Context: an optimization exercise on an open-source flow, tuned for small area and a short achievable clock period. The choices shown serve that exercise and are no tape-out recipe.
RTL that was checked went through simulation tests only; none was proved equivalent to the original.
Some runs may be left out. An edit can pass the tests and still lose a function that they never use.
Only the layout flow was run in runs 5 to 7; the RTL was not checked for function there.
Power figures rest on the tool's default switching activity, not on a simulated workload.

run_1/congestion.png
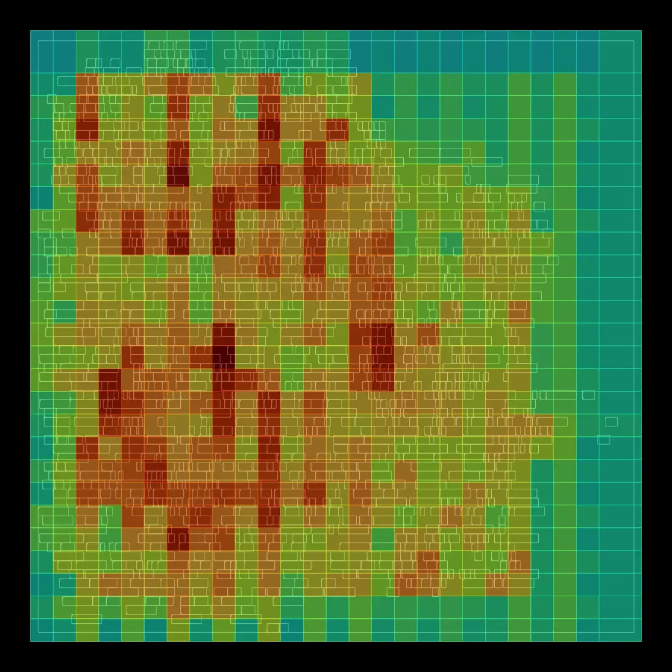
run_1/io_fan.png
Drawn at 2 px/µm.
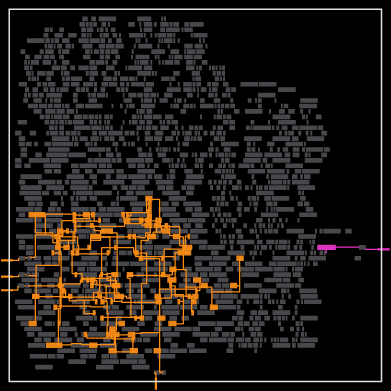
run_1/layer_met3.png
Drawn at 2 px/µm.
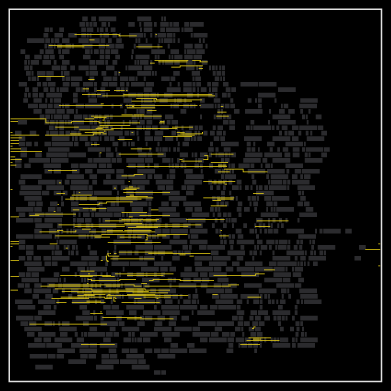
run_1/metal_density.png
Drawn at 2 px/µm. The die is cut into 37 by 37 equal tiles; dark purple is low, yellow is high, scaled to the fullest tile. Values are wire area over tile area, all layers added.
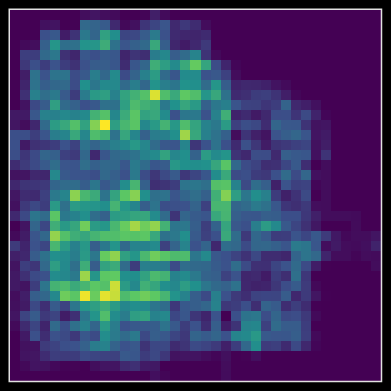
<file path="design.v">
module RegFile #(parameter WIDTH = 8, DEPTH = 16, ADDR = 4 )
(
input    wire                CLK,
input    wire                RST,
input    wire                WrEn,
input    wire                RdEn,
input    wire   [ADDR-1:0]   Address,
input    wire   [WIDTH-1:0]  WrData,
output   reg    [WIDTH-1:0]  RdData,
output   wire   [WIDTH-1:0]  REG0,
output   wire   [WIDTH-1:0]  REG1,
output   wire   [WIDTH-1:0]  REG2,
output   wire   [WIDTH-1:0]  REG3,
output   wire   [WIDTH-1:0]  REG4,
output   wire   [WIDTH-1:0]  REG5
);
integer I ; 
reg [WIDTH-1:0] regArr [DEPTH-1:0] ;    
always @(posedge CLK or negedge RST)
 begin
   if(!RST)   
    begin
      for (I=0 ; I < DEPTH ; I = I +1)
        begin
          regArr[I] <= 0 ;
        end
     end
   else if (WrEn && !RdEn)  
     begin
      regArr[Address] <= WrData ;
     end
  end
always @(posedge CLK)
 begin
   if (RST && RdEn && !WrEn)  
     begin    
       RdData <= regArr[Address] ;
     end        
  end
assign REG0 = regArr[0] ;
assign REG1 = regArr[1] ;
assign REG2 = regArr[2] ;
assign REG3 = regArr[3] ;
assign REG4 = regArr[4] ;
assign REG5 = regArr[5] ;
endmodule
module FSM_Controller #(parameter WIDTH = 8 , ALU_FUN_WD = 4)(
input    wire                  CLK,
input    wire                  RST,
input    wire                  Enable,
input    wire [WIDTH-1:0]      ALU_Config0,
input    wire [WIDTH-1:0]      ALU_Config1,
input    wire                  UART_Busy,
output   reg  [ALU_FUN_WD-1:0] ALU_FUN,
output   reg                   ALU_Enable,
output   reg                   CLKG_EN
);
parameter   [4:0]      IDLE       = 5'b00000,
                       CHK_ADD    = 5'b00001,
					   CHK_SUB    = 5'b00010,
					   CHK_MULT   = 5'b00011,
					   CHK_DIV    = 5'b00100,
                       CHK_AND    = 5'b00101,
					   CHK_OR     = 5'b00110,
					   CHK_NAND   = 5'b00111,
					   CHK_NOR    = 5'b01000,
					   CHK_XOR    = 5'b01001,					   
					   CHK_XNOR   = 5'b01010,						   
					   CHK_EQ_CMP = 5'b01011,
					   CHK_GR_CMP = 5'b01100,
					   CHK_LS_CMP = 5'b01101,					   
					   CHK_SFT_R  = 5'b01110,
					   CHK_SFT_L  = 5'b01111,
					   CHK_NO_OP  = 5'b10000,
                       WAIT_BUSY_HIGH = 5'b10001,
                       WAIT_BUSY_LOW  = 5'b10010;					   
reg         [4:0]      current_state , 
                       next_state ;
reg         [4:0]      state_flag ;
always @ (posedge CLK or negedge RST)
 begin
  if(!RST)
   begin
    current_state <= IDLE ;
   end
  else
   begin
    current_state <= next_state ;
   end
 end
always @ (*)
 begin
  CLKG_EN = 1'b1 ;  
  ALU_FUN = 'b0000 ;
  ALU_Enable = 1'b0 ;  
  case(current_state)
  IDLE      : begin
               CLKG_EN = 1'b1 ;  
			   ALU_FUN = 'b0000 ;
			   ALU_Enable = 1'b0 ;    
               if(Enable)
			    next_state = CHK_ADD ;
			   else
			    next_state = IDLE ; 			
              end
  CHK_ADD   : begin
               CLKG_EN = 1'b1 ; 
               if(ALU_Config0[0])
			    begin
				 ALU_FUN = 'd0 ;
				 ALU_Enable = 1'b1 ;
			     next_state = WAIT_BUSY_HIGH ;				 
				end
			   else 
                begin
			     ALU_Enable = 1'b0 ;				
			     next_state = CHK_SUB ;               
                end			   
              end
  CHK_SUB   : begin
               CLKG_EN = 1'b1 ; 
               if(ALU_Config0[1])
			    begin
				 ALU_FUN = 'd1 ;
				 ALU_Enable = 1'b1 ;
			     next_state = WAIT_BUSY_HIGH ;				 
				end
			   else 
                begin
			     ALU_Enable = 1'b0 ;	
			     next_state = CHK_MULT ;               
                end						
              end
  CHK_MULT  : begin
              CLKG_EN = 1'b1 ;  
               if(ALU_Config0[2])
			    begin
				 ALU_FUN = 'd2 ;
				 ALU_Enable = 1'b1 ;
			     next_state = WAIT_BUSY_HIGH ;				 
				end
			   else 
                begin
			     ALU_Enable = 1'b0 ;	
			     next_state = CHK_DIV ;               
                end						
              end
  CHK_DIV   : begin
              CLKG_EN = 1'b1 ;  
               if(ALU_Config0[3])
			    begin
				 ALU_FUN = 'd3 ;
				 ALU_Enable = 1'b1 ;
			     next_state = WAIT_BUSY_HIGH ;				 
				end
			   else 
                begin
			     ALU_Enable = 1'b0 ;	
			     next_state = CHK_AND ;               
                end						
              end
  CHK_AND   : begin
              CLKG_EN = 1'b1 ; 
               if(ALU_Config0[4])
			    begin
				 ALU_FUN = 'd4 ;
				 ALU_Enable = 1'b1 ;
			     next_state = WAIT_BUSY_HIGH ;						 
				end
			   else 
                begin
			     ALU_Enable = 1'b0 ;	
			     next_state = CHK_OR ;               
                end						
              end
  CHK_OR    : begin
              CLKG_EN = 1'b1 ; 
               if(ALU_Config0[5])
			    begin
				 ALU_FUN = 'd5 ;
				 ALU_Enable = 1'b1 ;
			     next_state = WAIT_BUSY_HIGH ;					 
				end
			   else 
                begin
			     ALU_Enable = 1'b0 ;	
			     next_state = CHK_NAND ;               
                end						
              end
  CHK_NAND  : begin
              CLKG_EN = 1'b1 ; 
               if(ALU_Config0[6])
			    begin
				 ALU_FUN = 'd6 ;
				 ALU_Enable = 1'b1 ;
			     next_state = WAIT_BUSY_HIGH ;						 
				end
			   else 
                begin
			     ALU_Enable = 1'b0 ;	
			     next_state = CHK_NOR ;               
                end						
              end					   		  
  CHK_NOR  : begin
              CLKG_EN = 1'b1 ;   
               if(ALU_Config0[7])
			    begin
				 ALU_FUN = 'd7 ;
				 ALU_Enable = 1'b1 ;
			     next_state = WAIT_BUSY_HIGH ;						 
				end
			   else 
                begin
			     ALU_Enable = 1'b0 ;	
			     next_state = CHK_XOR ;               
                end						
              end	
  CHK_XOR  : begin
              CLKG_EN = 1'b1 ;  
               if(ALU_Config1[0])
			    begin
				 ALU_FUN = 'd8 ;
				 ALU_Enable = 1'b1 ;
			     next_state = WAIT_BUSY_HIGH ;					 
				end
			   else 
                begin
			     ALU_Enable = 1'b0 ;	
			     next_state = CHK_XNOR ;               
                end						
              end	
  CHK_XNOR  : begin
              CLKG_EN = 1'b1 ;  
               if(ALU_Config1[1])
			    begin
				 ALU_FUN = 'd9 ;
				 ALU_Enable = 1'b1 ;
			     next_state = WAIT_BUSY_HIGH ;					 
				end
			   else 
                begin
			     next_state = CHK_EQ_CMP ;               
                end						
              end	
  CHK_EQ_CMP : begin
               CLKG_EN = 1'b1 ;   
               if(ALU_Config1[2])
			    begin
				 ALU_FUN = 'd10 ;
				 ALU_Enable = 1'b1 ;
			     next_state = WAIT_BUSY_HIGH ;				 
				end
			   else 
                begin
			     ALU_Enable = 1'b0 ;	
			     next_state = CHK_GR_CMP ;               
                end						
              end	
  CHK_GR_CMP : begin
               CLKG_EN = 1'b1 ;    
               if(ALU_Config1[3])
			    begin
				 ALU_FUN = 'd11 ;
				 ALU_Enable = 1'b1 ;
			     next_state = WAIT_BUSY_HIGH ;					 
				end
			   else 
                begin
			     ALU_Enable = 1'b0 ;	
			     next_state = CHK_LS_CMP ;               
                end						
              end	
  CHK_LS_CMP : begin
               CLKG_EN = 1'b1 ; 
               if(ALU_Config1[4])
			    begin
				 ALU_FUN = 'd12 ;
				 ALU_Enable = 1'b1 ;
			     next_state = WAIT_BUSY_HIGH ;					 
				end
			   else 
                begin
			     ALU_Enable = 1'b0 ;	
			     next_state = CHK_SFT_R ;               
                end						
              end
  CHK_SFT_R  : begin
               CLKG_EN = 1'b1 ;  
               if(ALU_Config1[5])
			    begin
				 ALU_FUN = 'd13 ;
				 ALU_Enable = 1'b1 ;
			     next_state = WAIT_BUSY_HIGH ;					 
				end
			   else 
                begin
			     ALU_Enable = 1'b0 ;	
			     next_state = CHK_SFT_L ;               
                end						
              end
  CHK_SFT_L : begin
              CLKG_EN = 1'b1 ;
               if(ALU_Config1[6])
			    begin
				 ALU_FUN = 'd14 ;
				 ALU_Enable = 1'b1 ;
			     next_state = WAIT_BUSY_HIGH ;					 
				end
			   else 
                begin
			     ALU_Enable = 1'b0 ;	
			     next_state = CHK_NO_OP ;               
                end						
              end
  CHK_NO_OP : begin
              CLKG_EN = 1'b1 ;
               if(ALU_Config1[7])
			    begin
				 ALU_FUN = 'd15 ;
				 ALU_Enable = 1'b1 ;
			     next_state = WAIT_BUSY_HIGH ;					 
				end
			   else 
                begin
			     ALU_Enable = 1'b0 ;	
			     next_state = IDLE ;               
                end						
              end
  WAIT_BUSY_HIGH : begin
              CLKG_EN = 1'b1 ;
			  ALU_Enable = 1'b0 ; 
               if(UART_Busy)
			    begin
			     next_state = WAIT_BUSY_LOW ;					 
				end
			   else 
                begin
			     next_state = WAIT_BUSY_HIGH ;	            
                end						
              end			  
  WAIT_BUSY_LOW  : begin
               CLKG_EN = 1'b0 ;
			   ALU_Enable = 1'b0 ;				   
               if(UART_Busy)        
			    begin
			     next_state = WAIT_BUSY_LOW ;				 
				end
			   else 
                begin
				 case(state_flag)
				  5'd0  :  next_state = IDLE ;   
				  5'd1  :  next_state = CHK_SUB ;  
		 		  5'd2  :  next_state = CHK_MULT ;  
		 		  5'd3  :  next_state = CHK_DIV ;  
		 		  5'd4  :  next_state = CHK_AND ;  
		 		  5'd5  :  next_state = CHK_OR ;  
		 		  5'd6  :  next_state = CHK_NAND ;  
				  5'd7  :  next_state = CHK_NOR ;  
				  5'd8  :  next_state = CHK_XOR ;  
				  5'd9  :  next_state = CHK_XNOR ;  
				  5'd10 :  next_state = CHK_EQ_CMP ;  
				  5'd11 :  next_state = CHK_GR_CMP ;  
				  5'd12 :  next_state = CHK_LS_CMP ;  
				  5'd13 :  next_state = CHK_SFT_R ;  
				  5'd14 :  next_state = CHK_SFT_L ; 
				  5'd15 :  next_state = CHK_NO_OP ;  
				  5'd16 :  next_state = IDLE ;   		   
                  default : next_state = IDLE ; 
                 endcase				 
                end						
              end			  
  default   : begin
			   next_state = IDLE ; 
              end	
  endcase                 	   
 end 
always @ (posedge CLK or negedge RST)
begin
 if(!RST)
  begin
   state_flag <= 5'd0 ;  
  end
 else  
  case(current_state)
  IDLE      : begin	
			   state_flag <= 5'd0 ;    
              end
  CHK_ADD   : begin
			   state_flag <= 5'd1 ;     
              end
  CHK_SUB   : begin
			   state_flag <= 5'd2 ;  			
              end
  CHK_MULT  : begin
			  state_flag <= 5'd3 ;    		
              end
  CHK_DIV   : begin
			  state_flag <= 5'd4 ;    				
              end
  CHK_AND   : begin
			  state_flag <= 5'd5 ;    				
              end
  CHK_OR    : begin
			  state_flag <= 5'd6 ;    					
              end
  CHK_NAND  : begin
			  state_flag <= 5'd7 ;    		
              end					   		  
  CHK_NOR  : begin
			  state_flag <= 5'd8 ;    		
              end	
  CHK_XOR  : begin
			  state_flag <= 5'd9 ;    	
              end	
  CHK_XNOR  : begin
			  state_flag <= 5'd10 ;    		
              end	
  CHK_EQ_CMP : begin
			   state_flag <= 5'd11 ;    			
              end	
  CHK_GR_CMP : begin
			   state_flag <= 5'd12 ;    				
              end	
  CHK_LS_CMP : begin
  			   state_flag <= 5'd13 ;  		
              end
  CHK_SFT_R  : begin
  			   state_flag <= 5'd14 ;  	
              end
  CHK_SFT_L : begin
  			  state_flag <= 5'd15 ;  
              end
  CHK_NO_OP : begin
  			  state_flag <= 5'd16 ;  			
              end
  WAIT_BUSY_HIGH : begin				
                   end			  
  WAIT_BUSY_LOW  : begin
                   end
  default   : begin
			   state_flag <= 5'd0 ;   
              end	
  endcase                 	   
 end 
endmodule
module ALU # ( parameter DATA_WIDTH = 8 , 
               parameter FUN_WIDTH = 4
) 
 (
  input wire [DATA_WIDTH-1:0]  A, B,
  input wire [FUN_WIDTH-1:0]   ALU_FUN,
  input wire                   CLK,
  input wire                   RST,
  input wire                   Enable,
  input wire                   CLK_EN,      
  input wire                   TICK,        
  output reg [DATA_WIDTH-1:0]  ALU_OUT,
  output reg                   OUT_VALID
);
  reg   [DATA_WIDTH-1:0]  ALU_OUT_Comb;
  reg                     OUT_VALID_Comb;
always @(posedge CLK or negedge RST)
 begin
  if(!RST)
   begin
    ALU_OUT <= 'b0 ;
    OUT_VALID <= 'b0 ;
   end
  else if(CLK_EN && (Enable || TICK))   
   begin
    ALU_OUT <= ALU_OUT_Comb;
    OUT_VALID <= OUT_VALID_Comb;
   end
 end  
always @(*)
 begin
  if(Enable)
   begin
     OUT_VALID_Comb = 1'b1 ;
     ALU_OUT_Comb = 1'b0 ;
    case (ALU_FUN) 
    4'b0000: begin
               ALU_OUT_Comb = A+B;
              end
    4'b0001: begin
               ALU_OUT_Comb = A-B;
              end
    4'b0010: begin
               ALU_OUT_Comb = A*B;
              end
    4'b0011: begin
               ALU_OUT_Comb = (B == 'b0) ? {DATA_WIDTH{1'b1}} : A/B;   
              end
    4'b0100: begin
               ALU_OUT_Comb = A & B;
              end
    4'b0101: begin
               ALU_OUT_Comb = A | B;
              end
    4'b0110: begin
               ALU_OUT_Comb = ~ (A & B);
              end
    4'b0111: begin
               ALU_OUT_Comb = ~ (A | B);
              end     
    4'b1000: begin
               ALU_OUT_Comb =  (A ^ B);
              end
    4'b1001: begin
               ALU_OUT_Comb = ~ (A ^ B);
              end           
    4'b1010: begin
              if (A==B)
                 ALU_OUT_Comb = 16'b1;
              else
                 ALU_OUT_Comb = 16'b0;
              end
    4'b1011: begin
               if (A>B)
                 ALU_OUT_Comb = 16'b1;
               else
                 ALU_OUT_Comb = 16'b0;
              end 
    4'b1100: begin
               if (A<B)
                 ALU_OUT_Comb = 16'b11;
               else
                 ALU_OUT_Comb = 16'b0;
              end     
    4'b1101: begin
              ALU_OUT_Comb = A>>1;
             end
    4'b1110: begin 
              ALU_OUT_Comb = A<<1;
             end
    default: begin
	       OUT_VALID_Comb = 1'b1 ;
               ALU_OUT_Comb = 16'b0;
             end
    endcase
   end
  else
   begin
    OUT_VALID_Comb = 1'b0 ;
    ALU_OUT_Comb = 16'b0;
   end
 end
endmodule
module ClkDiv #( 
 parameter RATIO_WD = 8 
)
(
 input  wire                   i_ref_clk ,              
 input  wire                   i_rst ,                  
 input  wire                   i_clk_en,                
 input  wire [RATIO_WD-1 : 0] i_div_ratio,             
 output wire                   o_div_tick               
);
reg  [RATIO_WD-2 : 0]  count ;
wire [RATIO_WD-2 :0]   edge_flip_half ;  
wire [RATIO_WD-2 :0]   edge_flip_full ;                                                                        
reg                    div_clk ;
reg                    odd_edge_tog ;               
wire                   flip ;
wire                   is_one ;
wire                   is_zero;
wire                   clk_en;
wire                   is_odd;
always @(posedge i_ref_clk or negedge i_rst)                
 begin : counter_proc
  if(!i_rst)
   begin
    count <= 0 ;
	div_clk <= 0 ;	
    odd_edge_tog <= 1 ;
   end
    else if(clk_en) 
     begin
      if(!is_odd && (count == edge_flip_half))               
       begin
        count <= 0 ;                                         
        div_clk <= ~div_clk ;                                
       end
      else if((is_odd && (count == edge_flip_half) && odd_edge_tog ) || (is_odd && (count == edge_flip_full) && !odd_edge_tog ))   
       begin  
        count <= 0 ;                                         
        div_clk <= ~div_clk ;		                         
        odd_edge_tog <= ~odd_edge_tog ;                      
       end
    else
     count <= count + 1'b1 ;
   end
 end
assign is_odd = i_div_ratio[0] ;
assign edge_flip_half = ((i_div_ratio >> 1) - 1 ) ;
assign edge_flip_full = (i_div_ratio >> 1) ;
assign is_zero = ~|i_div_ratio ;                                
assign is_one  = (i_div_ratio == 1'b1) ;                        
assign clk_en = i_clk_en & !is_one & !is_zero;                  
assign flip = (!is_odd && (count == edge_flip_half)) || (is_odd && (count == edge_flip_half) && odd_edge_tog ) || (is_odd && (count == edge_flip_full) && !odd_edge_tog ) ;
assign o_div_tick = clk_en ? (flip && !div_clk) : 1'b1 ;        
endmodule
module parity_calc # ( parameter WIDTH = 8 )
(
 input   wire                  CLK,
 input   wire                  TICK,
 input   wire                  RST,
 input   wire                  parity_enable,
 input   wire                  parity_type,
 input   wire   [WIDTH-1:0]    DATA,
 input   wire                  Data_Valid,
 output  reg                   parity 
);
reg  [WIDTH-1:0]    DATA_V ;
always @ (posedge CLK or negedge RST)
 begin
  if(!RST)
   begin
    DATA_V <= 'b0 ;
   end
  else if(TICK && Data_Valid)
   begin
    DATA_V <= DATA ;
   end 
 end
always @ (posedge CLK or negedge RST)
 begin
  if(!RST)
   begin
    parity <= 'b0 ;
   end
  else if(TICK)
   begin
    if (parity_enable)
	 begin
	  case(parity_type)
	  1'b0 : begin                 
	          parity <= ^DATA_V  ;      
	         end
	  1'b1 : begin
	          parity <= ~^DATA_V ;      
	         end		
	  endcase       	 
	 end
   end
 end 
endmodule
module Serializer # ( parameter WIDTH = 8 )
(
 input   wire                  CLK,
 input   wire                  TICK,
 input   wire                  RST,
 input   wire   [WIDTH-1:0]    DATA,
 input   wire                  Enable, 
 input   wire                  Data_Valid, 
 output  wire                  ser_out,
 output  wire                  ser_done
);
reg  [WIDTH-1:0]    DATA_V ;
reg  [2:0]          ser_count ;
always @ (posedge CLK or negedge RST)
 begin
  if(!RST)
   begin
    DATA_V <= 'b0 ;
   end
  else if(TICK && Data_Valid)
   begin
    DATA_V <= DATA ;
   end	
  else if(TICK && Enable)
   begin
    DATA_V <= DATA_V >> 1 ;          
   end
 end
always @ (posedge CLK or negedge RST)
 begin
  if(!RST)
   begin
    ser_count <= 'b0 ;
   end
  else if(TICK)
   begin
    if (Enable)
	 begin
      ser_count <= ser_count + 'b1 ;		 
	 end
	else 
	 begin
      ser_count <= 'b0 ;		 
	 end	
   end
 end 
assign ser_done = (ser_count == 'b111) ? 1'b1 : 1'b0 ;
assign ser_out = DATA_V[0] ;
endmodule
module mux  (
 input   wire                  CLK,
 input   wire                  TICK,
 input   wire                  RST,
 input   wire                  IN_0,
 input   wire                  IN_1,
 input   wire                  IN_2,
 input   wire                  IN_3,
 input   wire     [1:0]        SEL,
 output  reg                   OUT 
 );
reg              mux_out ;
always @ (*)
  begin
   case(SEL)
	2'b00 : begin                 
	         mux_out <= IN_0 ;       
	        end
	2'b01 : begin
	         mux_out <= IN_1 ;      
	        end	
	2'b10 : begin
	         mux_out <= IN_2 ;       
	        end	
	2'b11 : begin
	         mux_out <= IN_3 ;      
	        end		
	endcase        	   
  end
always @ (posedge CLK or negedge RST)
 begin
  if(!RST)
   begin
    OUT <= 'b0 ;
   end
  else if(TICK)
   begin
    OUT <= mux_out ;
   end 
 end  
endmodule
module uart_fsm  (
 input   wire                  CLK,
 input   wire                  TICK,
 input   wire                  RST,
 input   wire                  Data_Valid, 
 input   wire                  ser_done, 
 input   wire                  parity_enable, 
 output  reg                   Ser_enable,
 output  reg     [1:0]         mux_sel, 
 output  reg                   busy
);
parameter   [2:0]      IDLE   = 3'b000,
                       start  = 3'b001,
					   data   = 3'b011,
					   parity = 3'b010,
					   stop   = 3'b110 ;
reg         [2:0]      current_state , next_state ;
reg                    busy_c ;
always @ (posedge CLK or negedge RST)
 begin
  if(!RST)
   begin
    current_state <= IDLE ;
   end
  else if(TICK)
   begin
    current_state <= next_state ;
   end
 end
always @ (*)
 begin
  case(current_state)
  IDLE   : begin
            if(Data_Valid)
			 next_state = start ;
			else
			 next_state = IDLE ; 			
           end
  start  : begin
			 next_state = data ;  
           end
  data   : begin
            if(ser_done)
			 begin
			  if(parity_enable)
			   next_state = parity ;
              else
			   next_state = stop ;			  
			 end
			else
			 next_state = data ; 			
           end
  parity : begin
			 next_state = stop ; 
           end
  stop   : begin
			 next_state = IDLE ; 
           end	
  default: begin
			 next_state = IDLE ; 
           end	
  endcase                 	   
 end 
always @ (*)
 begin
  Ser_enable = 1'b0 ;
  case(current_state)
  IDLE   : begin
			Ser_enable = 1'b0 ;
            mux_sel = 2'b11 ;	
            busy_c = 1'b0 ;									
           end
  start  : begin
			Ser_enable = 1'b0 ;  
            busy_c = 1'b1 ;
            mux_sel = 2'b00 ;	
           end
  data   : begin 
			Ser_enable = 1'b1 ;    
            busy_c = 1'b1 ;
            mux_sel = 2'b01 ;	
            if(ser_done)
			 Ser_enable = 1'b0 ;  
			else
 			 Ser_enable = 1'b1 ;              			 
           end
  parity : begin
            busy_c = 1'b1 ;
            mux_sel = 2'b10 ;	
           end
  stop   : begin
            busy_c = 1'b1 ;
            mux_sel = 2'b11 ;			
           end		
  default: begin
            busy_c = 1'b0 ;
			Ser_enable = 1'b0 ;
            mux_sel = 2'b00 ;		
           end	
  endcase         	              
 end 
always @ (posedge CLK or negedge RST)
 begin
  if(!RST)
   begin
    busy <= 1'b0 ;
   end
  else if(TICK)
   begin
    busy <= busy_c ;
   end
 end
endmodule
module UART_TX  (
 input   wire                  CLK,
 input   wire                  TICK,
 input   wire                  RST,
 input   wire     [7:0]        P_DATA,
 input   wire                  Data_Valid,
 input   wire                  parity_enable,
 input   wire                  parity_type, 
 output  wire                  S_DATA,
 output  wire                  busy
 );
wire          seriz_en    , 
              seriz_done  ,
		 	  ser_data    ,
		 	  parity      ;
wire  [1:0]   mux_sel ;
uart_fsm  U0_fsm (
.CLK(CLK),
.TICK(TICK),
.RST(RST),
.Data_Valid(Data_Valid), 
.parity_enable(parity_enable),
.ser_done(seriz_done), 
.Ser_enable(seriz_en),
.mux_sel(mux_sel), 
.busy(busy)
);
Serializer U0_Serializer (
.CLK(CLK),
.TICK(TICK),
.RST(RST),
.DATA(P_DATA),
.Enable(seriz_en), 
.Data_Valid(Data_Valid), 
.ser_out(ser_data),
.ser_done(seriz_done)
);
mux U0_mux (
.CLK(CLK),
.TICK(TICK),
.RST(RST),
.IN_0(1'b0),
.IN_1(ser_data),
.IN_2(parity),
.IN_3(1'b1),
.SEL(mux_sel),
.OUT(S_DATA) 
);
parity_calc U0_parity_calc (
.CLK(CLK),
.TICK(TICK),
.RST(RST),
.parity_enable(parity_enable),
.parity_type(parity_type),
.DATA(P_DATA),
.Data_Valid(Data_Valid), 
.parity(parity)
); 
endmodule
module System_Top #(parameter WIDTH = 8, ADDR = 4 , ALU_FUN_WD = 4) (
input    wire                CONTROL_EN,
input    wire                CLKDIV_EN,
input    wire                CLK,
input    wire                RST,
input    wire                WrEn,
input    wire                RdEn,
input    wire   [ADDR-1:0]   Address,
input    wire   [WIDTH-1:0]  WrData,
output   wire   [WIDTH-1:0]  RdData,
output   wire                SYS_OUT,
output   wire                SYS_VLD
);
wire    [WIDTH-1:0]      ALU_A,
                         ALU_B,
			 ALU_Config0,
			 ALU_Config1,
			 UART_Config,
			 CLKDIV_Config;
wire                     UART_TICK ;
wire 	                 ALU_Enable,
			 CLKG_EN,
			 ALU_VLD ;
wire   [WIDTH-1:0]       ALU_OUT ;
wire   [ALU_FUN_WD-1:0]  ALU_FUN ;
FSM_Controller U0_FSM_Controller (
.CLK(CLK),
.RST(RST),
.Enable(CONTROL_EN),
.ALU_Config0(ALU_Config0),
.ALU_Config1(ALU_Config1),
.UART_Busy(SYS_VLD),
.ALU_Enable(ALU_Enable),
.ALU_FUN(ALU_FUN),
.CLKG_EN(CLKG_EN)
);
RegFile U0_RegFile (
.CLK(CLK),
.RST(RST),
.WrEn(WrEn),
.RdEn(RdEn),
.Address(Address),
.WrData(WrData),
.RdData(RdData),
.REG0(ALU_A),
.REG1(ALU_B),
.REG2(ALU_Config0),
.REG3(ALU_Config1),
.REG4(UART_Config),
.REG5(CLKDIV_Config)
);
ALU U0_ALU (
.CLK(CLK),
.CLK_EN(CLKG_EN),
.TICK(UART_TICK),
.RST(RST),
.A(ALU_A), 
.B(ALU_B),
.Enable(ALU_Enable),
.ALU_FUN(ALU_FUN),
.ALU_OUT(ALU_OUT),
.OUT_VALID(ALU_VLD)
);
UART_TX  U0_UART_TX (
.CLK(CLK),
.TICK(UART_TICK),
.RST(RST),
.P_DATA(ALU_OUT),
.Data_Valid(ALU_VLD),
.parity_enable(UART_Config[0]),
.parity_type(UART_Config[1]), 
.S_DATA(SYS_OUT),
.busy(SYS_VLD)
);
ClkDiv U0_ClkDiv (
.i_ref_clk(CLK),             
.i_rst(RST),               
.i_clk_en(CLKDIV_EN),               
.i_div_ratio(CLKDIV_Config),            
.o_div_tick(UART_TICK)             
);
endmodule
</file>
<file path="run.sh">
#!/bin/bash
# synth_recipe.tcl (not shown) runs the flow's synth.tcl, then flattens the netlist and writes it again
# the make line also repeats each setting of config.mk as NAME=value (left out here)
make -C /OpenROAD-flow-scripts/flow DESIGN_CONFIG=/design/flow/config.mk WORK_HOME=/design/flow/orfs CLKGATE_MAP_FILE= SYNTH_SCRIPT=/design/flow/synth_recipe.tcl finish
</file>
<file path="config.mk">
export PLATFORM = sky130hd
export DESIGN_NAME = System_Top
export DESIGN_NICKNAME = System_Top
export VERILOG_FILES = /design/flow/design.v
export SDC_FILE = /design/flow/constraint.sdc
export NUM_CORES = 4
export LEC_CHECK = 0
export CAP_MARGIN = 20
export CORE_MARGIN = 2
export CORE_UTILIZATION = 40
export SLEW_MARGIN = 20
</file>
<file path="constraint.sdc">
create_clock -name core_clock -period 11.0 [get_ports {CLK}]
set_input_delay 2.2000 -clock core_clock [delete_from_list [all_inputs] [get_ports {CLK}]]
set_output_delay 2.2000 -clock core_clock [all_outputs]
set_load 0.01 [all_outputs]
</file>
==> metrics.md, run 1 <==
| Metric | Value |
|---|---|
| Outcome | `complete, no violations` |
| WP data required | `11.30 ns` |
| Worst VDD drop | `0.000239 V` |
| CP Class | `reg -> reg` |
| Slowest-stage cell, CP | `or4_4` |
| DR vias/cell | `5.84` |
| Reg2reg end | `U0_ALU.ALU_OUT[0]` |
| Die area | `34400 µm²` |
| Tmin final | `10.68 ns` |
| Leak | `6.55 nW` |
| Final setup TNS | `0 ns` |
| Max Slew Vio Count | `0` |
| R2R cell count | `48` |
| First-pass GRT wire length | `60400 µm` |
| Seq/Total Area, Yosys | `36.3%` |
| Max_slew headroom | `29.3%` |
| Pre-CTS WS | `-0.316 ns` |
| CTS tree | `yes` |
| TritonCTS Buffers | `17` |
| Largest net degree at the start of global routing | `110` |
| CTS Buffer Depth | `2` |
| Wire length per cell | `20.9 µm` |
| Fin crit share | `97.1%` |
| Placer Congestion | `0.885` |
| Synth area leaders | `dfrtp_1 34%, mux2_2 13%, ha_1 8.2%, nor2_1 3.0%, nand2_1 2.7%` |
| Clock transition at path regs | `0.08 ns` |
| Final Hold Viols | `0` |
| Most common cell after layout, fill and taps aside | `dfrtp_1` |
| Syn Std Cell Area | `13200 µm²` |
| Total grt overflow | `0` |
| Fin cells | `1837` |
| Fraction of registers with async set/reset | `95.8%` |
| Clock skew | `0.0196 ns` |
| Crit. End Element | `register` |
| CP dominant cell by count | `o21a_1` |
| Final setup violation count | `0` |
| Ports | `28` |
| Die H | `185 µm` |
| Initial DRC Count | `995` |
| Hold path start | `U0_ClkDiv.div_clk` |
| Antenna cells | `0` |
| Via count | `10700` |
| Initial antenna violation count | `0` |
| Worst Hold End | `U0_ClkDiv.div_clk` |
| Final instance area | `14900 µm²` |
| Fmax | `93.6 MHz` |
| H-tree lvl count | `4` |
| Nets | `1500` |
| CP max FO | `5` |
| Unrepaired setup endpoints after global routing | `true` |
| Post-synth cell types | `84` |
| Top-count cell post-synth | `dfrtp_1` |
| Routed Antenna Nets | `0` |
| Synth warnings | `9` |
| R2R Setup Slk | `0.32 ns` |
Back to the opening pictures, congestion.png:
global-route layer with the greatest usage: met2
met2 usage: 36.3%
Util after Layout: 45.8%

Back to the opening pictures, io_fan.png:
`Address` -> orange  # bits 4, direction input, end cells 118, buffers 8, wire 1720 µm
`SYS_OUT` -> magenta  # bits 1, direction output, end cells 1, buffers 1, wire 26.3 µm

Back to the opening pictures, layer_met3.png:
nets with wire on the layer = 155
share of all routed wire = 7.0%
wire length on this layer = 2690 µm
main direction = horizontal

Back to the opening pictures, metal_density.png:
tiles over half the peak = 13%
nearly empty tiles = 27%
emptiest ninth of the die = top right
mean over tiles = 0.18
fullest tile = 0.76

-- run 1: layer usage --
metal	share of wire (%)	global-route usage, %	wire, µm	vias up
li1	-	-	-	4986
met1	45	31.3	17100	5269
met2	46	36.3	17800	413
met3	7.0	4.52	2690	67
met4	2.0	6.92	758	0
met5	0	0	0	-
-- run 1: where the power goes --
part | switching (mW) | internal (mW) | total (mW)
Sequential | 0.182 | 0.870 | 1.05
Clock | 0.325 | 0.312 | 0.637
Combinational | 1.24 | 1.22 | 2.45
Total | 1.74 | 2.40 | 4.14
-- run 1: state kept, by name, summed over array words and instances (netlist names) --
register and count:
U0_UART_TX.U0_parity_calc.DATA_V 8, U0_ALU.ALU_OUT 8, U0_UART_TX.U0_fsm.busy 1, U0_FSM_Controller.current_state 5, U0_ClkDiv.count 7, U0_UART_TX.U0_Serializer.ser_count 3
U0_UART_TX.U0_fsm.current_state 3, U0_UART_TX.U0_mux.OUT 1, U0_UART_TX.U0_parity_calc.parity 1, U0_UART_TX.U0_Serializer.DATA_V 8, U0_RegFile.RdData 8, U0_ClkDiv.div_clk 1
U0_ALU.OUT_VALID 1, U0_FSM_Controller.state_flag 5, U0_RegFile.regArr 128, U0_ClkDiv.odd_edge_tog 1
-- run 1: cell families after synthesis --
group                      Yosys count  synth area share, %
adders and majority gates          101                 10.4
DFF                                189                 36.3
muxes                              173                 14.8
AOI/OAI and AO/OA                  317                 16.5
and+or+nand+nor                    368                 13.3
xor gates and xnor gates            53                 3.53
buffers and inverters              152                 5.16
-- run 1: worst max-delay path: cells and delay by family (launching register included) --
family | cells | cell delay [ns]
simple gates | 9 | 1.97
fa+ha+maj | 7 | 1.79
flops | 1 | 0.39
compound gates | 24 | 4.42
mux | 5 | 1.48
buf+inv | 3 | 0.47
-- run 1: layout make-up --
cell class / instances / area (µm²) / share of cell area [%]
clock inverters: 15 / 198 / 1.33
inverters: 77 / 289 / 1.94
flip-flops and latches: 189 / 4770 / 32.1
clock buffers: 17 / 425 / 2.86
well taps: 442 / 553 / 3.72
repair buffers: 85 / 713 / 4.80
multi-input cells: 1012 / 7920 / 53.3
-- run 1: repair_timing --
action	in CTS	in global routing
setup buffers	2	6
setup endpoints to repair	1	1
pin swaps	3	13
gates resized for setup	10	35
hold buffers	0	0
==> run 2: a larger rewrite; changed files in full <==
==> design.v <==
module System_Top #(parameter WIDTH = 8, ADDR = 4 , ALU_FUN_WD = 4) (
input    wire                CONTROL_EN,
input    wire                CLKDIV_EN,
input    wire                CLK,
input    wire                RST,
input    wire                WrEn,
input    wire                RdEn,
input    wire   [ADDR-1:0]   Address,
input    wire   [WIDTH-1:0]  WrData,
output   reg    [WIDTH-1:0]  RdData,
output   reg                 SYS_OUT,
output   reg                 SYS_VLD
);
reg [7:0] regArr [0:15];
integer I;
always @(posedge CLK or negedge RST)
 begin
  if (!RST)
   begin
    for (I = 0; I < 16; I = I + 1)
      regArr[I] <= 8'd0;
   end
  else if (WrEn && !RdEn)
    regArr[Address] <= WrData;
 end
always @(posedge CLK)
 begin
  if (RST && RdEn && !WrEn)
    RdData <= regArr[Address];
 end
wire [7:0] A     = regArr[0];
wire [7:0] B     = regArr[1];
wire [15:0] CFG  = {regArr[3], regArr[2]};
wire       PAR_EN  = regArr[4][0];
wire       PAR_TYP = regArr[4][1];
wire [7:0] RATIO = regArr[5];
reg  [6:0] dv_count;
reg        div_clk;
reg        odd_tog;
wire       is_odd   = RATIO[0];
wire [6:0] half     = RATIO[7:1];
wire [6:0] half_m1  = half - 7'd1;
wire       ratio_ok = |RATIO[7:1];
wire       dv_en    = CLKDIV_EN & ratio_ok;
wire       flip     = is_odd ? (odd_tog ? (dv_count == half_m1) : (dv_count == half))
                             : (dv_count == half_m1);
always @(posedge CLK or negedge RST)
 begin
  if (!RST)
   begin
    dv_count <= 7'd0;
    div_clk  <= 1'b0;
    odd_tog  <= 1'b1;
   end
  else if (dv_en)
   begin
    if (flip)
     begin
      dv_count <= 7'd0;
      div_clk  <= ~div_clk;
      if (is_odd)
        odd_tog <= ~odd_tog;
     end
    else
      dv_count <= dv_count + 7'd1;
   end
 end
wire tick = ~dv_en | (flip & ~div_clk);
localparam [1:0] C_IDLE = 2'd0, C_CHK = 2'd1, C_WH = 2'd2, C_WL = 2'd3;
reg  [1:0] cphase;
reg  [3:0] op;
wire       alu_en = (cphase == C_CHK) & CFG[op];
always @(posedge CLK or negedge RST)
 begin
  if (!RST)
   begin
    cphase <= C_IDLE;
    op     <= 4'd0;
   end
  else
   case (cphase)
    C_IDLE: if (CONTROL_EN) cphase <= C_CHK;
    C_CHK:  if (CFG[op]) cphase <= C_WH;
            else begin
              op <= op + 4'd1;
              if (op == 4'd15) cphase <= C_IDLE;
            end
    C_WH:   if (SYS_VLD) cphase <= C_WL;
    C_WL:   if (!SYS_VLD) begin
              op <= op + 4'd1;
              cphase <= (op == 4'd15) ? C_IDLE : C_CHK;
            end
   endcase
 end
reg  [7:0] res;
wire [8:0] diff = {1'b0, A} - {1'b0, B};
wire       a_lt = diff[8];
wire       a_eq = (A == B);
wire [7:0] mul_lo = A * B[3:0];
wire [3:0] mul_hi = A[3:0] * B[7:4];
wire       q7 = ({7'd0, A[7]} >= B);
wire [0:0] r7 = q7 ? (A[7] - B[0]) : A[7];
wire [1:0] t6 = {r7, A[6]};
wire       q6 = ({6'd0, t6} >= B);
wire [1:0] r6 = q6 ? (t6 - B[1:0]) : t6;
wire [2:0] t5 = {r6, A[5]};
wire       q5 = ({5'd0, t5} >= B);
wire [2:0] r5 = q5 ? (t5 - B[2:0]) : t5;
wire [3:0] t4 = {r5, A[4]};
wire       q4 = ({4'd0, t4} >= B);
wire [3:0] r4 = q4 ? (t4 - B[3:0]) : t4;
always @(*)
 begin
  case (op)
   4'd0:  res = A + B;
   4'd1:  res = diff[7:0];
   4'd2:  res = mul_lo;
   4'd3:  res = {A[3:0], q7, q6, q5, q4};
   4'd4:  res = A & B;
   4'd5:  res = A | B;
   4'd6:  res = ~(A & B);
   4'd7:  res = ~(A | B);
   4'd8:  res = A ^ B;
   4'd9:  res = ~(A ^ B);
   4'd10: res = {7'd0, a_eq};
   4'd11: res = {7'd0, ~a_lt & ~a_eq};
   4'd12: res = {6'd0, a_lt, a_lt};
   4'd13: res = {1'b0, A[7:1]};
   4'd14: res = {A[6:0], 1'b0};
   default: res = 8'd0;
  endcase
 end
localparam [1:0] S_NONE = 2'd0, S_MUL = 2'd1, S_DIV1 = 2'd2, S_DIV2 = 2'd3;
reg  [1:0] seq;
reg  [7:0] Q;       
reg  [5:0] R;       
reg  [7:0] Bc;      
wire [4:0] t3 = {R[3:0], Q[7]};
wire       q3 = ({3'd0, t3} >= Bc);
wire [4:0] r3 = q3 ? (t3 - Bc[4:0]) : t3;
wire [5:0] t2 = {r3, Q[6]};
wire       q2 = ({2'd0, t2} >= Bc);
wire [5:0] r2 = q2 ? (t2 - Bc[5:0]) : t2;
wire [6:0] t1 = {R[5:0], Q[7]};
wire       q1 = ({1'd0, t1} >= Bc);
wire [6:0] r1 = q1 ? (t1 - Bc[6:0]) : t1;
wire [7:0] t0 = {r1, Q[6]};
wire       q0 = (t0 >= Bc);
reg  [3:0] ust;
reg        valid;
wire       in_data = ust[3];
always @(posedge CLK or negedge RST)
 begin
  if (!RST)
   begin
    valid   <= 1'b0;
    seq     <= S_NONE;
    ust     <= 4'd0;
    SYS_VLD <= 1'b0;
    SYS_OUT <= 1'b0;
   end
  else
   begin
    if (alu_en)
      valid <= 1'b1;
    else if (tick)
      valid <= 1'b0;
    if (alu_en)
      seq <= (op == 4'd2) ? S_MUL : (op == 4'd3) ? S_DIV1 : S_NONE;
    else
      seq <= (seq == S_DIV1) ? S_DIV2 : S_NONE;
    if (tick)
     begin
      SYS_VLD <= (ust != 4'd0);
      case (ust)
       4'd0:    SYS_OUT <= 1'b1;
       4'd1:    SYS_OUT <= 1'b0;
       4'd3:    SYS_OUT <= 1'b1;
       default: SYS_OUT <= Q[0];
      endcase
      case (ust)
       4'd0:    if (valid) ust <= 4'd1;
       4'd1:    ust <= 4'd8;
       4'd2:    ust <= 4'd3;
       4'd3:    ust <= 4'd0;
       4'd15:   ust <= PAR_EN ? 4'd2 : 4'd3;
       default: ust <= ust + 4'd1;
      endcase
     end
   end
 end
always @(posedge CLK)
 begin
  if (alu_en)
   begin
    Q  <= res;
    R  <= {2'd0, (op == 4'd2) ? mul_hi : r4};
    Bc <= B;
   end
  else if (seq == S_MUL)
    Q[7:4] <= Q[7:4] + R[3:0];
  else if (seq == S_DIV1)
   begin
    Q <= {Q[5:0], q3, q2};
    R <= r2;
   end
  else if (seq == S_DIV2)
    Q <= {Q[5:0], q1, q0};
  else if (tick && in_data)
   begin
    if (ust == 4'd15)
      Q[0] <= Q[7] ^ PAR_TYP;
    else
      Q <= {Q[7] ^ Q[0], Q[7:1]};
   end
 end
endmodule
==> config.mk <==
export PLATFORM = sky130hd
export DESIGN_NAME = System_Top
export DESIGN_NICKNAME = System_Top
export VERILOG_FILES = /design/flow/design.v
export SDC_FILE = /design/flow/constraint.sdc
export NUM_CORES = 4
export LEC_CHECK = 0
export ABC_CLOCK_PERIOD_IN_PS = 3500
export CAP_MARGIN = 20
export CORE_MARGIN = 2
export CORE_UTILIZATION = 40
export SETUP_SLACK_MARGIN = 5
export SLEW_MARGIN = 20
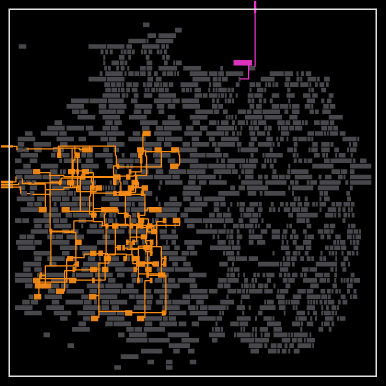
run_2/io_fan.png
Drawn at 2 px/µm.
`SYS_OUT` -> magenta  # bits 1, direction output, end cells 1, buffers 1, wire 40.7 µm
`Address` -> orange  # bits 4, direction input, end cells 104, buffers 8, wire 1450 µm

==> run 2 against run 1 <==
  * Largest cell class unchanged
  * Largest power group unchanged
  * Highest routed layer unchanged
  * Utilization shrank 1.6 points
  * Worst setup slack gained 5.1 ns
  * Global-route usage down 0.10 points
==> metrics.md, run 2 <==
| Metric | Value |
|---|---|
| Tmin final | `5.54 ns (-5.14 ns)` |
| Fmax | `181 MHz (+93%)` |
| Die H | `183 µm (-1.4%)` |
| Max reg flops | `128 (unchanged)` |
| Slowest-stage cell, CP | `or4_4` |
| Util after Layout | `44.3% (-1.6 points)` |
| Fin crit share | `50.4% (-47 points)` |
| R2R Setup Slk | `5.46 ns (+5.14 ns)` |
| Seq/Total Area, Yosys | `36.6% (+0.37 points)` |
| First-pass GRT wire length | `58100 µm (-3.8%)` |
| Unrepaired setup endpoints after global routing | `false` |
| Max Slew Vio Count | `0 (unchanged)` |
| Synth warnings | `2 (-7)` |
| Largest net degree at the start of global routing | `87 (-21%)` |
| Max_slew headroom | `34.6% (+5.3 points)` |
| Switch share | `42.2% (+0.083 points)` |
| Top-count cell post-synth | `dfrtp_1` |
| Final setup TNS | `0 ns (unchanged)` |
| H-tree lvl count | `4 (unchanged)` |
| Final setup violation count | `0 (unchanged)` |
| Crit. End Element | `register` |
| Routed Antenna Nets | `0 (unchanged)` |
| Die area | `33400 µm² (-2.7%)` |
| Initial antenna violation count | `0 (unchanged)` |
| Placer Congestion | `0.917 (+3.6%)` |
| Leak | `6.04 nW (-7.9%)` |
| Sequential power share | `32.4% (+7.0 points)` |
| Clock transition at path regs | `0.08 ns (about the same)` |
| Sw power | `1.43 mW (-18%)` |
| Fraction of registers with async set/reset | `83.5% (-12 points)` |
| Clock group share of total power | `18.8% (+3.4 points)` |
| Post-synth cell types | `86 (+2.4%)` |
| CP Class | `reg -> reg` |
| Antenna cells | `0 (unchanged)` |
| Final Hold Viols | `0 (unchanged)` |
| Outcome | `complete, no violations` |
| Comb power frac | `48.8% (-10 points)` |
| CTS Hold Bufs | `0 (unchanged)` |
| CTS Buffer Depth | `2 (unchanged)` |
| Ports | `28 (unchanged)` |
| WP data required | `11.19 ns (-0.11 ns)` |
| CP max FO | `7 (+2)` |
| Top reg by flops | `regArr` |
| Fin cells | `1673 (-8.9%)` |
| Worst VDD drop | `0.000139 V (-42%)` |
| Most common cell after layout, fill and taps aside | `dfrtp_1` |
| Crit path buf inv count | `1 (-2)` |
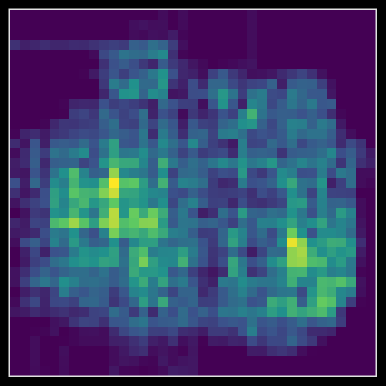
run_2/metal_density.png
Drawn at 2 px/µm. The die is cut into 37 by 37 equal tiles; dark purple is low, yellow is high, scaled to the fullest tile. Values are wire area over tile area, all layers added.
emptiest ninth of the die = top left
fullest tile = 0.78
nearly empty tiles = 27%
mean over tiles = 0.18
tiles over half the peak = 11%

[run 2: changes by cell type after synthesis, sizes merged, moves of 8 or more]
cell    change
dfrtp      -29
and3       -12
inv        -10
nor2       -19
edfxtp     +20
mux2i      +16
o21a       -11
nand2      +10
a31oi       +8
nand3      -17
nor3       -25
[run 2: routing by layer]
layer	vias up	wire length [µm]	track usage, %
li1	4618	-	-
met4	0	1180	7.52
met2	349	17200	37.0
met5	-	0	0
met3	83	1760	3.02
met1	4940	17000	31.4
[run 2: final timing paths]
check,from,cells after the start,end
max in group asynchronous,RST,2,regArr[11][6]
min,div_clk,1,div_clk
min in group asynchronous,RST,1,dv_count[5]
min reg2reg,div_clk,1,div_clk
max,regArr[1][6],23,Q[0]
max reg2reg,regArr[1][6],23,Q[0]
[run 2: cell type report]
type	instances	area (µm²)
clock buffers	20	478
clock inverters	12	124
fillers	2999	17600
inverters	66	248
multi-input cells	952	7570
flip-flops and latches	182	4690
well taps	402	503
repair buffers	39	362
[run 2: what timing repair did]
action | 4_1_cts | 5_1_grt
buffers inserted | 0 | 3
endpoints found under the setup margin | 0 | 5
gates resized for setup | 0 | 7
[run 2: cell families (layout without fill, tap and decap cells)]
logic type                 after synthesis  in the layout  synth area share [%]
DFF                                    182            182                  36.6
and+or+nand+nor                        302            302                  11.1
buffers and inverters                  137            137                  4.42
AOI/OAI and AO/OA                      312            312                  16.4
muxes                                  189            189                  17.0
xor gates and xnor gates                49             49                  3.57
adders and majority gates              100            100                  10.8
[run 2: stage by stage]
step | hold WS, ns | setup WS, ns
final | 0.491 | 5.46
after floorplan | 0.445 | 5.79
after detailed placement | 0.476 | 5.14
after global routing | 0.499 | 5.09
after CTS | 0.489 | 5.12
after global placement | 0.467 | 5.35
[run 2: power by group through the flow]
stage               logic (mW)  registers, mW  clock network (mW)
floorplan                 1.30           1.00                   0
global placement          1.59           1.10                   0
detailed placement        1.61           1.11                   0
CTS                       1.62           1.09               0.649
global route              1.83           1.12               0.676
finish                    1.65           1.10               0.638
==> run 3: changes to the inputs <==
--- a/config.mk
+++ b/config.mk
@@ -5,9 +5,7 @@
 export SDC_FILE = /design/flow/constraint.sdc
 export NUM_CORES = 4
 export LEC_CHECK = 0
-export ABC_CLOCK_PERIOD_IN_PS = 3500
 export CAP_MARGIN = 20
 export CORE_MARGIN = 2
 export CORE_UTILIZATION = 40
-export SETUP_SLACK_MARGIN = 5
 export SLEW_MARGIN = 20
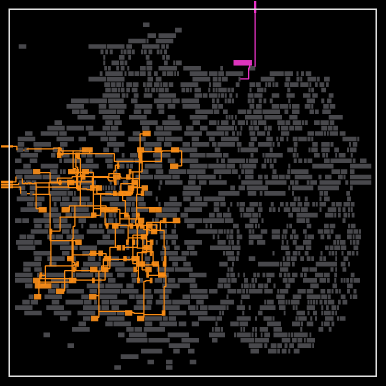
run_3/io_fan.png
Drawn at 2 px/µm.
`Address` -> orange  # bits 4, direction input, end cells 104, buffers 8, wire 1470 µm
`SYS_OUT` -> magenta  # bits 1, direction output, end cells 1, buffers 1, wire 40.7 µm

==> run 3 against run 2 <==
  * First-iteration DRC count increased by 7.0%
  * Flip-flop and latch count unchanged
  * Non-clock buffer count decreased by 3
  * Count of clock-buffer cells in the layout unchanged
  * Area after synthesis did not move
  * Maximum frequency is 8.1% lower
  * Via count increased by 0.26%
  * Critical path depth is the same
  * Combinational power barely moved
  * Worst hold slack barely moved
  * Sequential power hardly changed
==> metrics.md, run 3 <==
| Metric | Value |
|---|---|
| Routed Antenna Nets | `0 (unchanged)` |
| Max reg flops | `128 (unchanged)` |
| Seq pwr | `1.10 mW (about the same)` |
| Switch share | `42.2% (+0.067 points)` |
| Power Clock | `0.639 mW (about the same)` |
| Max Slew Vio Count | `0 (unchanged)` |
| Multi-input gate area | `7540 µm² (-0.40%)` |
| Placer Congestion | `0.917 (unchanged)` |
| Final setup TNS | `0 ns (unchanged)` |
| Cts repair resizes | `0 (unchanged)` |
| CP Class | `reg -> reg` |
| Final Hold Viols | `0 (unchanged)` |
| Post-CTS Setup Bufs | `0 (unchanged)` |
| Clock transition at path regs | `0.08 ns (about the same)` |
| Outcome | `complete, no violations` |
| CTS Buffer Depth | `2 (unchanged)` |
| CTS Hold Bufs | `0 (unchanged)` |
| Fraction of registers with async set/reset | `83.5% (unchanged)` |
| Reg-to-Reg Start | `regArr[1][6]` |
| Fin cells | `1670 (-0.18%)` |
| Initial antenna violation count | `0 (unchanged)` |
| P_comb | `1.63 mW (about the same)` |
| Reg2reg end | `Q[0]` |
| Clock group share of total power | `19.0% (+0.2 points)` |
| Top-count cell post-synth | `dfrtp_1` |
| Crit path to | `Q[0]` |
| Seq/Total Area, Yosys | `36.6% (unchanged)` |
| Pwr top | `combinational cells` |
| R2R cell count | `23 (unchanged)` |
| CP max FO | `8 (+1)` |
| Synth warnings | `2 (unchanged)` |
| Die area | `33400 µm² (unchanged)` |
| Comb power frac | `48.5% (-0.3 points)` |
| H-tree lvl count | `4 (unchanged)` |
| Crit. End Element | `register` |
| Fmax | `166 MHz (-8.1%)` |
| Max_slew headroom | `34.4% (-0.20 points)` |
| Filler cells | `3001 (+0.067%)` |
| Tmin final | `6.03 ns (+0.491 ns)` |
| Worst Setup SP | `regArr[1][6]` |
| Die H | `183 µm (unchanged)` |
| FF/Latch Area | `4690 µm² (unchanged)` |
| Leak | `6.02 nW (-0.34%)` |
| Top reg by flops | `regArr` |
| First-pass GRT wire length | `58100 µm (unchanged)` |
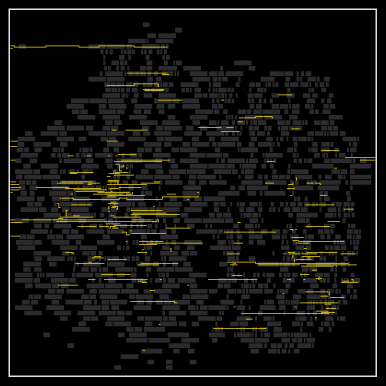
run_3/layer_met3.png
Drawn at 2 px/µm.
longest straight run = 50.1 µm
nets with wire on the layer = 133
wire length on this layer = 1750 µm

run 3: changes by cell type in the layout (fill, tap and decap cells not counted), sizes merged:
cell,previous run,this run
buf,13,10
run 3: cells by family after synthesis:
logic type | count (synthesis) | share of synthesized area, %
buffers and inverters | 137 | 4.42
and+or+nand+nor | 302 | 11.1
adders and majority gates | 100 | 10.8
DFF | 182 | 36.6
muxes | 189 | 17.0
AOI/OAI and AO/OA | 312 | 16.4
xor gates and xnor gates | 49 | 3.57
run 3: how the worst min path moves through the flow:
stage	start	to	slack, ns	cells after the start
after floorplan	div_clk	div_clk	0.44	1
after global placement	div_clk	div_clk	0.47	1
after detailed placement	div_clk	div_clk	0.48	1
after CTS	div_clk	div_clk	0.49	1
after global routing	div_clk	div_clk	0.50	1
final	div_clk	div_clk	0.49	1
run 3: layout make-up:
class	instances	share of cell area (%)
multi-input combinational	952	54.2
sequential	182	33.7
tap	402	3.61
clock buffer	20	3.43
timing repair buffer	36	2.44
inverter	66	1.78
clock inverter	12	0.890
run 3: routing by layer:
layer | vias up | track usage [%] | wire, µm
met4 | 0 | 7.52 | 1080
met1 | 4982 | 31.4 | 17000
met2 | 360 | 37.0 | 17400
met5 | - | 0 | 0
li1 | 4602 | - | -
met3 | 72 | 3.02 | 1750
run 3: metrics by stage:
step / util (%) / worst slack (ns) / cell area, µm² / hold WS [ns]
after floorplan: - / 5.79 / 12800 / 0.445
after global placement: 42.2 / 5.35 / 13300 / 0.467
after detailed placement: 42.2 / 5.14 / 13300 / 0.476
after CTS: 44.1 / 5.12 / 13900 / 0.489
after global routing: 44.1 / 4.61 / 13900 / 0.499
final: 44.1 / 4.97 / 13900 / 0.491
run 3: worst max-delay path, stage by stage, from the launching register on:
cell and delay (ns):
dfrtp_1 0.47, or4_1 0.63, nor2_1 0.20, nand2_1 0.12
nor3_1 0.15, nor2_1 0.06, a21oi_1 0.19, ha_1 0.27
a21boi_0 0.48, o21ai_0 0.18, a21oi_1 0.17, a21oi_1 0.09
ha_1 0.36, a21oi_1 0.11, nor3_1 0.42, mux2i_1 0.41
ha_1 0.32, a21oi_1 0.17, o21ai_0 0.11, nand2b_1 0.25
nand2b_1 0.15, a21oi_1 0.06, a221oi_1 0.27, o22ai_1 0.13
==> run 4: changes to the inputs <==
==> flow/run.sh (new file) <==
#!/bin/bash
# Standard ORFS layout (standard.sh) with two changes: the adder-extraction step of
# synthesis is skipped (ADDER_MAP_FILE empty, so abc maps the arithmetic), and the timing
# repair aims for extra setup slack.
set -euo pipefail
KNOBS="ADDER_MAP_FILE= SETUP_SLACK_MARGIN=7.3"
bash standard.sh $KNOBS synth > make_synth.log 2>&1
bash standard.sh $KNOBS finish > make_finish.log 2>&1
==> standard.sh (new file) <==
#!/bin/bash
# synth_recipe.tcl (not shown) runs the flow's synth.tcl, then flattens the netlist and writes it again
# the make line also repeats each setting of config.mk as NAME=value (left out here)
make -C /OpenROAD-flow-scripts/flow DESIGN_CONFIG=/design/flow/config.mk WORK_HOME=/design/flow/orfs CLKGATE_MAP_FILE= SYNTH_SCRIPT=/design/flow/synth_recipe.tcl "${@:-finish}"
removed: run.sh
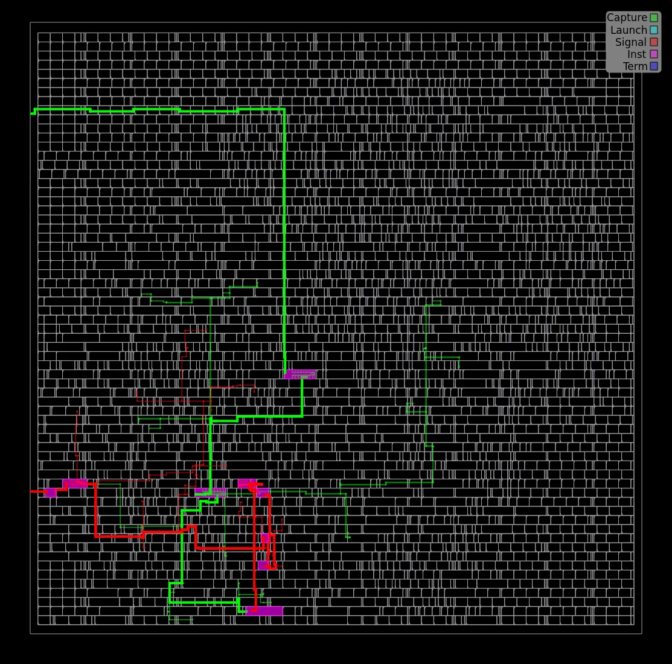
run_4/worst_path.png
Util after Layout: 46.3%
final setup TNS: 0 ns
fin cells: 1817
Tmin final: 3.69 ns

==> run 4 against run 3 <==
  * Still clean on timing, DRC and antenna
  * Via count rose by 13%
  * Worst setup slack improved by 2.3 ns
  * Utilization rose by 2.2 points
  * Worst hold slack got worse by 0.0014 ns
  * Synthesized cell count rose by 11%
  * Sequential power barely moved
  * Flip-flop and latch count did not move
  * First-iteration DRC count rose by 15%
  * Sequential share of layout area fell by 1.4 points
  * Combinational power fell by 7%
  * Clock skew fell by 0.0014 ns
  * Highest routed layer unchanged
==> metrics.md, run 4 <==
| Metric | Value |
|---|---|
| Final instance area | `14600 µm² (+4.8%)` |
| Initial antenna violation count | `0 (unchanged)` |
| Seq/Total Area, Yosys | `36.7% (+0.054 points)` |
| Top-count cell post-synth | `dfrtp_1` |
| Slowest-stage cell, CP | `a222oi_1` |
| Leak | `5.64 nW (-6.2%)` |
| Die area | `33400 µm² (-0.14%)` |
| Clock transition at path regs | `0.08 ns (about the same)` |
| Fmax | `271 MHz (+64%)` |
| Final Hold Viols | `0 (unchanged)` |
| Crit. End Element | `register` |
| H-tree lvl count | `4 (unchanged)` |
| CP Class | `in -> reg` |
| Hold slack | `0.489 ns (-0.00140 ns)` |
| Max reg flops | `128 (unchanged)` |
| Die H | `183 µm (about the same)` |
| Fraction of registers with async set/reset | `83.5% (unchanged)` |
| First-pass GRT wire length | `63800 µm (+9.8%)` |
| Outcome | `complete, no violations` |
| CTS Hold Bufs | `0 (unchanged)` |
| Max Slew Vio Count | `0 (unchanged)` |
| CP max stage delay | `0.35 ns (-0.28 ns)` |
| Routed Antenna Nets | `0 (unchanged)` |
| CTS Buffer Depth | `2 (unchanged)` |
| Max_slew headroom | `30.9% (-3.5 points)` |
| Dpl cell area | `13200 µm² (-0.58%)` |
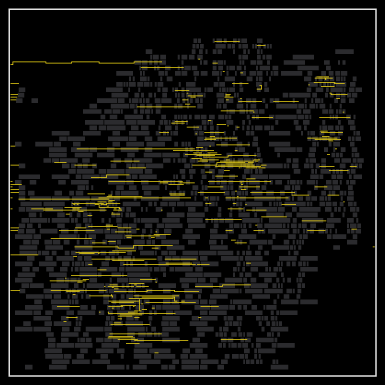
run_4/layer_met3.png
Drawn at 2 px/µm.
longest straight run = 58.7 µm
wire length on this layer = 2350 µm
nets with wire on the layer = 164
main direction = horizontal

run 4: worst max-delay path: cells and delay by family:
| family | cells | cell delay [ns] |
|---|---|---|
| compound gates | 4 | 0.96 |
| buf+inv | 2 | 0.49 |
| simple gates | 1 | 0.20 |
run 4: final cells by class:
type                    instances  area [µm²]
clock buffers                  17         425
clock inverters                15         163
fillers                      2956       16900
inverters                      38         150
multi-input cells            1080        7760
flip-flops and latches        182        4710
well taps                     402         503
repair buffers                 82         863
repair inverters                1        7.51
run 4: logic make-up after synthesis:
family          share of synthesized area, %
compound gates                          20.4
xor+xnor                                7.01
fa+ha+maj                               2.01
buf+inv                                 4.50
flops                                   36.7
mux                                     13.9
simple gates                            15.5
run 4: path summary, 6_finish.rpt:
path	start	end	slack (ns)	cells past startpoint
setup / recovery	Address[2]	RdData[6]	7.31	7
hold / removal	odd_tog	odd_tog	0.49	1
setup reg to reg	Q[7]	R[2]	7.41	11
hold reg to reg	odd_tog	odd_tog	0.49	1
max in group asynchronous	RST	regArr[1][2]	7.66	2
min in group asynchronous	RST	regArr[14][4]	1.79	1
run 4: through the flow:
| stage | cells | power (mW) | setup slack (ns) |
|---|---|---|---|
| after floorplan | 1412 | 2.13 | 7.26 |
| after global placement | 1746 | 2.47 | 6.03 |
| after detailed placement | 1746 | 2.49 | 5.91 |
| after CTS | 1800 | 3.16 | 7.31 |
| after global routing | 1817 | 3.43 | 7.27 |
| final | 1817 | 3.23 | 7.31 |
run 4: power by group:
group	leakage, nW	internal, mW	total, mW	switching, mW
registers	2.18	0.876	1.11	0.229
logic	3.18	0.642	1.51	0.864
clock network	0.282	0.305	0.617	0.312
total	5.64	1.82	3.23	1.41
run 4: timing repair:
action,4_1_cts,5_1_grt
setup endpoints to repair,148,35
gates cloned,4,2
pin swaps,5,6
gates resized for setup,78,35
setup buffers,18,15
run 4: per-layer routing:
metal	up-vias	track usage (%)	wire length [µm]
met2	458	40.0	19500
met5	-	0	0
met4	0	8.52	1520
li1	5182	-	-
met3	105	3.17	2350
met1	5603	33.6	17800
--- run 5 (changed files replaced; the others as in run 4) ---
==> design.v <==
module System_Top #(parameter WIDTH = 8, ADDR = 4 , ALU_FUN_WD = 4) (
input    wire                CONTROL_EN,
input    wire                CLKDIV_EN,
input    wire                CLK,
input    wire                RST,
input    wire                WrEn,
input    wire                RdEn,
input    wire   [ADDR-1:0]   Address,
input    wire   [WIDTH-1:0]  WrData,
output   reg    [WIDTH-1:0]  RdData,
output   reg                 SYS_OUT,
output   reg                 SYS_VLD
);
reg [7:0] regArr [0:15];
integer I;
always @(posedge CLK or negedge RST)
 begin
  if (!RST)
   begin
    for (I = 0; I < 16; I = I + 1)
      regArr[I] <= 8'd0;
   end
  else if (WrEn && !RdEn)
    regArr[Address] <= WrData;
 end
always @(posedge CLK)
 begin
  if (RST && RdEn && !WrEn)
    RdData <= regArr[Address];
 end
wire [7:0] A     = regArr[0];
wire [7:0] B     = regArr[1];
wire [15:0] CFG  = {regArr[3], regArr[2]};
wire       PAR_EN  = regArr[4][0];
wire       PAR_TYP = regArr[4][1];
wire [7:0] RATIO = regArr[5];
reg  [6:0] dv_count;
reg        div_clk;
reg        odd_tog;
wire       is_odd   = RATIO[0];
wire [6:0] half     = RATIO[7:1];
wire [6:0] half_m1  = half - 7'd1;
wire       ratio_ok = |RATIO[7:1];
wire       dv_en    = CLKDIV_EN & ratio_ok;
wire       flip     = is_odd ? (odd_tog ? (dv_count == half_m1) : (dv_count == half))
                             : (dv_count == half_m1);
always @(posedge CLK or negedge RST)
 begin
  if (!RST)
   begin
    dv_count <= 7'd0;
    div_clk  <= 1'b0;
    odd_tog  <= 1'b1;
   end
  else if (dv_en)
   begin
    if (flip)
     begin
      dv_count <= 7'd0;
      div_clk  <= ~div_clk;
      if (is_odd)
        odd_tog <= ~odd_tog;
     end
    else
      dv_count <= dv_count + 7'd1;
   end
 end
wire tick = ~dv_en | (flip & ~div_clk);
localparam [1:0] C_IDLE = 2'd0, C_CHK = 2'd1, C_WH = 2'd2, C_WL = 2'd3;
reg  [1:0] cphase;
reg  [3:0] op;
wire       alu_en = (cphase == C_CHK) & CFG[op];
always @(posedge CLK or negedge RST)
 begin
  if (!RST)
   begin
    cphase <= C_IDLE;
    op     <= 4'd0;
   end
  else
   case (cphase)
    C_IDLE: if (CONTROL_EN) cphase <= C_CHK;
    C_CHK:  if (CFG[op]) cphase <= C_WH;
            else begin
              op <= op + 4'd1;
              if (op == 4'd15) cphase <= C_IDLE;
            end
    C_WH:   if (SYS_VLD) cphase <= C_WL;
    C_WL:   if (!SYS_VLD) begin
              op <= op + 4'd1;
              cphase <= (op == 4'd15) ? C_IDLE : C_CHK;
            end
   endcase
 end
reg  [7:0] res;
wire       is_sub = (op != 4'd0);
wire [8:0] sum    = {1'b0, A} + {1'b0, B ^ {8{is_sub}}} + {8'd0, is_sub};
wire       a_lt   = ~sum[8];
wire       a_eq   = (A == B);
wire [7:0] mul_lo = A * B[3:0];
wire [3:0] mul_hi = A[3:0] * B[7:4];
wire       q7 = ({7'd0, A[7]} >= B);
wire [0:0] r7 = q7 ? (A[7] - B[0]) : A[7];
wire [1:0] t6 = {r7, A[6]};
wire       q6 = ({6'd0, t6} >= B);
wire [1:0] r6 = q6 ? (t6 - B[1:0]) : t6;
always @(*)
 begin
  case (op)
   4'd0:  res = sum[7:0];
   4'd1:  res = sum[7:0];
   4'd2:  res = mul_lo;
   4'd3:  res = {A[5:0], q7, q6};
   4'd4:  res = A & B;
   4'd5:  res = A | B;
   4'd6:  res = ~(A & B);
   4'd7:  res = ~(A | B);
   4'd8:  res = A ^ B;
   4'd9:  res = ~(A ^ B);
   4'd10: res = {7'd0, a_eq};
   4'd11: res = {7'd0, ~a_lt & ~a_eq};
   4'd12: res = {6'd0, a_lt, a_lt};
   4'd13: res = {1'b0, A[7:1]};
   4'd14: res = {A[6:0], 1'b0};
   default: res = 8'd0;
  endcase
 end
localparam [2:0] S_NONE = 3'd0, S_MUL = 3'd1, S_DIV1 = 3'd2, S_DIV2 = 3'd3, S_DIV3 = 3'd4;
reg  [2:0] seq;
reg  [7:0] Q;       
reg  [6:0] R;       
reg  [7:0] Bc;      
wire [7:0] ta = {R, Q[7]};
wire       qa = (ta >= Bc);
wire [7:0] da = ta - Bc;
wire [6:0] ra = qa ? da[6:0] : ta[6:0];
wire [7:0] tb = {ra, Q[6]};
wire       qb = (tb >= Bc);
wire [7:0] db = tb - Bc;
wire [6:0] rb = qb ? db[6:0] : tb[6:0];
wire       div_last = (seq == S_DIV3);
reg  [3:0] ust;
reg        valid;
wire       in_data = ust[3];
always @(posedge CLK or negedge RST)
 begin
  if (!RST)
   begin
    valid   <= 1'b0;
    seq     <= S_NONE;
    ust     <= 4'd0;
    SYS_VLD <= 1'b0;
    SYS_OUT <= 1'b0;
   end
  else
   begin
    if (alu_en)
      valid <= 1'b1;
    else if (tick)
      valid <= 1'b0;
    if (alu_en)
      seq <= (op == 4'd2) ? S_MUL : (op == 4'd3) ? S_DIV1 : S_NONE;
    else
      seq <= (seq == S_DIV1) ? S_DIV2 : (seq == S_DIV2) ? S_DIV3 : S_NONE;
    if (tick)
     begin
      SYS_VLD <= (ust != 4'd0);
      case (ust)
       4'd0:    SYS_OUT <= 1'b1;
       4'd1:    SYS_OUT <= 1'b0;
       4'd3:    SYS_OUT <= 1'b1;
       default: SYS_OUT <= div_last ? qb : Q[0];
      endcase
      case (ust)
       4'd0:    if (valid) ust <= 4'd1;
       4'd1:    ust <= 4'd8;
       4'd2:    ust <= 4'd3;
       4'd3:    ust <= 4'd0;
       4'd15:   ust <= PAR_EN ? 4'd2 : 4'd3;
       default: ust <= ust + 4'd1;
      endcase
     end
   end
 end
always @(posedge CLK)
 begin
  if (alu_en)
   begin
    Q  <= res;
    R  <= (op == 4'd2) ? {3'd0, mul_hi} : {5'd0, r6};
    Bc <= B;
   end
  else if (seq == S_MUL)
    Q[7:4] <= Q[7:4] + R[3:0];
  else if (seq == S_DIV1 || seq == S_DIV2 || (div_last && !(tick && in_data)))
   begin
    Q <= {Q[5:0], qa, qb};
    R <= rb;
   end
  else if (div_last)           
    Q <= {Q[5] ^ qb, Q[5:0], qa};
  else if (tick && in_data)
   begin
    if (ust == 4'd15)
      Q[0] <= Q[7] ^ PAR_TYP;
    else
      Q <= {Q[7] ^ Q[0], Q[7:1]};
   end
 end
endmodule
==> flow/run.sh <==
#!/bin/bash
# The standard ORFS layout (standard.sh) with two changes: synthesis skips the
# adder-extraction step (ADDER_MAP_FILE empty, so abc maps the arithmetic), and timing
# repair aims for extra setup slack. Each make run logs to its own file here; ORFS keeps
# every tool's log under orfs/logs.
set -euo pipefail
KNOBS="ADDER_MAP_FILE= SETUP_SLACK_MARGIN=7.3"
bash standard.sh $KNOBS synth > make_synth.log 2>&1
bash standard.sh $KNOBS finish > make_finish.log 2>&1
==> config.mk <==
export PLATFORM = sky130hd
export DESIGN_NAME = System_Top
export DESIGN_NICKNAME = System_Top
export VERILOG_FILES = /design/flow/design.v
export SDC_FILE = /design/flow/constraint.sdc
export NUM_CORES = 4
export LEC_CHECK = 0
export ABC_AREA = 1
export CAP_MARGIN = 20
export CORE_MARGIN = 2
export CORE_UTILIZATION = 40
export SLEW_MARGIN = 20
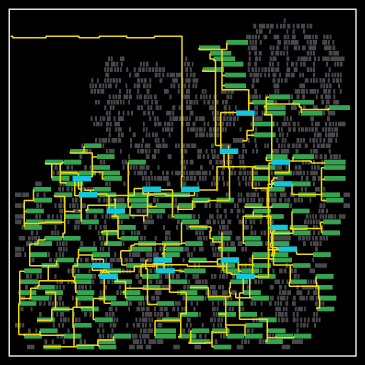
run_5/clk_routes.png
Drawn at 2 px/µm.
clock drivers -> cyan  # count 17
flip-flops -> green  # count 184
clock wires -> yellow  # length 2420 µm
routed clock nets = 18

==> run 5 against run 4 <==
  * Sequential share of layout area grew 5.2 points
  * Clock skew grew 0.0048 ns
  * Critical endpoint is now RdData[1]
  * Register-to-register slack improved by 0.29 ns
  * Flip-flop and latch count grew 2
  * Largest power group unchanged
  * Utilization shrank 0.75 points
==> metrics.md, run 5 <==
| Metric | Value |
|---|---|
| Reg-to-Reg Start | `op[1]` |
| CTS Hold Bufs | `0 (unchanged)` |
| Slowest-stage cell, CP | `clkdlybuf4s50_1` |
| Pint | `1.77 mW (-3.2%)` |
| Cell family with most CP delay | `buffers and inverters` |
| Sequential power share | `33.9% (-0.3 points)` |
| Top-count cell post-synth | `nand2_1` |
| Tmin final | `3.62 ns (-0.0699 ns)` |
| FF/Latch Area | `4760 µm² (+1.1%)` |
| R2R cell count | `10 (-1)` |
| Dpl cell area | `11900 µm² (-10%)` |
| Worst Hold End | `valid` |
| Leak | `5.85 nW (+3.6%)` |
| First-pass GRT wire length | `53700 µm (-16%)` |
| Crit. End Element | `output pin` |
| Reg2reg end | `Q[2]` |
| Routed Antenna Nets | `0 (unchanged)` |
| Outcome | `complete, no violations` |
| Final instance area | `12700 µm² (-13%)` |
| Clock transition at path regs | `0.07 ns (about the same)` |
| Fmax | `276 MHz (+1.9%)` |
| Initial antenna violation count | `0 (unchanged)` |
| Hold slack | `0.486 ns (-0.00316 ns)` |
| Die H | `173 µm (-5.5%)` |
| CTS Buffer Depth | `2 (unchanged)` |
| Die area | `29800 µm² (-11%)` |
| R2R Setup Slk | `7.70 ns (+0.29 ns)` |
| CP max stage delay | `0.57 ns (+0.22 ns)` |
| H-tree lvl count | `4 (unchanged)` |
| Filler cells | `2810 (-4.9%)` |
| Power, Total | `3.25 mW (+0.56%)` |
| Clock group share of total power | `19.9% (+0.8 points)` |
| Crit path buf inv count | `1 (-1)` |
| Max reg flops | `128 (unchanged)` |
| Seq/Total Area, Yosys | `41.9% (+5.2 points)` |
| Max Slew Vio Count | `0 (unchanged)` |
| Max_slew headroom | `37.9% (+7.0 points)` |
| Comb power frac | `46.2% (-0.5 points)` |
| Multi-input gate area | `5840 µm² (-25%)` |
| Final setup TNS | `0 ns (unchanged)` |
| Drt total wl | `32900 µm` |
| Pre-CTS WS | `6.33 ns (+0.415 ns)` |
| WP depth | `1 (-6)` |
| Worst hold path cell count | `2 (+1)` |
| CP Class | `reg -> out` |
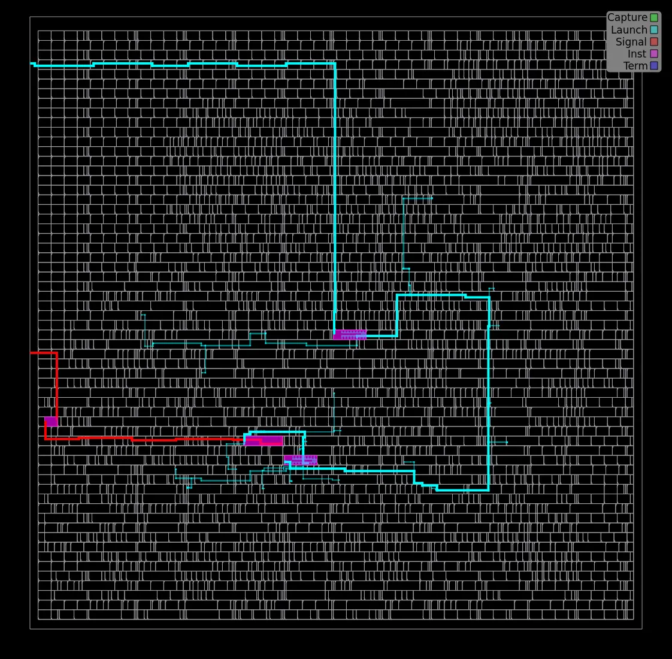
run_5/worst_path.png
Final WS setup: 7.38 ns
fin cells: 1982

run 5: changes by cell type in the layout (fill, tap and decap cells not counted), moves of 20 or more:
cell      previous run  this run
a21oi_1             87        41
inv_1               32       163
xnor2_1             64        14
maj3_1              20         0
nand2b_1            23         0
o21ai_0             79       187
a31oi_1             29         4
buf_4               41         5
nand2_1            133       475
nand3_1             32        82
mux2_2             132         0
nor2_1              85       122
run 5: how the worst max path moves through the flow:
stage	startpoint	end	slack (ns)
final	RdData[1]	RdData[1]	7.38
after global routing	WrEn	regArr[14][0]	7.28
after CTS	RdData[5]	RdData[5]	7.30
after detailed placement	WrEn	regArr[13][1]	6.33
after global placement	Address[0]	regArr[13][0]	6.39
after floorplan	Address[2]	RdData[7]	7.52
run 5: area by class of cell:
type	instances	area share (%)
inverters	177	5.28
clock inverters	15	1.58
clock buffers	17	3.35
well taps	378	3.72
flip-flops and latches	184	37.5
repair buffers	34	2.61
multi-input cells	1177	46.0
run 5: layer usage:
layer  track usage (%)  routed length (µm)
met1              32.9               15900
met5                 0                   0
met2              34.4               14700
met3              3.61                1720
met4              5.80                 535
run 5: cells by family (layout without fill, tap and decap cells):
group                  after synthesis  after routing  synth area share (%)
AO/OA/AOI/OAI                      338            338                  17.3
flip-flops                         184            184                  41.9
XOR/XNOR                            40             40                  3.08
AND/OR/NAND/NOR                    799            799                  29.9
buffers and inverters              225            243                  7.89
run 5: timing repair:
item / in CTS / in global routing
setup endpoints to repair: 150 / 28
endpoints found under the hold margin: 0 / 0
resized for setup: 43 / 15
buffers inserted: 6 / 0
pin swaps: 4 / 1
run 5: power by group through the flow:
| stage | logic, mW | registers (mW) | clock network, mW |
|---|---|---|---|
| final | 1.50 | 1.10 | 0.646 |
| after global routing | 1.71 | 1.13 | 0.679 |
| after CTS | 1.48 | 1.10 | 0.658 |
| after detailed placement | 1.46 | 1.11 | 0 |
| after global placement | 1.44 | 1.11 | 0 |
| after floorplan | 1.21 | 1.02 | 0 |
run 5: per-stage QoR:
stage               utilization (%)  std cells
floorplan                         -       1586
global placement               42.7       1944
detailed placement             42.7       1944
CTS                            45.4       1982
global route                   45.6       1982
finish                         45.6       1982
==> run 6: changes to the inputs <==
==> flow/run.sh (replaced) <==
#!/bin/bash
# The standard ORFS layout (standard.sh) with one change: timing
# repair aims for extra setup slack. Each make run logs to its own file here; ORFS keeps
# every tool's log under orfs/logs.
set -euo pipefail
KNOBS="SETUP_SLACK_MARGIN=7.3"
bash standard.sh $KNOBS synth > make_synth.log 2>&1
bash standard.sh $KNOBS finish > make_finish.log 2>&1
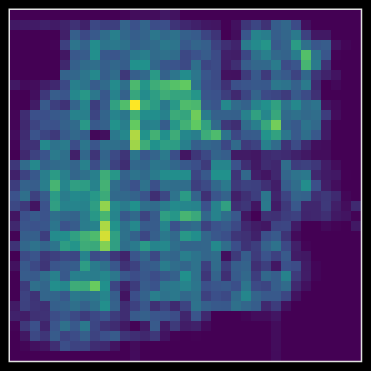
run_6/metal_density.png
Drawn at 2 px/µm. The die is cut into 35 by 35 equal tiles; dark purple is low, yellow is high, scaled to the fullest tile. Values are wire area over tile area, all layers added.
mean over tiles = 0.17
nearly empty tiles = 22%
tiles over half the peak = 7.9%

==> run 6 against run 5 <==
  * Still clean on timing, DRC and antenna
  * Power is 12% higher
  * Routed wire length is 3.5% higher
  * Register-to-register slack worse by 0.30 ns
  * Non-clock buffer count is 10 higher
  * Utilization is 0.58 points higher
  * Critical path type unchanged
  * Highest routed layer unchanged
==> metrics.md, run 6 <==
| Metric | Value |
|---|---|
| Outcome | `complete, no violations` |
| Util after Layout | `46.2% (+0.58 points)` |
| Tmin final | `3.62 ns (+0.00688 ns)` |
| Reg-to-Reg Start | `regArr[0][0]` |
| Fmax | `276 MHz (-0.19%)` |
| R2R cell count | `9 (-1)` |
| M1 GR Usage | `33.9% (+0.95 points)` |
| Sequential power share | `30.8% (-3.1 points)` |
| Drt total wl | `34100 µm (+3.5%)` |
| Initial antenna violation count | `0 (unchanged)` |
| Max Slew Vio Count | `0 (unchanged)` |
| Seq/Total Area, Yosys | `40.5% (-1.4 points)` |
| Worst Hold End | `div_clk` |
| Cell family with most CP delay | `buffers and inverters` |
| Final setup TNS | `0 ns (unchanged)` |
| Leak | `6.30 nW (+7.7%)` |
| Comb power frac | `50.7% (+4.5 points)` |
| Die H | `175 µm (+1.6%)` |
| Reg2reg end | `Q[3]` |
| Max reg flops | `128 (unchanged)` |
| Crit path buf inv count | `1 (unchanged)` |
| Crit. End Element | `output pin` |
| H-tree lvl count | `4 (unchanged)` |
| R2R Setup Slk | `7.40 ns (-0.30 ns)` |
| Filler cells | `2908 (+3.5%)` |
| Top-count cell post-synth | `nand2_1` |
| Pint | `1.98 mW (+12%)` |
| CP max stage delay | `0.58 ns (about the same)` |
| Vias in the first global route | `9823` |
| Met2 usage | `35.7% (+1.3 points)` |
| Die area | `30800 µm² (+3.3%)` |
| Clock transition at path regs | `0.09 ns (+0.02 ns)` |
| Worst Setup SP | `RdData[7]` |
| Routed Antenna Nets | `0 (unchanged)` |
| CTS Hold Bufs | `0 (unchanged)` |
| Slowest-stage cell, CP | `clkdlybuf4s50_1` |
| Clock group share of total power | `18.5% (-1.4 points)` |
| CP Class | `reg -> out` |
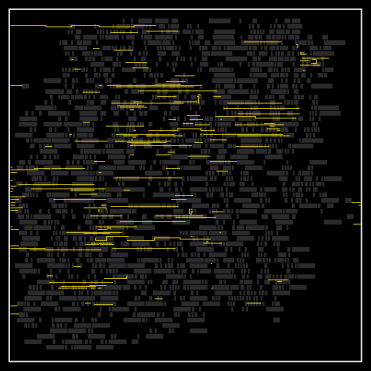
run_6/layer_met3.png
Drawn at 2 px/µm.
share of all routed wire = 5.4%
wire length on this layer = 1840 µm
nets with wire on the layer = 125
longest straight run = 46.9 µm
main direction = horizontal

[run 6: worst max path at each step]
stage | endpoint | slack, ns | cells after the start
after global placement | RdData[4] | 6.33 | 8
after CTS | Q[7] | 7.18 | 25
after floorplan | RdData[4] | 7.58 | 8
after detailed placement | RdData[4] | 6.42 | 8
after global routing | Q[7] | 7.19 | 23
final | RdData[7] | 7.38 | 1
[run 6: metal layers]
layer,up-vias,routed length (µm)
li1,5019,-
met1,4929,16300
met2,305,15500
met3,29,1840
met4,0,396
met5,-,0
[run 6: worst register-to-register path: stages (launching register included)]
cell and delay (ns):
dfrtp_2 0.59, nand2_1 0.15, fa_1 0.52, fa_1 0.55, fa_1 0.56, nor2_1 0.05
nor4_1 0.42, o2111ai_1 0.33, nand2_1 0.14, nand2_1 0.06
[run 6: logic make-up (layout without fill, tap and decap cells)]
family,count (synthesis),in the layout,synth area share [%]
AO/OA/AOI/OAI,329,329,16.1
XOR/XNOR,45,45,3.35
adder cells (fa/ha/maj),84,84,9.84
buffers and inverters,230,270,7.59
flip-flops,184,184,40.5
AND/OR/NAND/NOR,631,631,22.6
[run 6: what timing repair did]
item / 4_1_cts / 5_1_grt
cloned: 1 / 0
setup endpoints to repair: 16 / 111
gates resized for setup: 17 / 47
setup buffers: 0 / 15
pin swaps: 4 / 10
[run 6: final cells by class]
type / count / area, µm² / share of cell area (%)
multi-input combinational: 1089 / 6270 / 47.1
sequential: 184 / 4770 / 35.8
inverter: 193 / 733 / 5.50
tap: 384 / 480 / 3.61
clock buffer: 17 / 425 / 3.19
timing repair buffer: 44 / 409 / 3.07
clock inverter: 15 / 230 / 1.73
timing repair inverter: 1 / 7.51 / 0.0563
[run 6: power by group through the flow]
stage	logic [mW]	registers [mW]	clock network, mW
after detailed placement	1.63	1.13	0
final	1.85	1.12	0.674
after global routing	2.10	1.15	0.714
after floorplan	1.27	1.05	0
after global placement	1.60	1.13	0
after CTS	1.66	1.12	0.683
[run 6: stage by stage]
step	area [µm²]	setup slack [ns]	cells	total power, mW	hold WS [ns]
finish	13300	7.38	1927	3.65	0.473
global route	13300	7.19	1927	3.96	0.492
global placement	12400	6.33	1879	2.73	0.462
CTS	13100	7.18	1912	3.46	0.480
floorplan	11800	7.58	1503	2.32	0.445
detailed placement	12400	6.42	1879	2.76	0.466
==> run 7: changes to the inputs <==
==> flow/run.sh (replaced) <==
#!/bin/bash
# The standard ORFS layout (standard.sh), run with these make settings on top of
# config.mk: ADDER_MAP_FILE= SETUP_SLACK_MARGIN=7.6
# ADDER_MAP_FILE empty skips synthesis's adder-extraction step, so abc maps the arithmetic;
# SETUP_SLACK_MARGIN makes timing repair aim for extra setup slack. Each make run logs to its
# own file here; ORFS keeps every tool's log under orfs/logs.
set -euo pipefail
KNOBS="ADDER_MAP_FILE= SETUP_SLACK_MARGIN=7.6"
bash standard.sh $KNOBS synth > make_synth.log 2>&1
bash standard.sh $KNOBS finish > make_finish.log 2>&1
--- a/config.mk
+++ b/config.mk
@@ -8,5 +8,5 @@
 export ABC_AREA = 1
 export CAP_MARGIN = 20
 export CORE_MARGIN = 2
-export CORE_UTILIZATION = 40
+export CORE_UTILIZATION = 60
 export SLEW_MARGIN = 20
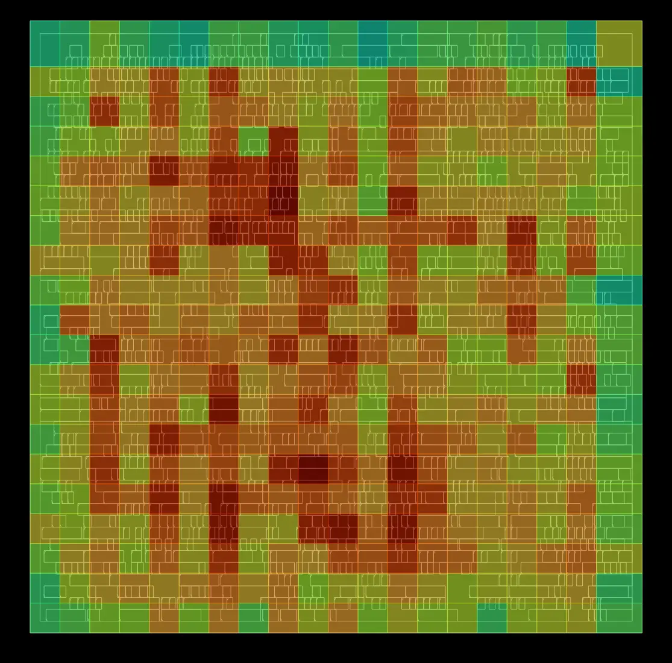
run_7/congestion.png
met3 usage: 7.32%
wire length per cell: 17.7 µm
Util after Layout: 67.6%
M1 GR Usage: 48.6%

==> run 7 against run 6 <==
  * Still clean on timing, DRC and antenna
  * Power decreased by 11%
  * Via count up 6.1%
  * Flip-flop and latch count stayed put
  * Critical path type is now in -> reg
  * Largest cell class unchanged
  * Largest power group unchanged
==> metrics.md, run 7 <==
| Metric | Value |
|---|---|
| Outcome | `complete, no violations` |
| Vias in the first global route | `9997 (+1.8%)` |
| Pint | `1.77 mW (-11%)` |
| Multi-Input Combinational | `1177 (+8.1%)` |
| WP depth | `7 (+6)` |
| Slowest-stage cell, CP | `clkdlybuf4s50_1` |
| Cell family with most CP delay | `buffers and inverters` |
| R2R Setup Slk | `7.87 ns (+0.47 ns)` |
| Final setup TNS | `0 ns (unchanged)` |
| Clock group share of total power | `19.3% (+0.8 points)` |
| Largest cell class by area | `multi-input combinational cells` |
| Sequential power share | `33.9% (+3.1 points)` |
| Clock transition at path regs | `0.08 ns (about the same)` |
| Reg-to-Reg Start | `regArr[0][0]` |
| CTS Hold Bufs | `0 (unchanged)` |
| Initial antenna violation count | `0 (unchanged)` |
| Clk tree area frac | `4.73% (-0.19 points)` |
| Seq/Total Area, Yosys | `41.9% (+1.4 points)` |
| R2R cell count | `15 (+6)` |
| Crit path to | `regArr[10][4]` |
| Reg2reg end | `Q[6]` |
| H-tree lvl count | `4 (unchanged)` |
| Non-clk invs | `179 (-7.7%)` |
| Routed Antenna Nets | `0 (unchanged)` |
| Max Slew Vio Count | `0 (unchanged)` |
| Leak | `5.86 nW (-7.0%)` |
| CP Class | `in -> reg` |
| Power, Total | `3.26 mW (-11%)` |
| Crit path buf inv count | `3 (+2)` |
| Die area | `20100 µm² (-35%)` |
| Buffering overhead | `2.69% (-0.38 points)` |
| Top-count cell post-synth | `nand2_1` |
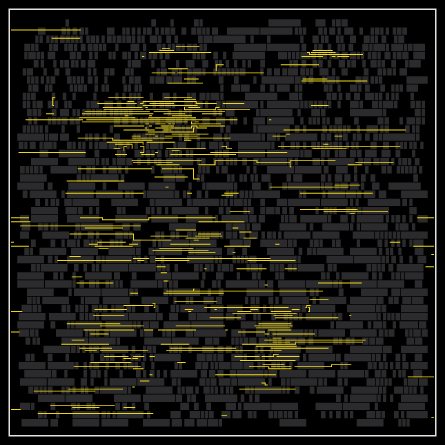
run_7/layer_met3.png
Drawn at 3 px/µm.
wire length on this layer = 2760 µm
main direction = horizontal
longest straight run = 52.0 µm
share of all routed wire = 8.5%

run 7: changes by cell type after synthesis, moves of 6 or more:
cell	delta
nand3_1	+41
nor2_1	+49
or2_2	+6
nor2_2	-10
nand2_1	+49
fa_1	-14
o21ai_0	+7
inv_1	-12
ha_1	-70
nand2_2	+17
nand4_1	+8
a211oi_1	-7
run 7: worst min path at each step:
stage          depth (start not counted)    end          from
6_report                               2  valid         valid
5_1_grt                                2  valid         valid
4_1_cts                                2  valid         valid
3_5_place_dp                           2  valid         valid
3_3_place_gp                           2  valid         valid
2_1_floorplan                          0  Bc[3]  regArr[1][3]
run 7: cells by family after synthesis:
group	count (synthesis)	synth area share, %
DFF	184	41.9
xor gates and xnor gates	40	3.08
and+or+nand+nor	799	29.9
buffers and inverters	225	7.89
AOI/OAI and AO/OA	338	17.3
run 7: per-stage QoR:
stage / setup slack (ns) / util [%] / cells / hold WS [ns]
2_1_floorplan: 7.54 / - / 1586 / 0.420
3_3_place_gp: 6.62 / 62.9 / 1801 / 0.456
3_5_place_dp: 6.55 / 62.9 / 1801 / 0.457
4_1_cts: 7.60 / 67.0 / 1840 / 0.472
5_1_grt: 7.47 / 67.6 / 1845 / 0.492
6_report: 7.58 / 67.6 / 1845 / 0.473
run 7: power groups by stage:
stage	logic, mW	registers, mW	clock network (mW)
floorplan	1.21	1.02	0
global placement	1.44	1.11	0
detailed placement	1.47	1.11	0
CTS	1.49	1.10	0.631
global route	1.72	1.13	0.660
finish	1.53	1.11	0.629
run 7: worst register-to-register path, stage by stage, from the launching register on:
cell,delay [ns]
dfrtp_1,0.57
inv_1,0.21
o21ai_0,0.37
nand3_1,0.16
nand3_1,0.15
a21boi_0,0.33
nand3b_1,0.22
nand2_1,0.11
inv_1,0.10
nand3_1,0.11
nand2_1,0.07
nand3_1,0.06
nand3_1,0.10
nand3_1,0.15
nand2_1,0.12
nand2_1,0.06
run 7: timing repair:
action | 4_1_cts | 5_1_grt
endpoints found under the setup margin | 173 | 153
setup buffers | 6 | 4
resized for setup | 61 | 33
cloned | 1 | 1
pin swaps | 1 | 6
run 7: per-layer routing:
metal / track usage [%] / part of all wire (%) / vias to the layer above / wire [µm]
met5: 0 / 0 / - / 0
met4: 10.7 / 2.3 / 0 / 749
met3: 7.32 / 8.5 / 69 / 2760
met2: 51.3 / 44 / 492 / 14400
met1: 48.6 / 45 / 5057 / 14700
li1: - / - / 5289 / -
## Run 8: files that changed since run 7, shown whole
==> design.v <==
module System_Top #(parameter WIDTH = 8, ADDR = 4 , ALU_FUN_WD = 4) (
input    wire                CONTROL_EN,
input    wire                CLKDIV_EN,
input    wire                CLK,
input    wire                RST,
input    wire                WrEn,
input    wire                RdEn,
input    wire   [ADDR-1:0]   Address,
input    wire   [WIDTH-1:0]  WrData,
output   reg    [WIDTH-1:0]  RdData,
output   reg                 SYS_OUT,
output   reg                 SYS_VLD
);
reg [7:0] regArr [0:15];
integer I;
always @(posedge CLK or negedge RST)
 begin
  if (!RST)
   begin
    for (I = 0; I < 16; I = I + 1)
      regArr[I] <= 8'd0;
   end
  else if (WrEn && !RdEn)
    regArr[Address] <= WrData;
 end
always @(posedge CLK)
 begin
  if (RST && RdEn && !WrEn)
    RdData <= regArr[Address];
 end
wire [7:0] A     = regArr[0];
wire [7:0] B     = regArr[1];
wire [15:0] CFG  = {regArr[3], regArr[2]};
wire       PAR_EN  = regArr[4][0];
wire       PAR_TYP = regArr[4][1];
wire [7:0] RATIO = regArr[5];
reg  [6:0] dv_count;
reg        div_clk;
reg        odd_tog;
wire       is_odd   = RATIO[0];
wire [6:0] half     = RATIO[7:1];
wire [6:0] half_m1  = half - 7'd1;
wire       ratio_ok = |RATIO[7:1];
wire       dv_en    = CLKDIV_EN & ratio_ok;
wire       flip     = is_odd ? (odd_tog ? (dv_count == half_m1) : (dv_count == half))
                             : (dv_count == half_m1);
always @(posedge CLK or negedge RST)
 begin
  if (!RST)
   begin
    dv_count <= 7'd0;
    div_clk  <= 1'b0;
    odd_tog  <= 1'b1;
   end
  else if (dv_en)
   begin
    if (flip)
     begin
      dv_count <= 7'd0;
      div_clk  <= ~div_clk;
      if (is_odd)
        odd_tog <= ~odd_tog;
     end
    else
      dv_count <= dv_count + 7'd1;
   end
 end
wire tick = ~dv_en | (flip & ~div_clk);
localparam [1:0] C_IDLE = 2'd0, C_CHK = 2'd1, C_WH = 2'd3, C_WL = 2'd2;
reg  [1:0] cphase;
reg  [3:0] op;
wire       alu_en = (cphase == C_CHK) & CFG[op];
reg  [1:0] cphase_nx;
reg        op_inc;
always @(*)
 begin
  cphase_nx = cphase;
  op_inc    = 1'b0;
  case (cphase)
   C_IDLE: if (CONTROL_EN) cphase_nx = C_CHK;
   C_CHK:  if (CFG[op]) cphase_nx = C_WH;
           else begin
             op_inc = 1'b1;
             if (op == 4'd15) cphase_nx = C_IDLE;
           end
   C_WH:   if (SYS_VLD) cphase_nx = C_WL;
   C_WL:   if (!SYS_VLD) begin
             op_inc = 1'b1;
             cphase_nx = (op == 4'd15) ? C_IDLE : C_CHK;
           end
  endcase
 end
always @(posedge CLK or negedge RST)
 begin
  if (!RST)
   begin
    cphase <= C_IDLE;
    op     <= 4'd0;
   end
  else
   begin
    cphase[0] <= cphase_nx[0];
    cphase[1] <= cphase_nx[1];
    if (op_inc)
      op <= op + 4'd1;
   end
 end
reg  [7:0] res;
wire       is_mul = (op == 4'd2);
wire       is_div = (op == 4'd3);
wire       is_sub = ~is_mul & (op != 4'd0);
wire [7:0] add_x  = is_mul ? ({B[6:0], 1'b0} & {8{A[7]}}) : A;
wire [7:0] add_y  = is_mul ? (B & {8{A[6]}}) : (B ^ {8{is_sub}});
wire [8:0] sum    = {1'b0, add_x} + {1'b0, add_y} + {8'd0, is_sub};
wire       a_lt   = ~sum[8];
wire       a_eq   = (A == B);
wire       q7 = ({7'd0, A[7]} >= B);
wire [0:0] r7 = q7 ? (A[7] - B[0]) : A[7];
wire [1:0] t6 = {r7, A[6]};
wire       q6 = ({6'd0, t6} >= B);
wire [1:0] r6 = q6 ? (t6 - B[1:0]) : t6;
always @(*)
 begin
  case (op)
   4'd0:  res = sum[7:0];
   4'd1:  res = sum[7:0];
   4'd2:  res = {A[5:0], 2'b00};
   4'd3:  res = {A[5:0], q7, q6};
   4'd4:  res = A & B;
   4'd5:  res = A | B;
   4'd6:  res = ~(A & B);
   4'd7:  res = ~(A | B);
   4'd8:  res = A ^ B;
   4'd9:  res = ~(A ^ B);
   4'd10: res = {7'd0, a_eq};
   4'd11: res = {7'd0, ~a_lt & ~a_eq};
   4'd12: res = {6'd0, a_lt, a_lt};
   4'd13: res = {1'b0, A[7:1]};
   4'd14: res = {A[6:0], 1'b0};
   default: res = 8'd0;
  endcase
 end
reg  [2:0] useq;
reg  [7:0] Q;       
reg  [7:0] R;       
reg  [7:0] Bc;      
wire       u_div  = useq[2];
wire       u_run  = (useq[1:0] != 2'd0);
wire       u_last = (useq[1:0] == 2'd1);
wire [7:0] ta  = {R[6:0], u_div & Q[7]};
wire [8:0] sa  = {1'b0, ta} + {1'b0, Bc} + {8'd0, u_div};
wire       qa  = u_div ? sa[8] : Q[7];
wire [7:0] ra  = qa ? sa[7:0] : ta;
wire [7:0] tb  = {ra[6:0], u_div & Q[6]};
wire [8:0] sb  = {1'b0, tb} + {1'b0, Bc} + {8'd0, u_div};
wire       qb  = u_div ? sb[8] : Q[6];
wire [7:0] rb  = qb ? sb[7:0] : tb;
wire [7:0] fin = u_div ? {Q[5:0], qa, qb} : rb;    
reg  [3:0] ust;
wire       in_data = ust[3];
always @(posedge CLK or negedge RST)
 begin
  if (!RST)
   begin
    useq    <= 3'd0;
    ust     <= 4'd0;
    SYS_VLD <= 1'b0;
    SYS_OUT <= 1'b0;
   end
  else
   begin
    if (alu_en)
      useq <= {is_div, (is_mul | is_div) ? 2'd3 : 2'd0};
    else if (u_run)
      useq <= {u_div, useq[1:0] - 2'd1};
    if (tick)
     begin
      SYS_VLD <= (ust != 4'd0) && (ust != 4'd4);
      case (ust)
       4'd0:    SYS_OUT <= 1'b1;
       4'd4:    SYS_OUT <= 1'b1;
       4'd1:    SYS_OUT <= 1'b0;
       4'd3:    SYS_OUT <= 1'b1;
       default: SYS_OUT <= (u_run & u_last) ? fin[0] : Q[0];
      endcase
     end
    if (alu_en)
      ust <= 4'd4;
    else if (tick)
     begin
      case (ust)
       4'd0:    ust <= 4'd0;
       4'd4:    ust <= 4'd1;
       4'd1:    ust <= 4'd8;
       4'd2:    ust <= 4'd3;
       4'd3:    ust <= 4'd0;
       4'd15:   ust <= PAR_EN ? 4'd2 : 4'd3;
       default: ust <= ust + 4'd1;
      endcase
     end
   end
 end
always @(posedge CLK)
 begin
  if (alu_en)
   begin
    Q  <= res;
    R  <= is_mul ? sum[7:0] : {6'd0, r6};
    Bc <= B ^ {8{is_div}};
   end
  else if (u_run && !u_last)
   begin
    Q <= {Q[5:0], qa, qb};
    R <= rb;
   end
  else if (u_run)              
    Q <= (tick && in_data) ? {fin[7] ^ fin[0], fin[7:1]} : fin;
  else if (tick && in_data)
   begin
    if (ust == 4'd15)
      Q[0] <= Q[7] ^ PAR_TYP;
    else
      Q <= {Q[7] ^ Q[0], Q[7:1]};
   end
 end
endmodule
==> flow/run.sh <==
#!/bin/bash
# The standard ORFS layout (standard.sh) with these changes:
#  - synthesis maps with abc using flow/abc_area.script (area-oriented standard-cell
#    mapping) in place of ORFS's abc_area.script; ORFS's scripts are copied to
#    scripts_mod/ and only that file is replaced;
#  - ADDER_MAP_FILE is empty, so synthesis skips the adder-extraction step and abc maps
#    the arithmetic too;
#  - SETUP_SLACK_MARGIN makes timing repair aim for extra setup slack.
# Registers, their names and cell types are those of the standard synthesis.
# Each make run logs to its own file here; ORFS keeps every tool's log under orfs/logs.
set -euo pipefail
rm -rf scripts_mod
cp -r "$FLOW_HOME/scripts" scripts_mod
cp flow/abc_area.script scripts_mod/abc_area.script
KNOBS="SCRIPTS_DIR=$PWD/scripts_mod ADDER_MAP_FILE= SETUP_SLACK_MARGIN=7.6"
bash standard.sh $KNOBS synth > make_synth.log 2>&1
bash standard.sh $KNOBS finish > make_finish.log 2>&1
==> flow/abc_area.script <==
strash
dch
map -B 0.9
topo
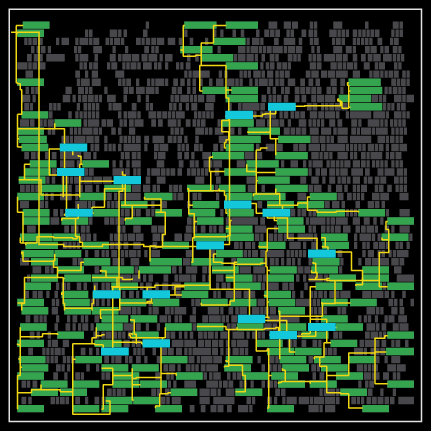
run_8/clk_routes.png
Drawn at 3 px/µm.
clock drivers -> cyan  # count 17
flip-flops -> green  # count 183
clock wires -> yellow  # length 2110 µm
routed clock nets = 18
flops lie = widely spread

==> run 8 against run 7 <==
  * Utilization grew 6.2 points
  * Final cell count shrank 2.5%
  * Power grew 11%
  * Register-to-register slack lost 0.17 ns
  * Routed wire length grew 0.73%
  * Design area grew 1.3%
==> metrics.md, run 8 <==
| Metric | Value |
|---|---|
| Outcome | `complete, no violations` |
| Layout cells sized above 1 | `14.9%` |
| Wire length per cell | `18.3 µm (+3.4%)` |
| Top sig layer | `met4` |
| Final setup TNS | `0 ns (unchanged)` |
| Routed Antenna Nets | `0 (unchanged)` |
| Util after Layout | `73.7% (+6.2 points)` |
| WL met2 | `15200 µm (+6.1%)` |
| Top-count cell post-synth | `nand2_1` |
| Mean Syn Cell Area | `7.25 µm²` |
| MaxCap Viol Count | `0` |
| Initial antenna violation count | `0 (unchanged)` |
| Crit. End Element | `output pin` |
| Placed cells | `1717 (-4.7%)` |
| R2R Setup Slk | `7.70 ns (-0.17 ns)` |
| Fin cells | `1798 (-2.5%)` |
| Post-synth top cells | `495 x nand2_1, 190 x o21ai_0, 157 x clkinv_1` |
| Max Slew Vio Count | `0 (unchanged)` |
| Worst Hold End | `div_clk` |
| Cell family with most CP delay | `flip-flops` |
| Hold path start | `div_clk` |
| Crit path buf inv count | `1 (-2)` |
| TritonCTS Buffers | `17` |
| R2R cell count | `26 (+11)` |
| Wl on met1 | `13800 µm (-6.3%)` |
| Die area | `18800 µm² (-6.5%)` |
| Worst hold path cell count | `1 (-1)` |
| Seq/Total Area, Yosys | `44.7% (+2.8 points)` |
| Power, Total | `3.63 mW (+11%)` |
| CP max stage delay | `0.44 ns` |
| H-tree lvl count | `4 (unchanged)` |
| Yosys top cell area share | `35.6%` |
| Slowest-stage cell, CP | `edfxtp_1` |
| Core outline area | `17300 µm²` |
| Reg-to-Reg Start | `Bc[1]` |
| Leak | `5.58 nW (-4.9%)` |
| Vias in the first global route | `9633 (-3.6%)` |
| Met3 WL | `2880 µm (+4.3%)` |
| CP Class | `reg -> out` |
| Post-synth cell types | `34` |
| Crit path launch type | `register` |
| Reg2reg end | `Q[7]` |
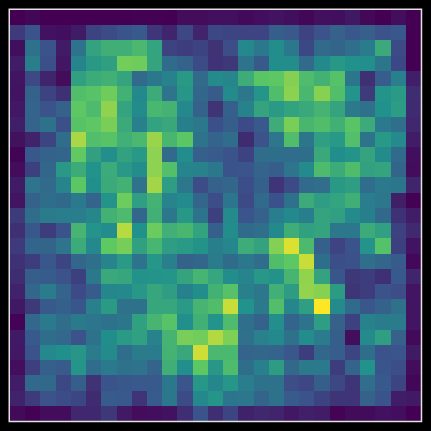
run_8/metal_density.png
Drawn at 3 px/µm. The die is cut into 27 by 27 equal tiles; dark purple is low, yellow is high, scaled to the fullest tile. Values are wire area over tile area, all layers added.
mean over tiles = 0.29
fullest tile = 0.77
tiles over half the peak = 30%
nearly empty tiles = 3.3%

run 8: how the worst max path moves through the flow:
stage,from,slack (ns),endpoint,cells past startpoint
after floorplan,CLKDIV_EN,7.58,Q[7],11
after global placement,Address[0],6.58,regArr[9][5],8
after detailed placement,Address[0],6.55,regArr[9][1],8
after CTS,op[1],7.57,Q[5],20
after global routing,Bc[1],7.43,Q[5],27
final,RdData[5],7.62,RdData[5],1
run 8: cell families after synthesis:
| group | Yosys count | share of synthesized area (%) |
|---|---|---|
| AOI/OAI and AO/OA | 307 | 16.9 |
| buffers and inverters | 157 | 5.56 |
| xor gates and xnor gates | 34 | 2.81 |
| and+or+nand+nor | 782 | 30.1 |
| DFF | 183 | 44.7 |
run 8: final cells by class:
type	instances	area, µm²
flip-flops and latches	183	4740
clock inverters	12	133
multi-input cells	1127	5880
inverters	157	632
clock buffers	20	468
fillers	1344	4550
repair buffers	74	616
well taps	225	282
run 8: stage by stage:
stage,hold slack [ns],setup WS (ns)
detailed placement,0.466,6.55
global placement,0.465,6.58
CTS,0.480,7.57
global route,0.504,7.43
floorplan,0.449,7.58
finish,0.476,7.62
run 8: where the power goes:
| group | internal, mW | switching [mW] | total [mW] |
|---|---|---|---|
| sequential | 0.913 | 0.183 | 1.10 |
| combinational | 0.667 | 1.24 | 1.91 |
| clock | 0.340 | 0.280 | 0.620 |
| total | 1.92 | 1.71 | 3.63 |
run 8: layer usage:
metal / track usage [%] / vias to the layer above
li1: - / 5157
met1: 48.9 / 5071
met2: 55.4 / 641
met3: 6.52 / 97
met4: 11.9 / 0
met5: 0 / -
run 8: timing repair:
action	4_1_cts	5_1_grt
pin swaps	14	21
gates resized for setup	97	109
hold buffers	0	0
setup buffers	21	24
endpoints found under the setup margin	180	205
cloned	1	3
==> run 9: changes to the inputs <==
--- a/design.v
+++ b/design.v
@@ -205,14 +205,10 @@
   if (alu_en)
    begin
     Q  <= res;
-    R  <= is_mul ? sum[7:0] : {6'd0, r6};
     Bc <= B ^ {8{is_div}};
    end
   else if (u_run && !u_last)
-   begin
     Q <= {Q[5:0], qa, qb};
-    R <= rb;
-   end
   else if (u_run)              
     Q <= (tick && in_data) ? {fin[7] ^ fin[0], fin[7:1]} : fin;
   else if (tick && in_data)
@@ -223,4 +219,6 @@
       Q <= {Q[7] ^ Q[0], Q[7:1]};
    end
  end
+always @(posedge CLK)
+  R <= alu_en ? (is_mul ? sum[7:0] : {6'd0, r6}) : rb;
 endmodule
==> flow/abc_area.script (replaced) <==
strash
dch
map -a -B 0.9
topo
stime -c
buffer -c
upsize -c
dnsize -c
--- a/config.mk
+++ b/config.mk
@@ -9,4 +9,7 @@
 export CAP_MARGIN = 20
 export CORE_MARGIN = 2
 export CORE_UTILIZATION = 60
+export CTS_BUF_LIST = sky130_fd_sc_hd__clkbuf_8
+export CTS_CLUSTER_DIAMETER = 100
+export CTS_CLUSTER_SIZE = 25
 export SLEW_MARGIN = 20
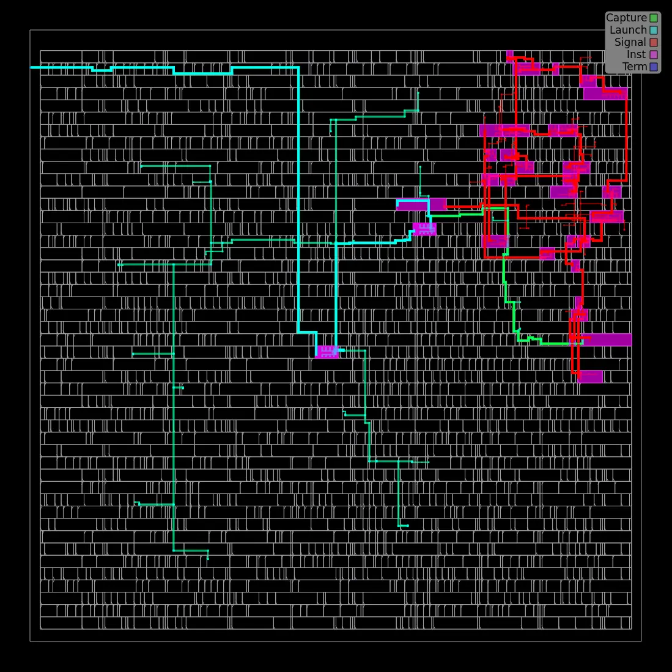
run_9/worst_path.png
fin cells: 1627
Util after Layout: 72.5%
Final WS setup: 6.82 ns

==> run 9 against run 8 <==
  * Still clean on timing, DRC and antenna
  * Flip-flop and latch count did not move
  * Sequential power is 4% lower
  * Power fell by 4.3%
  * Register-to-register slack lost 0.88 ns
  * Clock power is 21% lower
  * Non-clock buffer count increased by 7
  * Critical endpoint is now Q[5]
  * Largest cell class unchanged
  * Largest power group unchanged
==> metrics.md, run 9 <==
| Metric | Value |
|---|---|
| Cts repair resizes | `82 (-15%)` |
| Vias in the first global route | `9113 (-5.4%)` |
| Tightest Pin Transition | `0.930 ns` |
| Power, Total | `3.47 mW (-4.3%)` |
| MaxCap Viol Count | `0 (unchanged)` |
| TritonCTS Buffers | `17 (unchanged)` |
| Mean Syn Cell Area | `7.77 µm² (+7.1%)` |
| Leak | `5.44 nW (-2.5%)` |
| Post-synth top cells | `298 x nand2_1, 174 x o21ai_0, 172 x nor2_1` |
| Layout cells sized above 1 | `16.9% (+2.0 points)` |
| Top reg by flops | `regArr` |
| Outcome | `complete, no violations` |
| Row count | `47` |
| Top-count cell post-synth | `nand2_1` |
| Seq cells post-synth | `183` |
| Final setup TNS | `0 ns (unchanged)` |
| Post-CTS Setup Bufs | `26 (+24%)` |
| Wire length per cell | `19.1 µm (+4.6%)` |
| CP max stage delay | `0.44 ns (about the same)` |
| Routed Antenna Nets | `0 (unchanged)` |
| Die area | `18300 µm² (-2.7%)` |
| Post-synth cell types | `61 (+79%)` |
| CP dominant cell by count | `nand2_1` |
| EDFF count, synth | `24` |
| Core outline area | `16700 µm² (-3.4%)` |
| CTS Buffer Depth | `2` |
| Crit path launch type | `register` |
| Syn Std Cell Area | `10300 µm²` |
| Slowest-stage cell, CP | `edfxtp_1` |
| CTS Hold Bufs | `0 (unchanged)` |
| CP Class | `reg -> reg` |
| H-tree lvl count | `4 (unchanged)` |
| Clock transition at path regs | `0.10 ns` |
| Nets | `1412` |
| R2R cell count | `30 (+15%)` |
| Seq/Total Area, Yosys | `45.2% (+0.59 points)` |
| Initial antenna violation count | `0 (unchanged)` |
| Yosys top cell area share | `36.6% (+1.0 points)` |
| Max Slew Vio Count | `0 (unchanged)` |
| CTS tree | `yes` |
| Worst hold path cell count | `1 (unchanged)` |
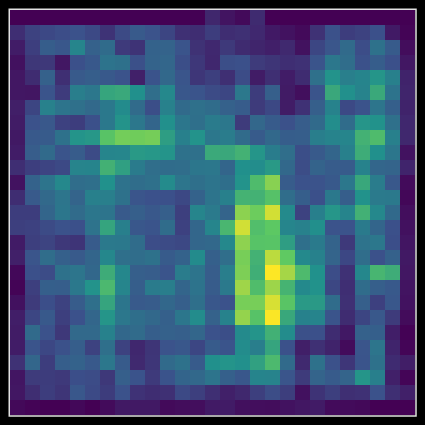
run_9/metal_density.png
Drawn at 3 px/µm. The die is cut into 27 by 27 equal tiles; dark purple is low, yellow is high, scaled to the fullest tile. Values are wire area over tile area, all layers added.
mean over tiles = 0.28
tiles over half the peak = 13%
fullest tile = 0.94

run 9: changes by cell type in the layout (fill, tap and decap cells not counted), sizes merged, moves of 9 or more:
cell,delta
nand4,-13
nor2,+37
buf,+9
inv,+133
nand2,-193
nor3,+12
a22oi,+23
a221oi,+9
clkinv,-139
a21oi,+21
nand3,-68
run 9: cell type report:
type / count / area [µm²]
Tap cell: 220 / 275
Sequential cell: 183 / 4670
Fill cell: 1359 / 4600
Multi-Input combinational cell: 962 / 5450
Timing Repair inverter: 1 / 6.26
Clock buffer: 17 / 234
Clock inverter: 15 / 191
Timing Repair Buffer: 81 / 688
Inverter: 148 / 588
run 9: cells by family (layout without fill, tap and decap cells):
logic type | count (synthesis) | in the layout | synth area share (%)
XOR/XNOR | 38 | 38 | 3.30
buffers and inverters | 184 | 262 | 7.00
flip-flops | 183 | 183 | 45.2
adder cells (fa/ha/maj) | 2 | 2 | 0.243
AO/OA/AOI/OAI | 367 | 367 | 22.3
AND/OR/NAND/NOR | 554 | 555 | 21.9
run 9: worst paths after layout:
path / from / endpoint / slack (ns)
worst min register to register: div_clk / div_clk / 0.47
worst min-delay path: div_clk / div_clk / 0.47
min in group asynchronous: RST / SYS_OUT / 1.69
max in group asynchronous: RST / regArr[4][7] / 8.11
worst max register to register: Bc[0] / Q[5] / 6.82
worst max-delay path: Bc[0] / Q[5] / 6.82
run 9: metal layers:
metal	wire [µm]	global-route usage (%)	share of wire (%)	vias up
li1	-	-	-	4645
met1	12200	44.6	39	4597
met2	15100	56.0	49	504
met3	2550	6.31	8.2	106
met4	1230	14.5	3.9	0
met5	0	0	0	-
run 9: critical path, delay by kind of cell, from the launching register on:
kind,cells,cell delay [ns]
DFF,1,0.44
AOI/OAI and AO/OA,11,1.50
and+or+nand+nor,13,1.16
adders and majority gates,1,0.37
buffers and inverters,5,0.47
run 9: through the flow:
step                      util [%]  hold WS, ns  worst slack, ns  area (µm²)  instances
after floorplan                  -        0.442             7.36       10400       1328
after global placement        64.8        0.459             6.39       10800       1541
after detailed placement      64.8        0.461             6.38       10800       1541
after CTS                     69.7        0.480             7.01       11600       1599
after global routing          72.5        0.494             6.67       12100       1627
final                         72.5        0.474             6.82       12100       1627
run 9: where the power goes:
group	total [mW]	internal, mW	switching [mW]	leakage [nW]
clock network	0.487	0.211	0.276	0.210
logic	1.93	0.722	1.21	2.99
registers	1.06	0.892	0.165	2.24
==> run 10: changes to the inputs <==
==> flow/abc_area.script (replaced) <==
strash
dc2
dch
map -B 0.9
topo
stime -c
buffer -c
upsize -c
dnsize -c
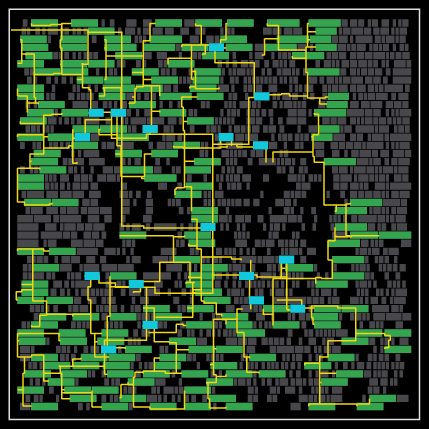
run_10/clk_routes.png
Drawn at 3 px/µm.
flip-flops -> green  # count 183
clock wires -> yellow  # length 2130 µm
clock drivers -> cyan  # count 17
routed clock nets = 18
flops lie = widely spread

==> run 10 against run 9 <==
  * Flip-flop and latch count unchanged
  * Area after synthesis is 1.7% higher
  * Critical path depth up 5
  * Non-clock buffer count up 16
  * Critical endpoint is now Q[4]
  * Highest routed layer unchanged
==> metrics.md, run 10 <==
| Metric | Value |
|---|---|
| Worst Hold End | `regArr[15][6]` |
| Initial antenna violation count | `0 (unchanged)` |
| Top reg by flops | `regArr` |
| H-tree lvl count | `4 (unchanged)` |
| Final setup TNS | `0 ns (unchanged)` |
| Syn Std Cell Area | `10500 µm² (+1.7%)` |
| WP depth | `35 (+17%)` |
| Cell family with most CP delay | `simple AND/OR/NAND/NOR gates` |
| CTS Buffer Depth | `2 (unchanged)` |
| Seq cells post-synth | `183 (unchanged)` |
| Die area | `18600 µm² (+1.7%)` |
| Crit path launch type | `register` |
| Crit path buf inv count | `9 (+4)` |
| Slowest-stage cell, CP | `edfxtp_1` |
| R2R cell count | `35 (+17%)` |
| TritonCTS Buffers | `17 (unchanged)` |
| EDFF count, synth | `24 (unchanged)` |
| CP max stage delay | `0.46 ns (+0.02 ns)` |
| Tightest Pin Transition | `0.806 ns (-0.124 ns)` |
| Max Slew Vio Count | `0 (unchanged)` |
| Mean Syn Cell Area | `7.62 µm² (-1.9%)` |
| Filler cells | `1304 (-4.0%)` |
| Worst hold path cell count | `2 (+1)` |
| MaxCap Viol Count | `0 (unchanged)` |
| Outcome | `complete, no violations` |
| CP Class | `reg -> reg` |
| Routed Antenna Nets | `0 (unchanged)` |
| Nets | `1472 (+4.2%)` |
| Hold path start | `regArr[15][6]` |
| Reg-to-Reg Start | `Bc[1]` |
| Yosys top cell area share | `36.0% (-0.62 points)` |
| Post-synth cell types | `56 (-8.2%)` |
| Seq/Total Area, Yosys | `44.5% (-0.77 points)` |
| Wire length per cell | `20.2 µm (+5.6%)` |
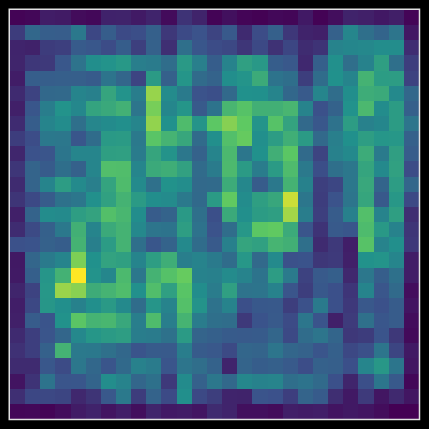
run_10/metal_density.png
Drawn at 3 px/µm. The die is cut into 27 by 27 equal tiles; dark purple is low, yellow is high, scaled to the fullest tile. Values are wire area over tile area, all layers added.
nearly empty tiles = 1.8%
emptiest ninth of the die = bottom right
densest ninth of the die = middle
fullest tile = 0.84

==> run 10: cell types whose count changed in the layout (fill, tap and decap cells not counted), sizes merged, moves of 7 or more <==
cell	change
o21ai	-14
a21oi	-10
nor3	-9
o221ai	-7
buf	+18
nand4	-10
or2	+11
nor2	-60
nand2	+105
o22ai	+7
nand3	+42
a22oi	-21
==> run 10: what timing repair did <==
item | CTS | global route
setup buffers | 42 | 24
pin swaps | 38 | 43
hold endpoints to repair | 0 | 0
gates resized for setup | 102 | 94
gates cloned | 1 | 0
setup endpoints to repair | 170 | 74
==> run 10: per-stage QoR <==
step	worst slack, ns	instances	util, %	instance area (µm²)	hold slack [ns]
3_3_place_gp	6.17	1593	64.1	11000	0.468
4_1_cts	7.25	1668	70.0	12000	0.497
6_report	7.08	1692	73.2	12600	0.498
5_1_grt	6.78	1692	73.2	12600	0.521
2_1_floorplan	7.47	1377	-	10600	0.446
3_5_place_dp	6.22	1593	64.1	11000	0.473
==> run 10: worst max path at each step <==
stage               startpoint        end  slack [ns]
detailed placement  Address[3]  RdData[6]        6.22
global route             Bc[1]       Q[0]        6.78
floorplan           Address[3]  RdData[6]        7.47
finish                   Bc[1]       Q[4]        7.08
global placement    Address[3]  RdData[6]        6.17
CTS                      Bc[1]       Q[4]        7.25
==> run 10: cell families (layout without fill, tap and decap cells) <==
logic type	Yosys count	in the layout	share of synthesized area (%)
flops	183	183	44.5
compound gates	330	330	18.8
simple gates	631	632	26.2
buf+inv	193	282	7.14
fa+ha+maj	1	1	0.0954
xor+xnor	39	39	3.26
==> run 10: final cells by class <==
type	count	share of cell area, %
multi-input cells	1002	45.5
flip-flops and latches	183	37.1
repair buffers	97	6.75
inverters	153	5.03
well taps	225	2.24
clock buffers	17	1.86
clock inverters	15	1.49
==> run 10: report_power, final <==
part / total [mW] / switching, mW / internal [mW]
sequential: 1.08 / 0.194 / 0.889
clock: 0.477 / 0.283 / 0.194
combinational: 2.04 / 1.27 / 0.769
total: 3.60 / 1.75 / 1.85
==> run 10: metal layers <==
metal | up-vias | part of all wire [%] | GRT usage [%]
met2 | 459 | 49 | 61.9
met5 | - | 0 | 0
li1 | 4775 | - | -
met4 | 0 | 6.2 | 20.0
met1 | 4880 | 39 | 44.8
met3 | 149 | 5.5 | 5.67
==> run 11: changes to the inputs <==
--- a/design.v
+++ b/design.v
@@ -205,10 +205,14 @@
   if (alu_en)
    begin
     Q  <= res;
+    R  <= is_mul ? sum[7:0] : {6'd0, r6};
     Bc <= B ^ {8{is_div}};
    end
   else if (u_run && !u_last)
+   begin
     Q <= {Q[5:0], qa, qb};
+    R <= rb;
+   end
   else if (u_run)              
     Q <= (tick && in_data) ? {fin[7] ^ fin[0], fin[7:1]} : fin;
   else if (tick && in_data)
@@ -219,6 +223,4 @@
       Q <= {Q[7] ^ Q[0], Q[7:1]};
    end
  end
-always @(posedge CLK)
-  R <= alu_en ? (is_mul ? sum[7:0] : {6'd0, r6}) : rb;
 endmodule
==> run.sh (new file) <==
#!/bin/bash
# synth_recipe.tcl (not shown) runs the flow's synth.tcl, then flattens the netlist and writes it again
# the make line also repeats each setting of config.mk as NAME=value (left out here)
make -C /OpenROAD-flow-scripts/flow DESIGN_CONFIG=/design/flow/config.mk WORK_HOME=/design/flow/orfs CLKGATE_MAP_FILE= SYNTH_SCRIPT=/design/flow/synth_recipe.tcl finish
--- a/config.mk
+++ b/config.mk
@@ -9,7 +9,5 @@
 export CAP_MARGIN = 20
 export CORE_MARGIN = 2
 export CORE_UTILIZATION = 60
-export CTS_BUF_LIST = sky130_fd_sc_hd__clkbuf_8
-export CTS_CLUSTER_DIAMETER = 100
-export CTS_CLUSTER_SIZE = 25
+export SETUP_SLACK_MARGIN = 5
 export SLEW_MARGIN = 20
removed: flow/run.sh
removed: flow/abc_area.script
removed: standard.sh
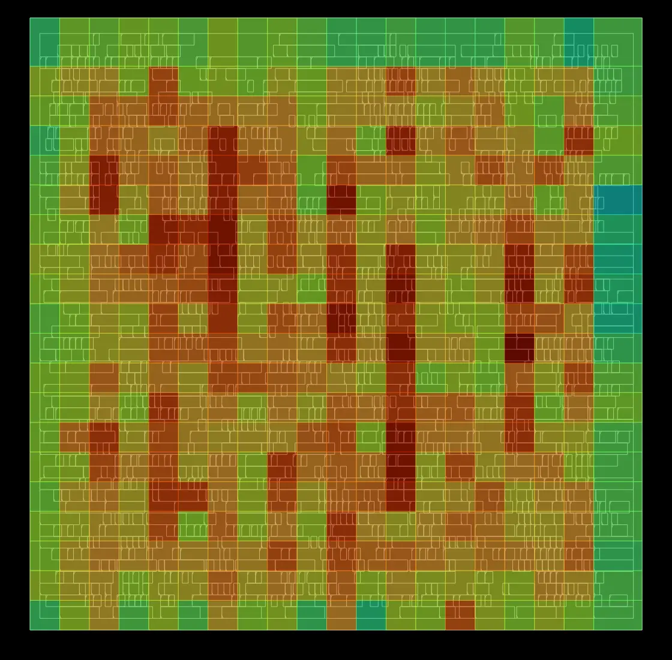
run_11/congestion.png
met2 usage: 49.9%
wire length per cell: 18.4 µm
Total Routing Usage GR: 33.0%
M1 GR Usage: 49.9%
Util after Layout: 66.9%

==> run 11 against run 10 <==
  * Area after synthesis rose by 9.4%
  * Clock skew rose by 0.0029 ns
  * Combinational power barely moved
  * Via count rose by 0.80%
  * Maximum frequency fell by 18%
  * Largest power group unchanged
  * Critical path depth fell by 9
  * Flip-flop and latch count did not move
  * Count of clock-buffer cells in the layout did not move
==> metrics.md, run 11 <==
| Metric | Value |
|---|---|
| Outcome | `complete, no violations` |
| Final setup TNS | `0 ns (unchanged)` |
| Slowest-stage cell, CP | `dfrtp_1` |
| TritonCTS Buffers | `17 (unchanged)` |
| Commonest cells after routing, fill and taps aside | `468 x nand2_1, 182 x o21ai_0, 157 x inv_1` |
| Post-synth cell types | `58 (+3.6%)` |
| Fmax | `209 MHz` |
| Tightest Pin Transition | `0.912 ns (+0.106 ns)` |
| Top reg by flops | `regArr` |
| Pre-CTS WS | `6.27 ns (+0.0466 ns)` |
| Syn Std Cell Area | `11500 µm² (+9.4%)` |
| Seq cells post-synth | `183 (unchanged)` |
| Initial antenna violation count | `0 (unchanged)` |
| Die width | `142 µm` |
| Top-count cell post-synth | `nand2_1` |
| Crit path launch type | `register` |
| Detailed Place HPWL | `23400 µm` |
| Die area | `20300 µm² (+9.1%)` |
| Cts repair resizes | `0 (-100%)` |
| MaxCap Viol Count | `0 (unchanged)` |
| Post-CTS Setup Bufs | `0 (-100%)` |
| CP Class | `reg -> reg` |
| EDFF count, synth | `31 (+29%)` |
| First-pass GRT wire length | `51800 µm` |
| Max Slew Vio Count | `0 (unchanged)` |
| Synth Area in Compound Gates | `15.7% (-3.1 points)` |
| H-tree lvl count | `4 (unchanged)` |
| Seq/Total Area, Yosys | `41.2% (-3.2 points)` |
| CTS Buffer Depth | `2 (unchanged)` |
| Total grt overflow | `0` |
| Mean Syn Cell Area | `7.67 µm² (+0.59%)` |
| Ports | `28` |
| Filler cells | `1616 (+24%)` |
| XOR/XNOR Fraction of Synth Area | `3.12% (-0.14 points)` |
| Tmin final | `4.78 ns` |
| CP max FO | `15` |
| Area grow syn2layout | `9.28%` |
| Unrepaired setup endpoints after global routing | `false` |
| CP max stage delay | `0.56 ns (+0.10 ns)` |
| Nets | `1590 (+8.0%)` |
| Routed Antenna Nets | `0 (unchanged)` |
| Final WS setup | `6.22 ns (-0.868 ns)` |
| Yosys top cell area share | `32.9% (-3.1 points)` |
| Final Hold Viols | `0` |
| Largest family of logic cells by synthesized area | `simple AND/OR/NAND/NOR gates` |
| Synth Area in Simple Gates | `25.5% (-0.66 points)` |
| Hold slack | `0.478 ns (-0.0206 ns)` |
| Syn_nets | `1578` |
| Adder-cell area share of the yosys netlist | `7.21% (+7.1 points)` |
| Clock transition at path regs | `0.08 ns` |
| Mux share of post-synthesis cell area | `0.185% (+0.19 points)` |
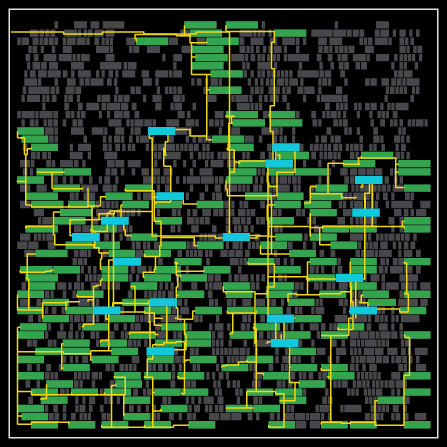
run_11/clk_routes.png
Drawn at 3 px/µm.
clock wires -> yellow  # length 2300 µm
flip-flops -> green  # count 183
clock drivers -> cyan  # count 17
routed clock nets = 18

-- run 11: per-layer routing --
layer / part of all wire [%] / track usage [%]
met1: 47 / 49.9
met2: 44 / 49.9
met3: 6.8 / 4.88
met4: 1.9 / 8.86
met5: 0 / 0
-- run 11: area by class of cell --
cell class / count / area, µm² / share of cell area (%)
clock buffers: 17 / 425 / 3.39
clock inverters: 15 / 224 / 1.78
inverters: 168 / 631 / 5.03
multi-input cells: 1110 / 5950 / 47.4
flip-flops and latches: 183 / 4740 / 37.7
well taps: 234 / 293 / 2.33
repair buffers: 30 / 294 / 2.34
-- run 11: final timing paths --
path	start	endpoint	slack, ns	cells past startpoint
min in group asynchronous	RST	regArr[14][1]	1.64	1
hold reg to reg	div_clk	div_clk	0.48	1
setup / recovery	useq[2]	Q[4]	6.22	26
max in group asynchronous	RST	regArr[6][1]	8.21	2
setup reg to reg	useq[2]	Q[4]	6.22	26
hold / removal	div_clk	div_clk	0.48	1
-- run 11: power breakdown --
group          internal [mW]  switching [mW]
Combinational          0.706            1.34
Sequential             0.914           0.176
Clock                  0.323           0.342
Total                   1.94            1.86
-- run 11: kinds of logic after synthesis --
logic type | count (synthesis)
buf+inv | 205
compound gates | 312
fa+ha+maj | 62
mux | 2
xor+xnor | 40
simple gates | 694
flops | 183
-- run 11: worst max-delay path: cells and delay by family (launching register included) --
family	cells	cell delay [ns]
flops	1	0.56
compound gates	1	0.15
buf+inv	3	0.58
simple gates	19	2.03
fa+ha+maj	3	1.18
-- run 11: metrics by stage --
step	cells	cell area [µm²]
after detailed placement	1725	11900
after floorplan	1498	11500
after CTS	1757	12500
after global placement	1725	11900
final	1757	12500
after global routing	1757	12500
==> run 12: changes to the inputs <==
==> flow/run.sh (new file) <==
#!/bin/bash
# The standard ORFS layout (standard.sh), run with these make settings on top of
# config.mk: ADDER_MAP_FILE= SETUP_SLACK_MARGIN=7.6
# ADDER_MAP_FILE empty skips synthesis's adder-extraction step, so abc maps the arithmetic;
# SETUP_SLACK_MARGIN makes timing repair aim for extra setup slack. Each make run logs to its
# own file here; ORFS keeps every tool's log under orfs/logs.
set -euo pipefail
KNOBS="ADDER_MAP_FILE= SETUP_SLACK_MARGIN=7.6"
bash standard.sh $KNOBS synth > make_synth.log 2>&1
bash standard.sh $KNOBS finish > make_finish.log 2>&1
==> standard.sh (new file) <==
#!/bin/bash
# synth_recipe.tcl (not shown) runs the flow's synth.tcl, then flattens the netlist and writes it again
# the make line also repeats each setting of config.mk as NAME=value (left out here)
make -C /OpenROAD-flow-scripts/flow DESIGN_CONFIG=/design/flow/config.mk WORK_HOME=/design/flow/orfs CLKGATE_MAP_FILE= SYNTH_SCRIPT=/design/flow/synth_recipe.tcl "${@:-finish}"
--- a/config.mk
+++ b/config.mk
@@ -9,5 +9,5 @@
 export CAP_MARGIN = 20
 export CORE_MARGIN = 2
 export CORE_UTILIZATION = 60
-export SETUP_SLACK_MARGIN = 5
+export CTS_BUF_LIST = sky130_fd_sc_hd__clkbuf_8
 export SLEW_MARGIN = 20
removed: run.sh
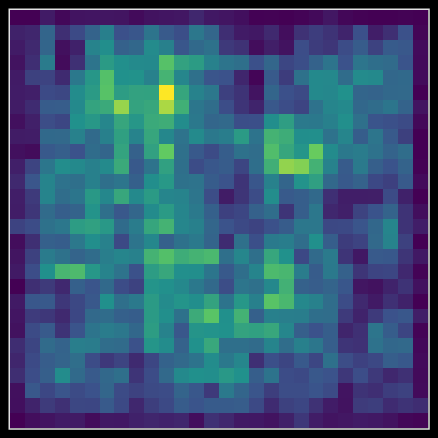
run_12/metal_density.png
Drawn at 3 px/µm. The die is cut into 28 by 28 equal tiles; dark purple is low, yellow is high, scaled to the fullest tile. Values are wire area over tile area, all layers added.
densest ninth of the die = middle
tiles over half the peak = 12%
mean over tiles = 0.28
nearly empty tiles = 3.4%
emptiest ninth of the die = bottom right

==> run 12 against run 11 <==
  * Critical path type is now in -> reg
  * First-iteration DRC count rose by 27%
  * Sequential share of layout area rose by 1.0 points
  * Clock power fell by 31%
  * Combinational power fell by about 10%
  * Area after synthesis fell by 4.1%
  * Highest routed layer is now met5
  * Die area fell by 4.0%
  * Largest power group unchanged
  * Flip-flop and latch count did not move
==> metrics.md, run 12 <==
| Metric | Value |
|---|---|
| Clock group share of total power | `13.5% (-4.0 points)` |
| Ports | `28 (unchanged)` |
| R2R cell count | `24 (-7.7%)` |
| Pre-CTS WS | `6.63 ns (+0.362 ns)` |
| Clock transition at path regs | `0.11 ns (+0.03 ns)` |
| Worst hold path cell count | `1 (unchanged)` |
| Syn_nets | `1527 (-3.2%)` |
| Hold slack | `0.478 ns (-0.000227 ns)` |
| CP Class | `in -> reg` |
| Die width | `139 µm (-2.0%)` |
| Tightest Pin Transition | `1.01 ns (+0.0974 ns)` |
| MaxCap Viol Count | `0 (unchanged)` |
| Switch share | `49.4% (+0.48 points)` |
| Seq cells post-synth | `183 (unchanged)` |
| Post-synth cell types | `50 (-14%)` |
| Total grt overflow | `0 (unchanged)` |
| Seq/Total Area, Yosys | `43.0% (+1.8 points)` |
| Slowest-stage cell, CP | `a221oi_2` |
| TritonCTS Buffers | `17 (unchanged)` |
| Pwr top | `combinational cells` |
| Top reg by flops | `regArr` |
| First-pass GRT wire length | `51500 µm (-0.60%)` |
| CTS Buffer Depth | `2 (unchanged)` |
| Detailed Place HPWL | `23400 µm (about the same)` |
| Wire length per cell | `18.2 µm (-1.1%)` |
| Fraction of registers with async set/reset | `83.1%` |
| Filler cells | `1548 (-4.2%)` |
| Crit. End Element | `register` |
| Max Slew Vio Count | `0 (unchanged)` |
| Total Routing Usage GR | `33.6% (+0.66 points)` |
| Nets | `1553 (-2.3%)` |
| Crit path buf inv count | `3 (unchanged)` |
| Mean Syn Cell Area | `7.30 µm² (-4.8%)` |
| Initial antenna violation count | `1 (+1)` |
| Final Hold Viols | `0 (unchanged)` |
| Final setup TNS | `0 ns (unchanged)` |
| Power Clock | `0.461 mW (-31%)` |
| Yosys top cell area share | `34.3% (+1.4 points)` |
| WP depth | `9 (-65%)` |
| Sequential power share | `32.3% (+3.6 points)` |
| Unrepaired setup endpoints after global routing | `true` |
| Fmax | `292 MHz (+40%)` |
| Comb power frac | `54.1% (+0.2 points)` |
| Crit path launch type | `input port` |
| Sw power | `1.68 mW (-9.7%)` |
| Outcome | `complete, no violations` |
| Tmin final | `3.42 ns (-1.36 ns)` |
| EDFF count, synth | `31 (unchanged)` |
| Area grow syn2layout | `11.0%` |
| Top-count cell post-synth | `nand2_1` |
| Pint | `1.72 mW (-11%)` |
| P_comb | `1.84 mW (-10%)` |
| Die area | `19400 µm² (-4.0%)` |
| Commonest cells after routing, fill and taps aside | `444 x nand2_1, 184 x o21ai_0, 148 x dfrtp_1` |
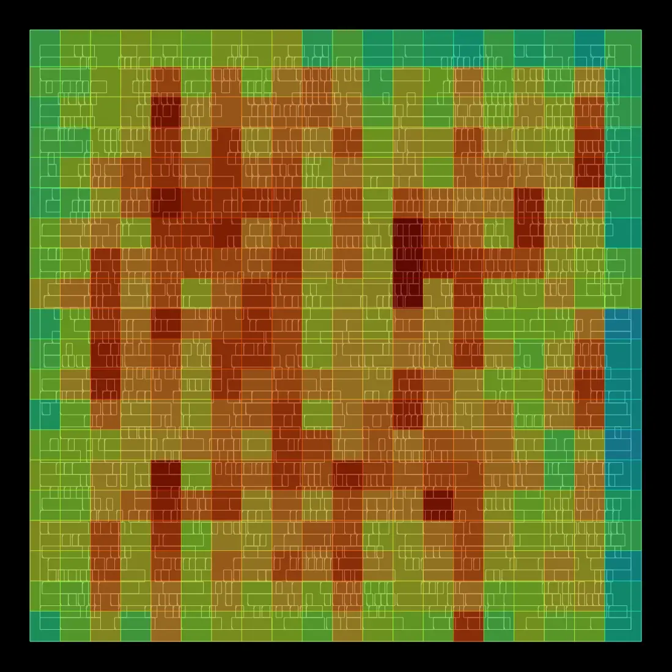
run_12/congestion.png
met3 usage: 5.54%
M1 GR Usage: 50.0%
met2 usage: 51.5%

-- run 12: cell count changes in the layout (fill, tap and decap cells not counted), sizes merged, moves of 10 or more --
cell / before / now
clkdlybuf4s50: 26 / 11
buf: 4 / 30
a21oi: 39 / 29
nor2: 106 / 137
nand2: 474 / 495
nand3: 59 / 100
inv: 177 / 163
ha: 55 / 0
-- run 12: stage by stage --
stage / power [mW] / instance area [µm²] / cells / util, %
detailed placement: 2.81 / 11400 / 1722 / 63.6
CTS: 3.29 / 12000 / 1763 / 66.7
global route: 3.67 / 12200 / 1777 / 68.1
finish: 3.40 / 12200 / 1777 / 68.1
floorplan: 2.40 / 11000 / 1509 / -
global placement: 2.78 / 11400 / 1722 / 63.6
-- run 12: what timing repair did --
action	4_1_cts	5_1_grt
buffers inserted	8	14
cloned	1	0
endpoints found under the setup margin	182	72
resized for setup	71	44
pin swaps	4	3
-- run 12: final cells by class --
cell class / instances / area, µm² / share of cell area (%)
Multi-Input combinational cell: 1123 / 5750 / 47.0
Sequential cell: 183 / 4740 / 38.8
Inverter: 157 / 602 / 4.92
Timing Repair Buffer: 52 / 429 / 3.51
Tap cell: 229 / 287 / 2.34
Clock buffer: 17 / 234 / 1.91
Clock inverter: 15 / 178 / 1.45
Timing Repair inverter: 1 / 5.00 / 0.0409
-- run 12: final timing paths --
kind	startpoint	slack (ns)	endpoint
min	div_clk	0.48	div_clk
max	Address[0]	7.58	RdData[2]
min in group asynchronous	RST	1.59	dv_count[3]
min reg2reg	div_clk	0.48	div_clk
max reg2reg	Bc[5]	7.76	Q[7]
max in group asynchronous	RST	8.17	useq[2]
-- run 12: layer usage --
| metal | part of all wire (%) | global-route usage, % | vias to the layer above | routed length [µm] |
|---|---|---|---|---|
| met1 | 44 | 50.0 | 4951 | 14300 |
| met5 | 0.043 | 0 | - | 14 |
| met2 | 45 | 51.5 | 491 | 14600 |
| met4 | 2.1 | 8.98 | 2 | 681 |
| met3 | 8.5 | 5.54 | 74 | 2750 |
| li1 | - | - | 5068 | - |
-- run 12: kinds of logic (layout without fill, tap and decap cells) --
| family | after synthesis | after routing | share of synthesized area, % |
|---|---|---|---|
| and+or+nand+nor | 782 | 782 | 30.6 |
| xor gates and xnor gates | 34 | 34 | 2.70 |
| AOI/OAI and AO/OA | 307 | 307 | 16.4 |
| buffers and inverters | 203 | 242 | 7.24 |
| DFF | 183 | 183 | 43.0 |

[what the ideal ports hide]
The results above use ideal ports. As a check the final layouts listed here were re-extracted and re-timed, cells and wires unchanged. Step 1, drivers: a clkbuf_16 drives CLK and a buf_2 each remaining input, both assumed. Step 2, shift: input delay + t, output delay - t, t = (earliest + latest rising clock arrival at the registers) / 2. This alone moves slack from input paths to output paths. Three values: ideal ports, drivers, drivers and shift; two values: the first two.
run	t (ns)	setup slack, ns	worst hold slack (ns)	worst data-port slew with drivers (ns)	pins driven straight from the clock port
run 1	0.488	0.322 / 0.322 / 0.322	0.476 / 0.476 / 0.476	0.04	1
run 2	0.487	5.461 / 5.461 / 5.461	0.491 / 0.491 / 0.491	0.04	1
run 3	0.488	4.969 / 4.969 / 4.969	0.491 / 0.491 / 0.491	0.04	1
run 4	0.485	7.313 / 7.344 / 6.860	0.489 / 0.489 / 0.489	0.04	1
run 5	0.486	7.383 / 7.335 / 6.929	0.486 / 0.486 / 0.486	0.04	1
run 6	0.489	7.376 / 7.328 / 6.968	0.473 / 0.473 / 0.473	0.04	1
run 7	0.491	7.583 / 7.588 / 7.115	0.473 / 0.473 / 0.473	0.06	1
run 8	0.480	7.615 / 7.568 / 7.192	0.476 / 0.476 / 0.476	0.05	1
run 9	0.527	6.824 / 6.824 / 6.824	0.474 / 0.474 / 0.474	0.04	1
run 10	0.518	7.084 / 7.084 / 7.057	0.498 / 0.498 / 0.498	0.06	1
run 11	0.497	6.216 / 6.216 / 6.154	0.478 / 0.478 / 0.478	0.04	1
run 12	0.518	7.577 / 7.574 / 7.086	0.478 / 0.478 / 0.478	0.07	1
After both steps every run listed still meets setup and hold. For run 12, which loses most, drivers alone change the setup slack by -0.003 ns; drivers and shift together by -0.491 ns.
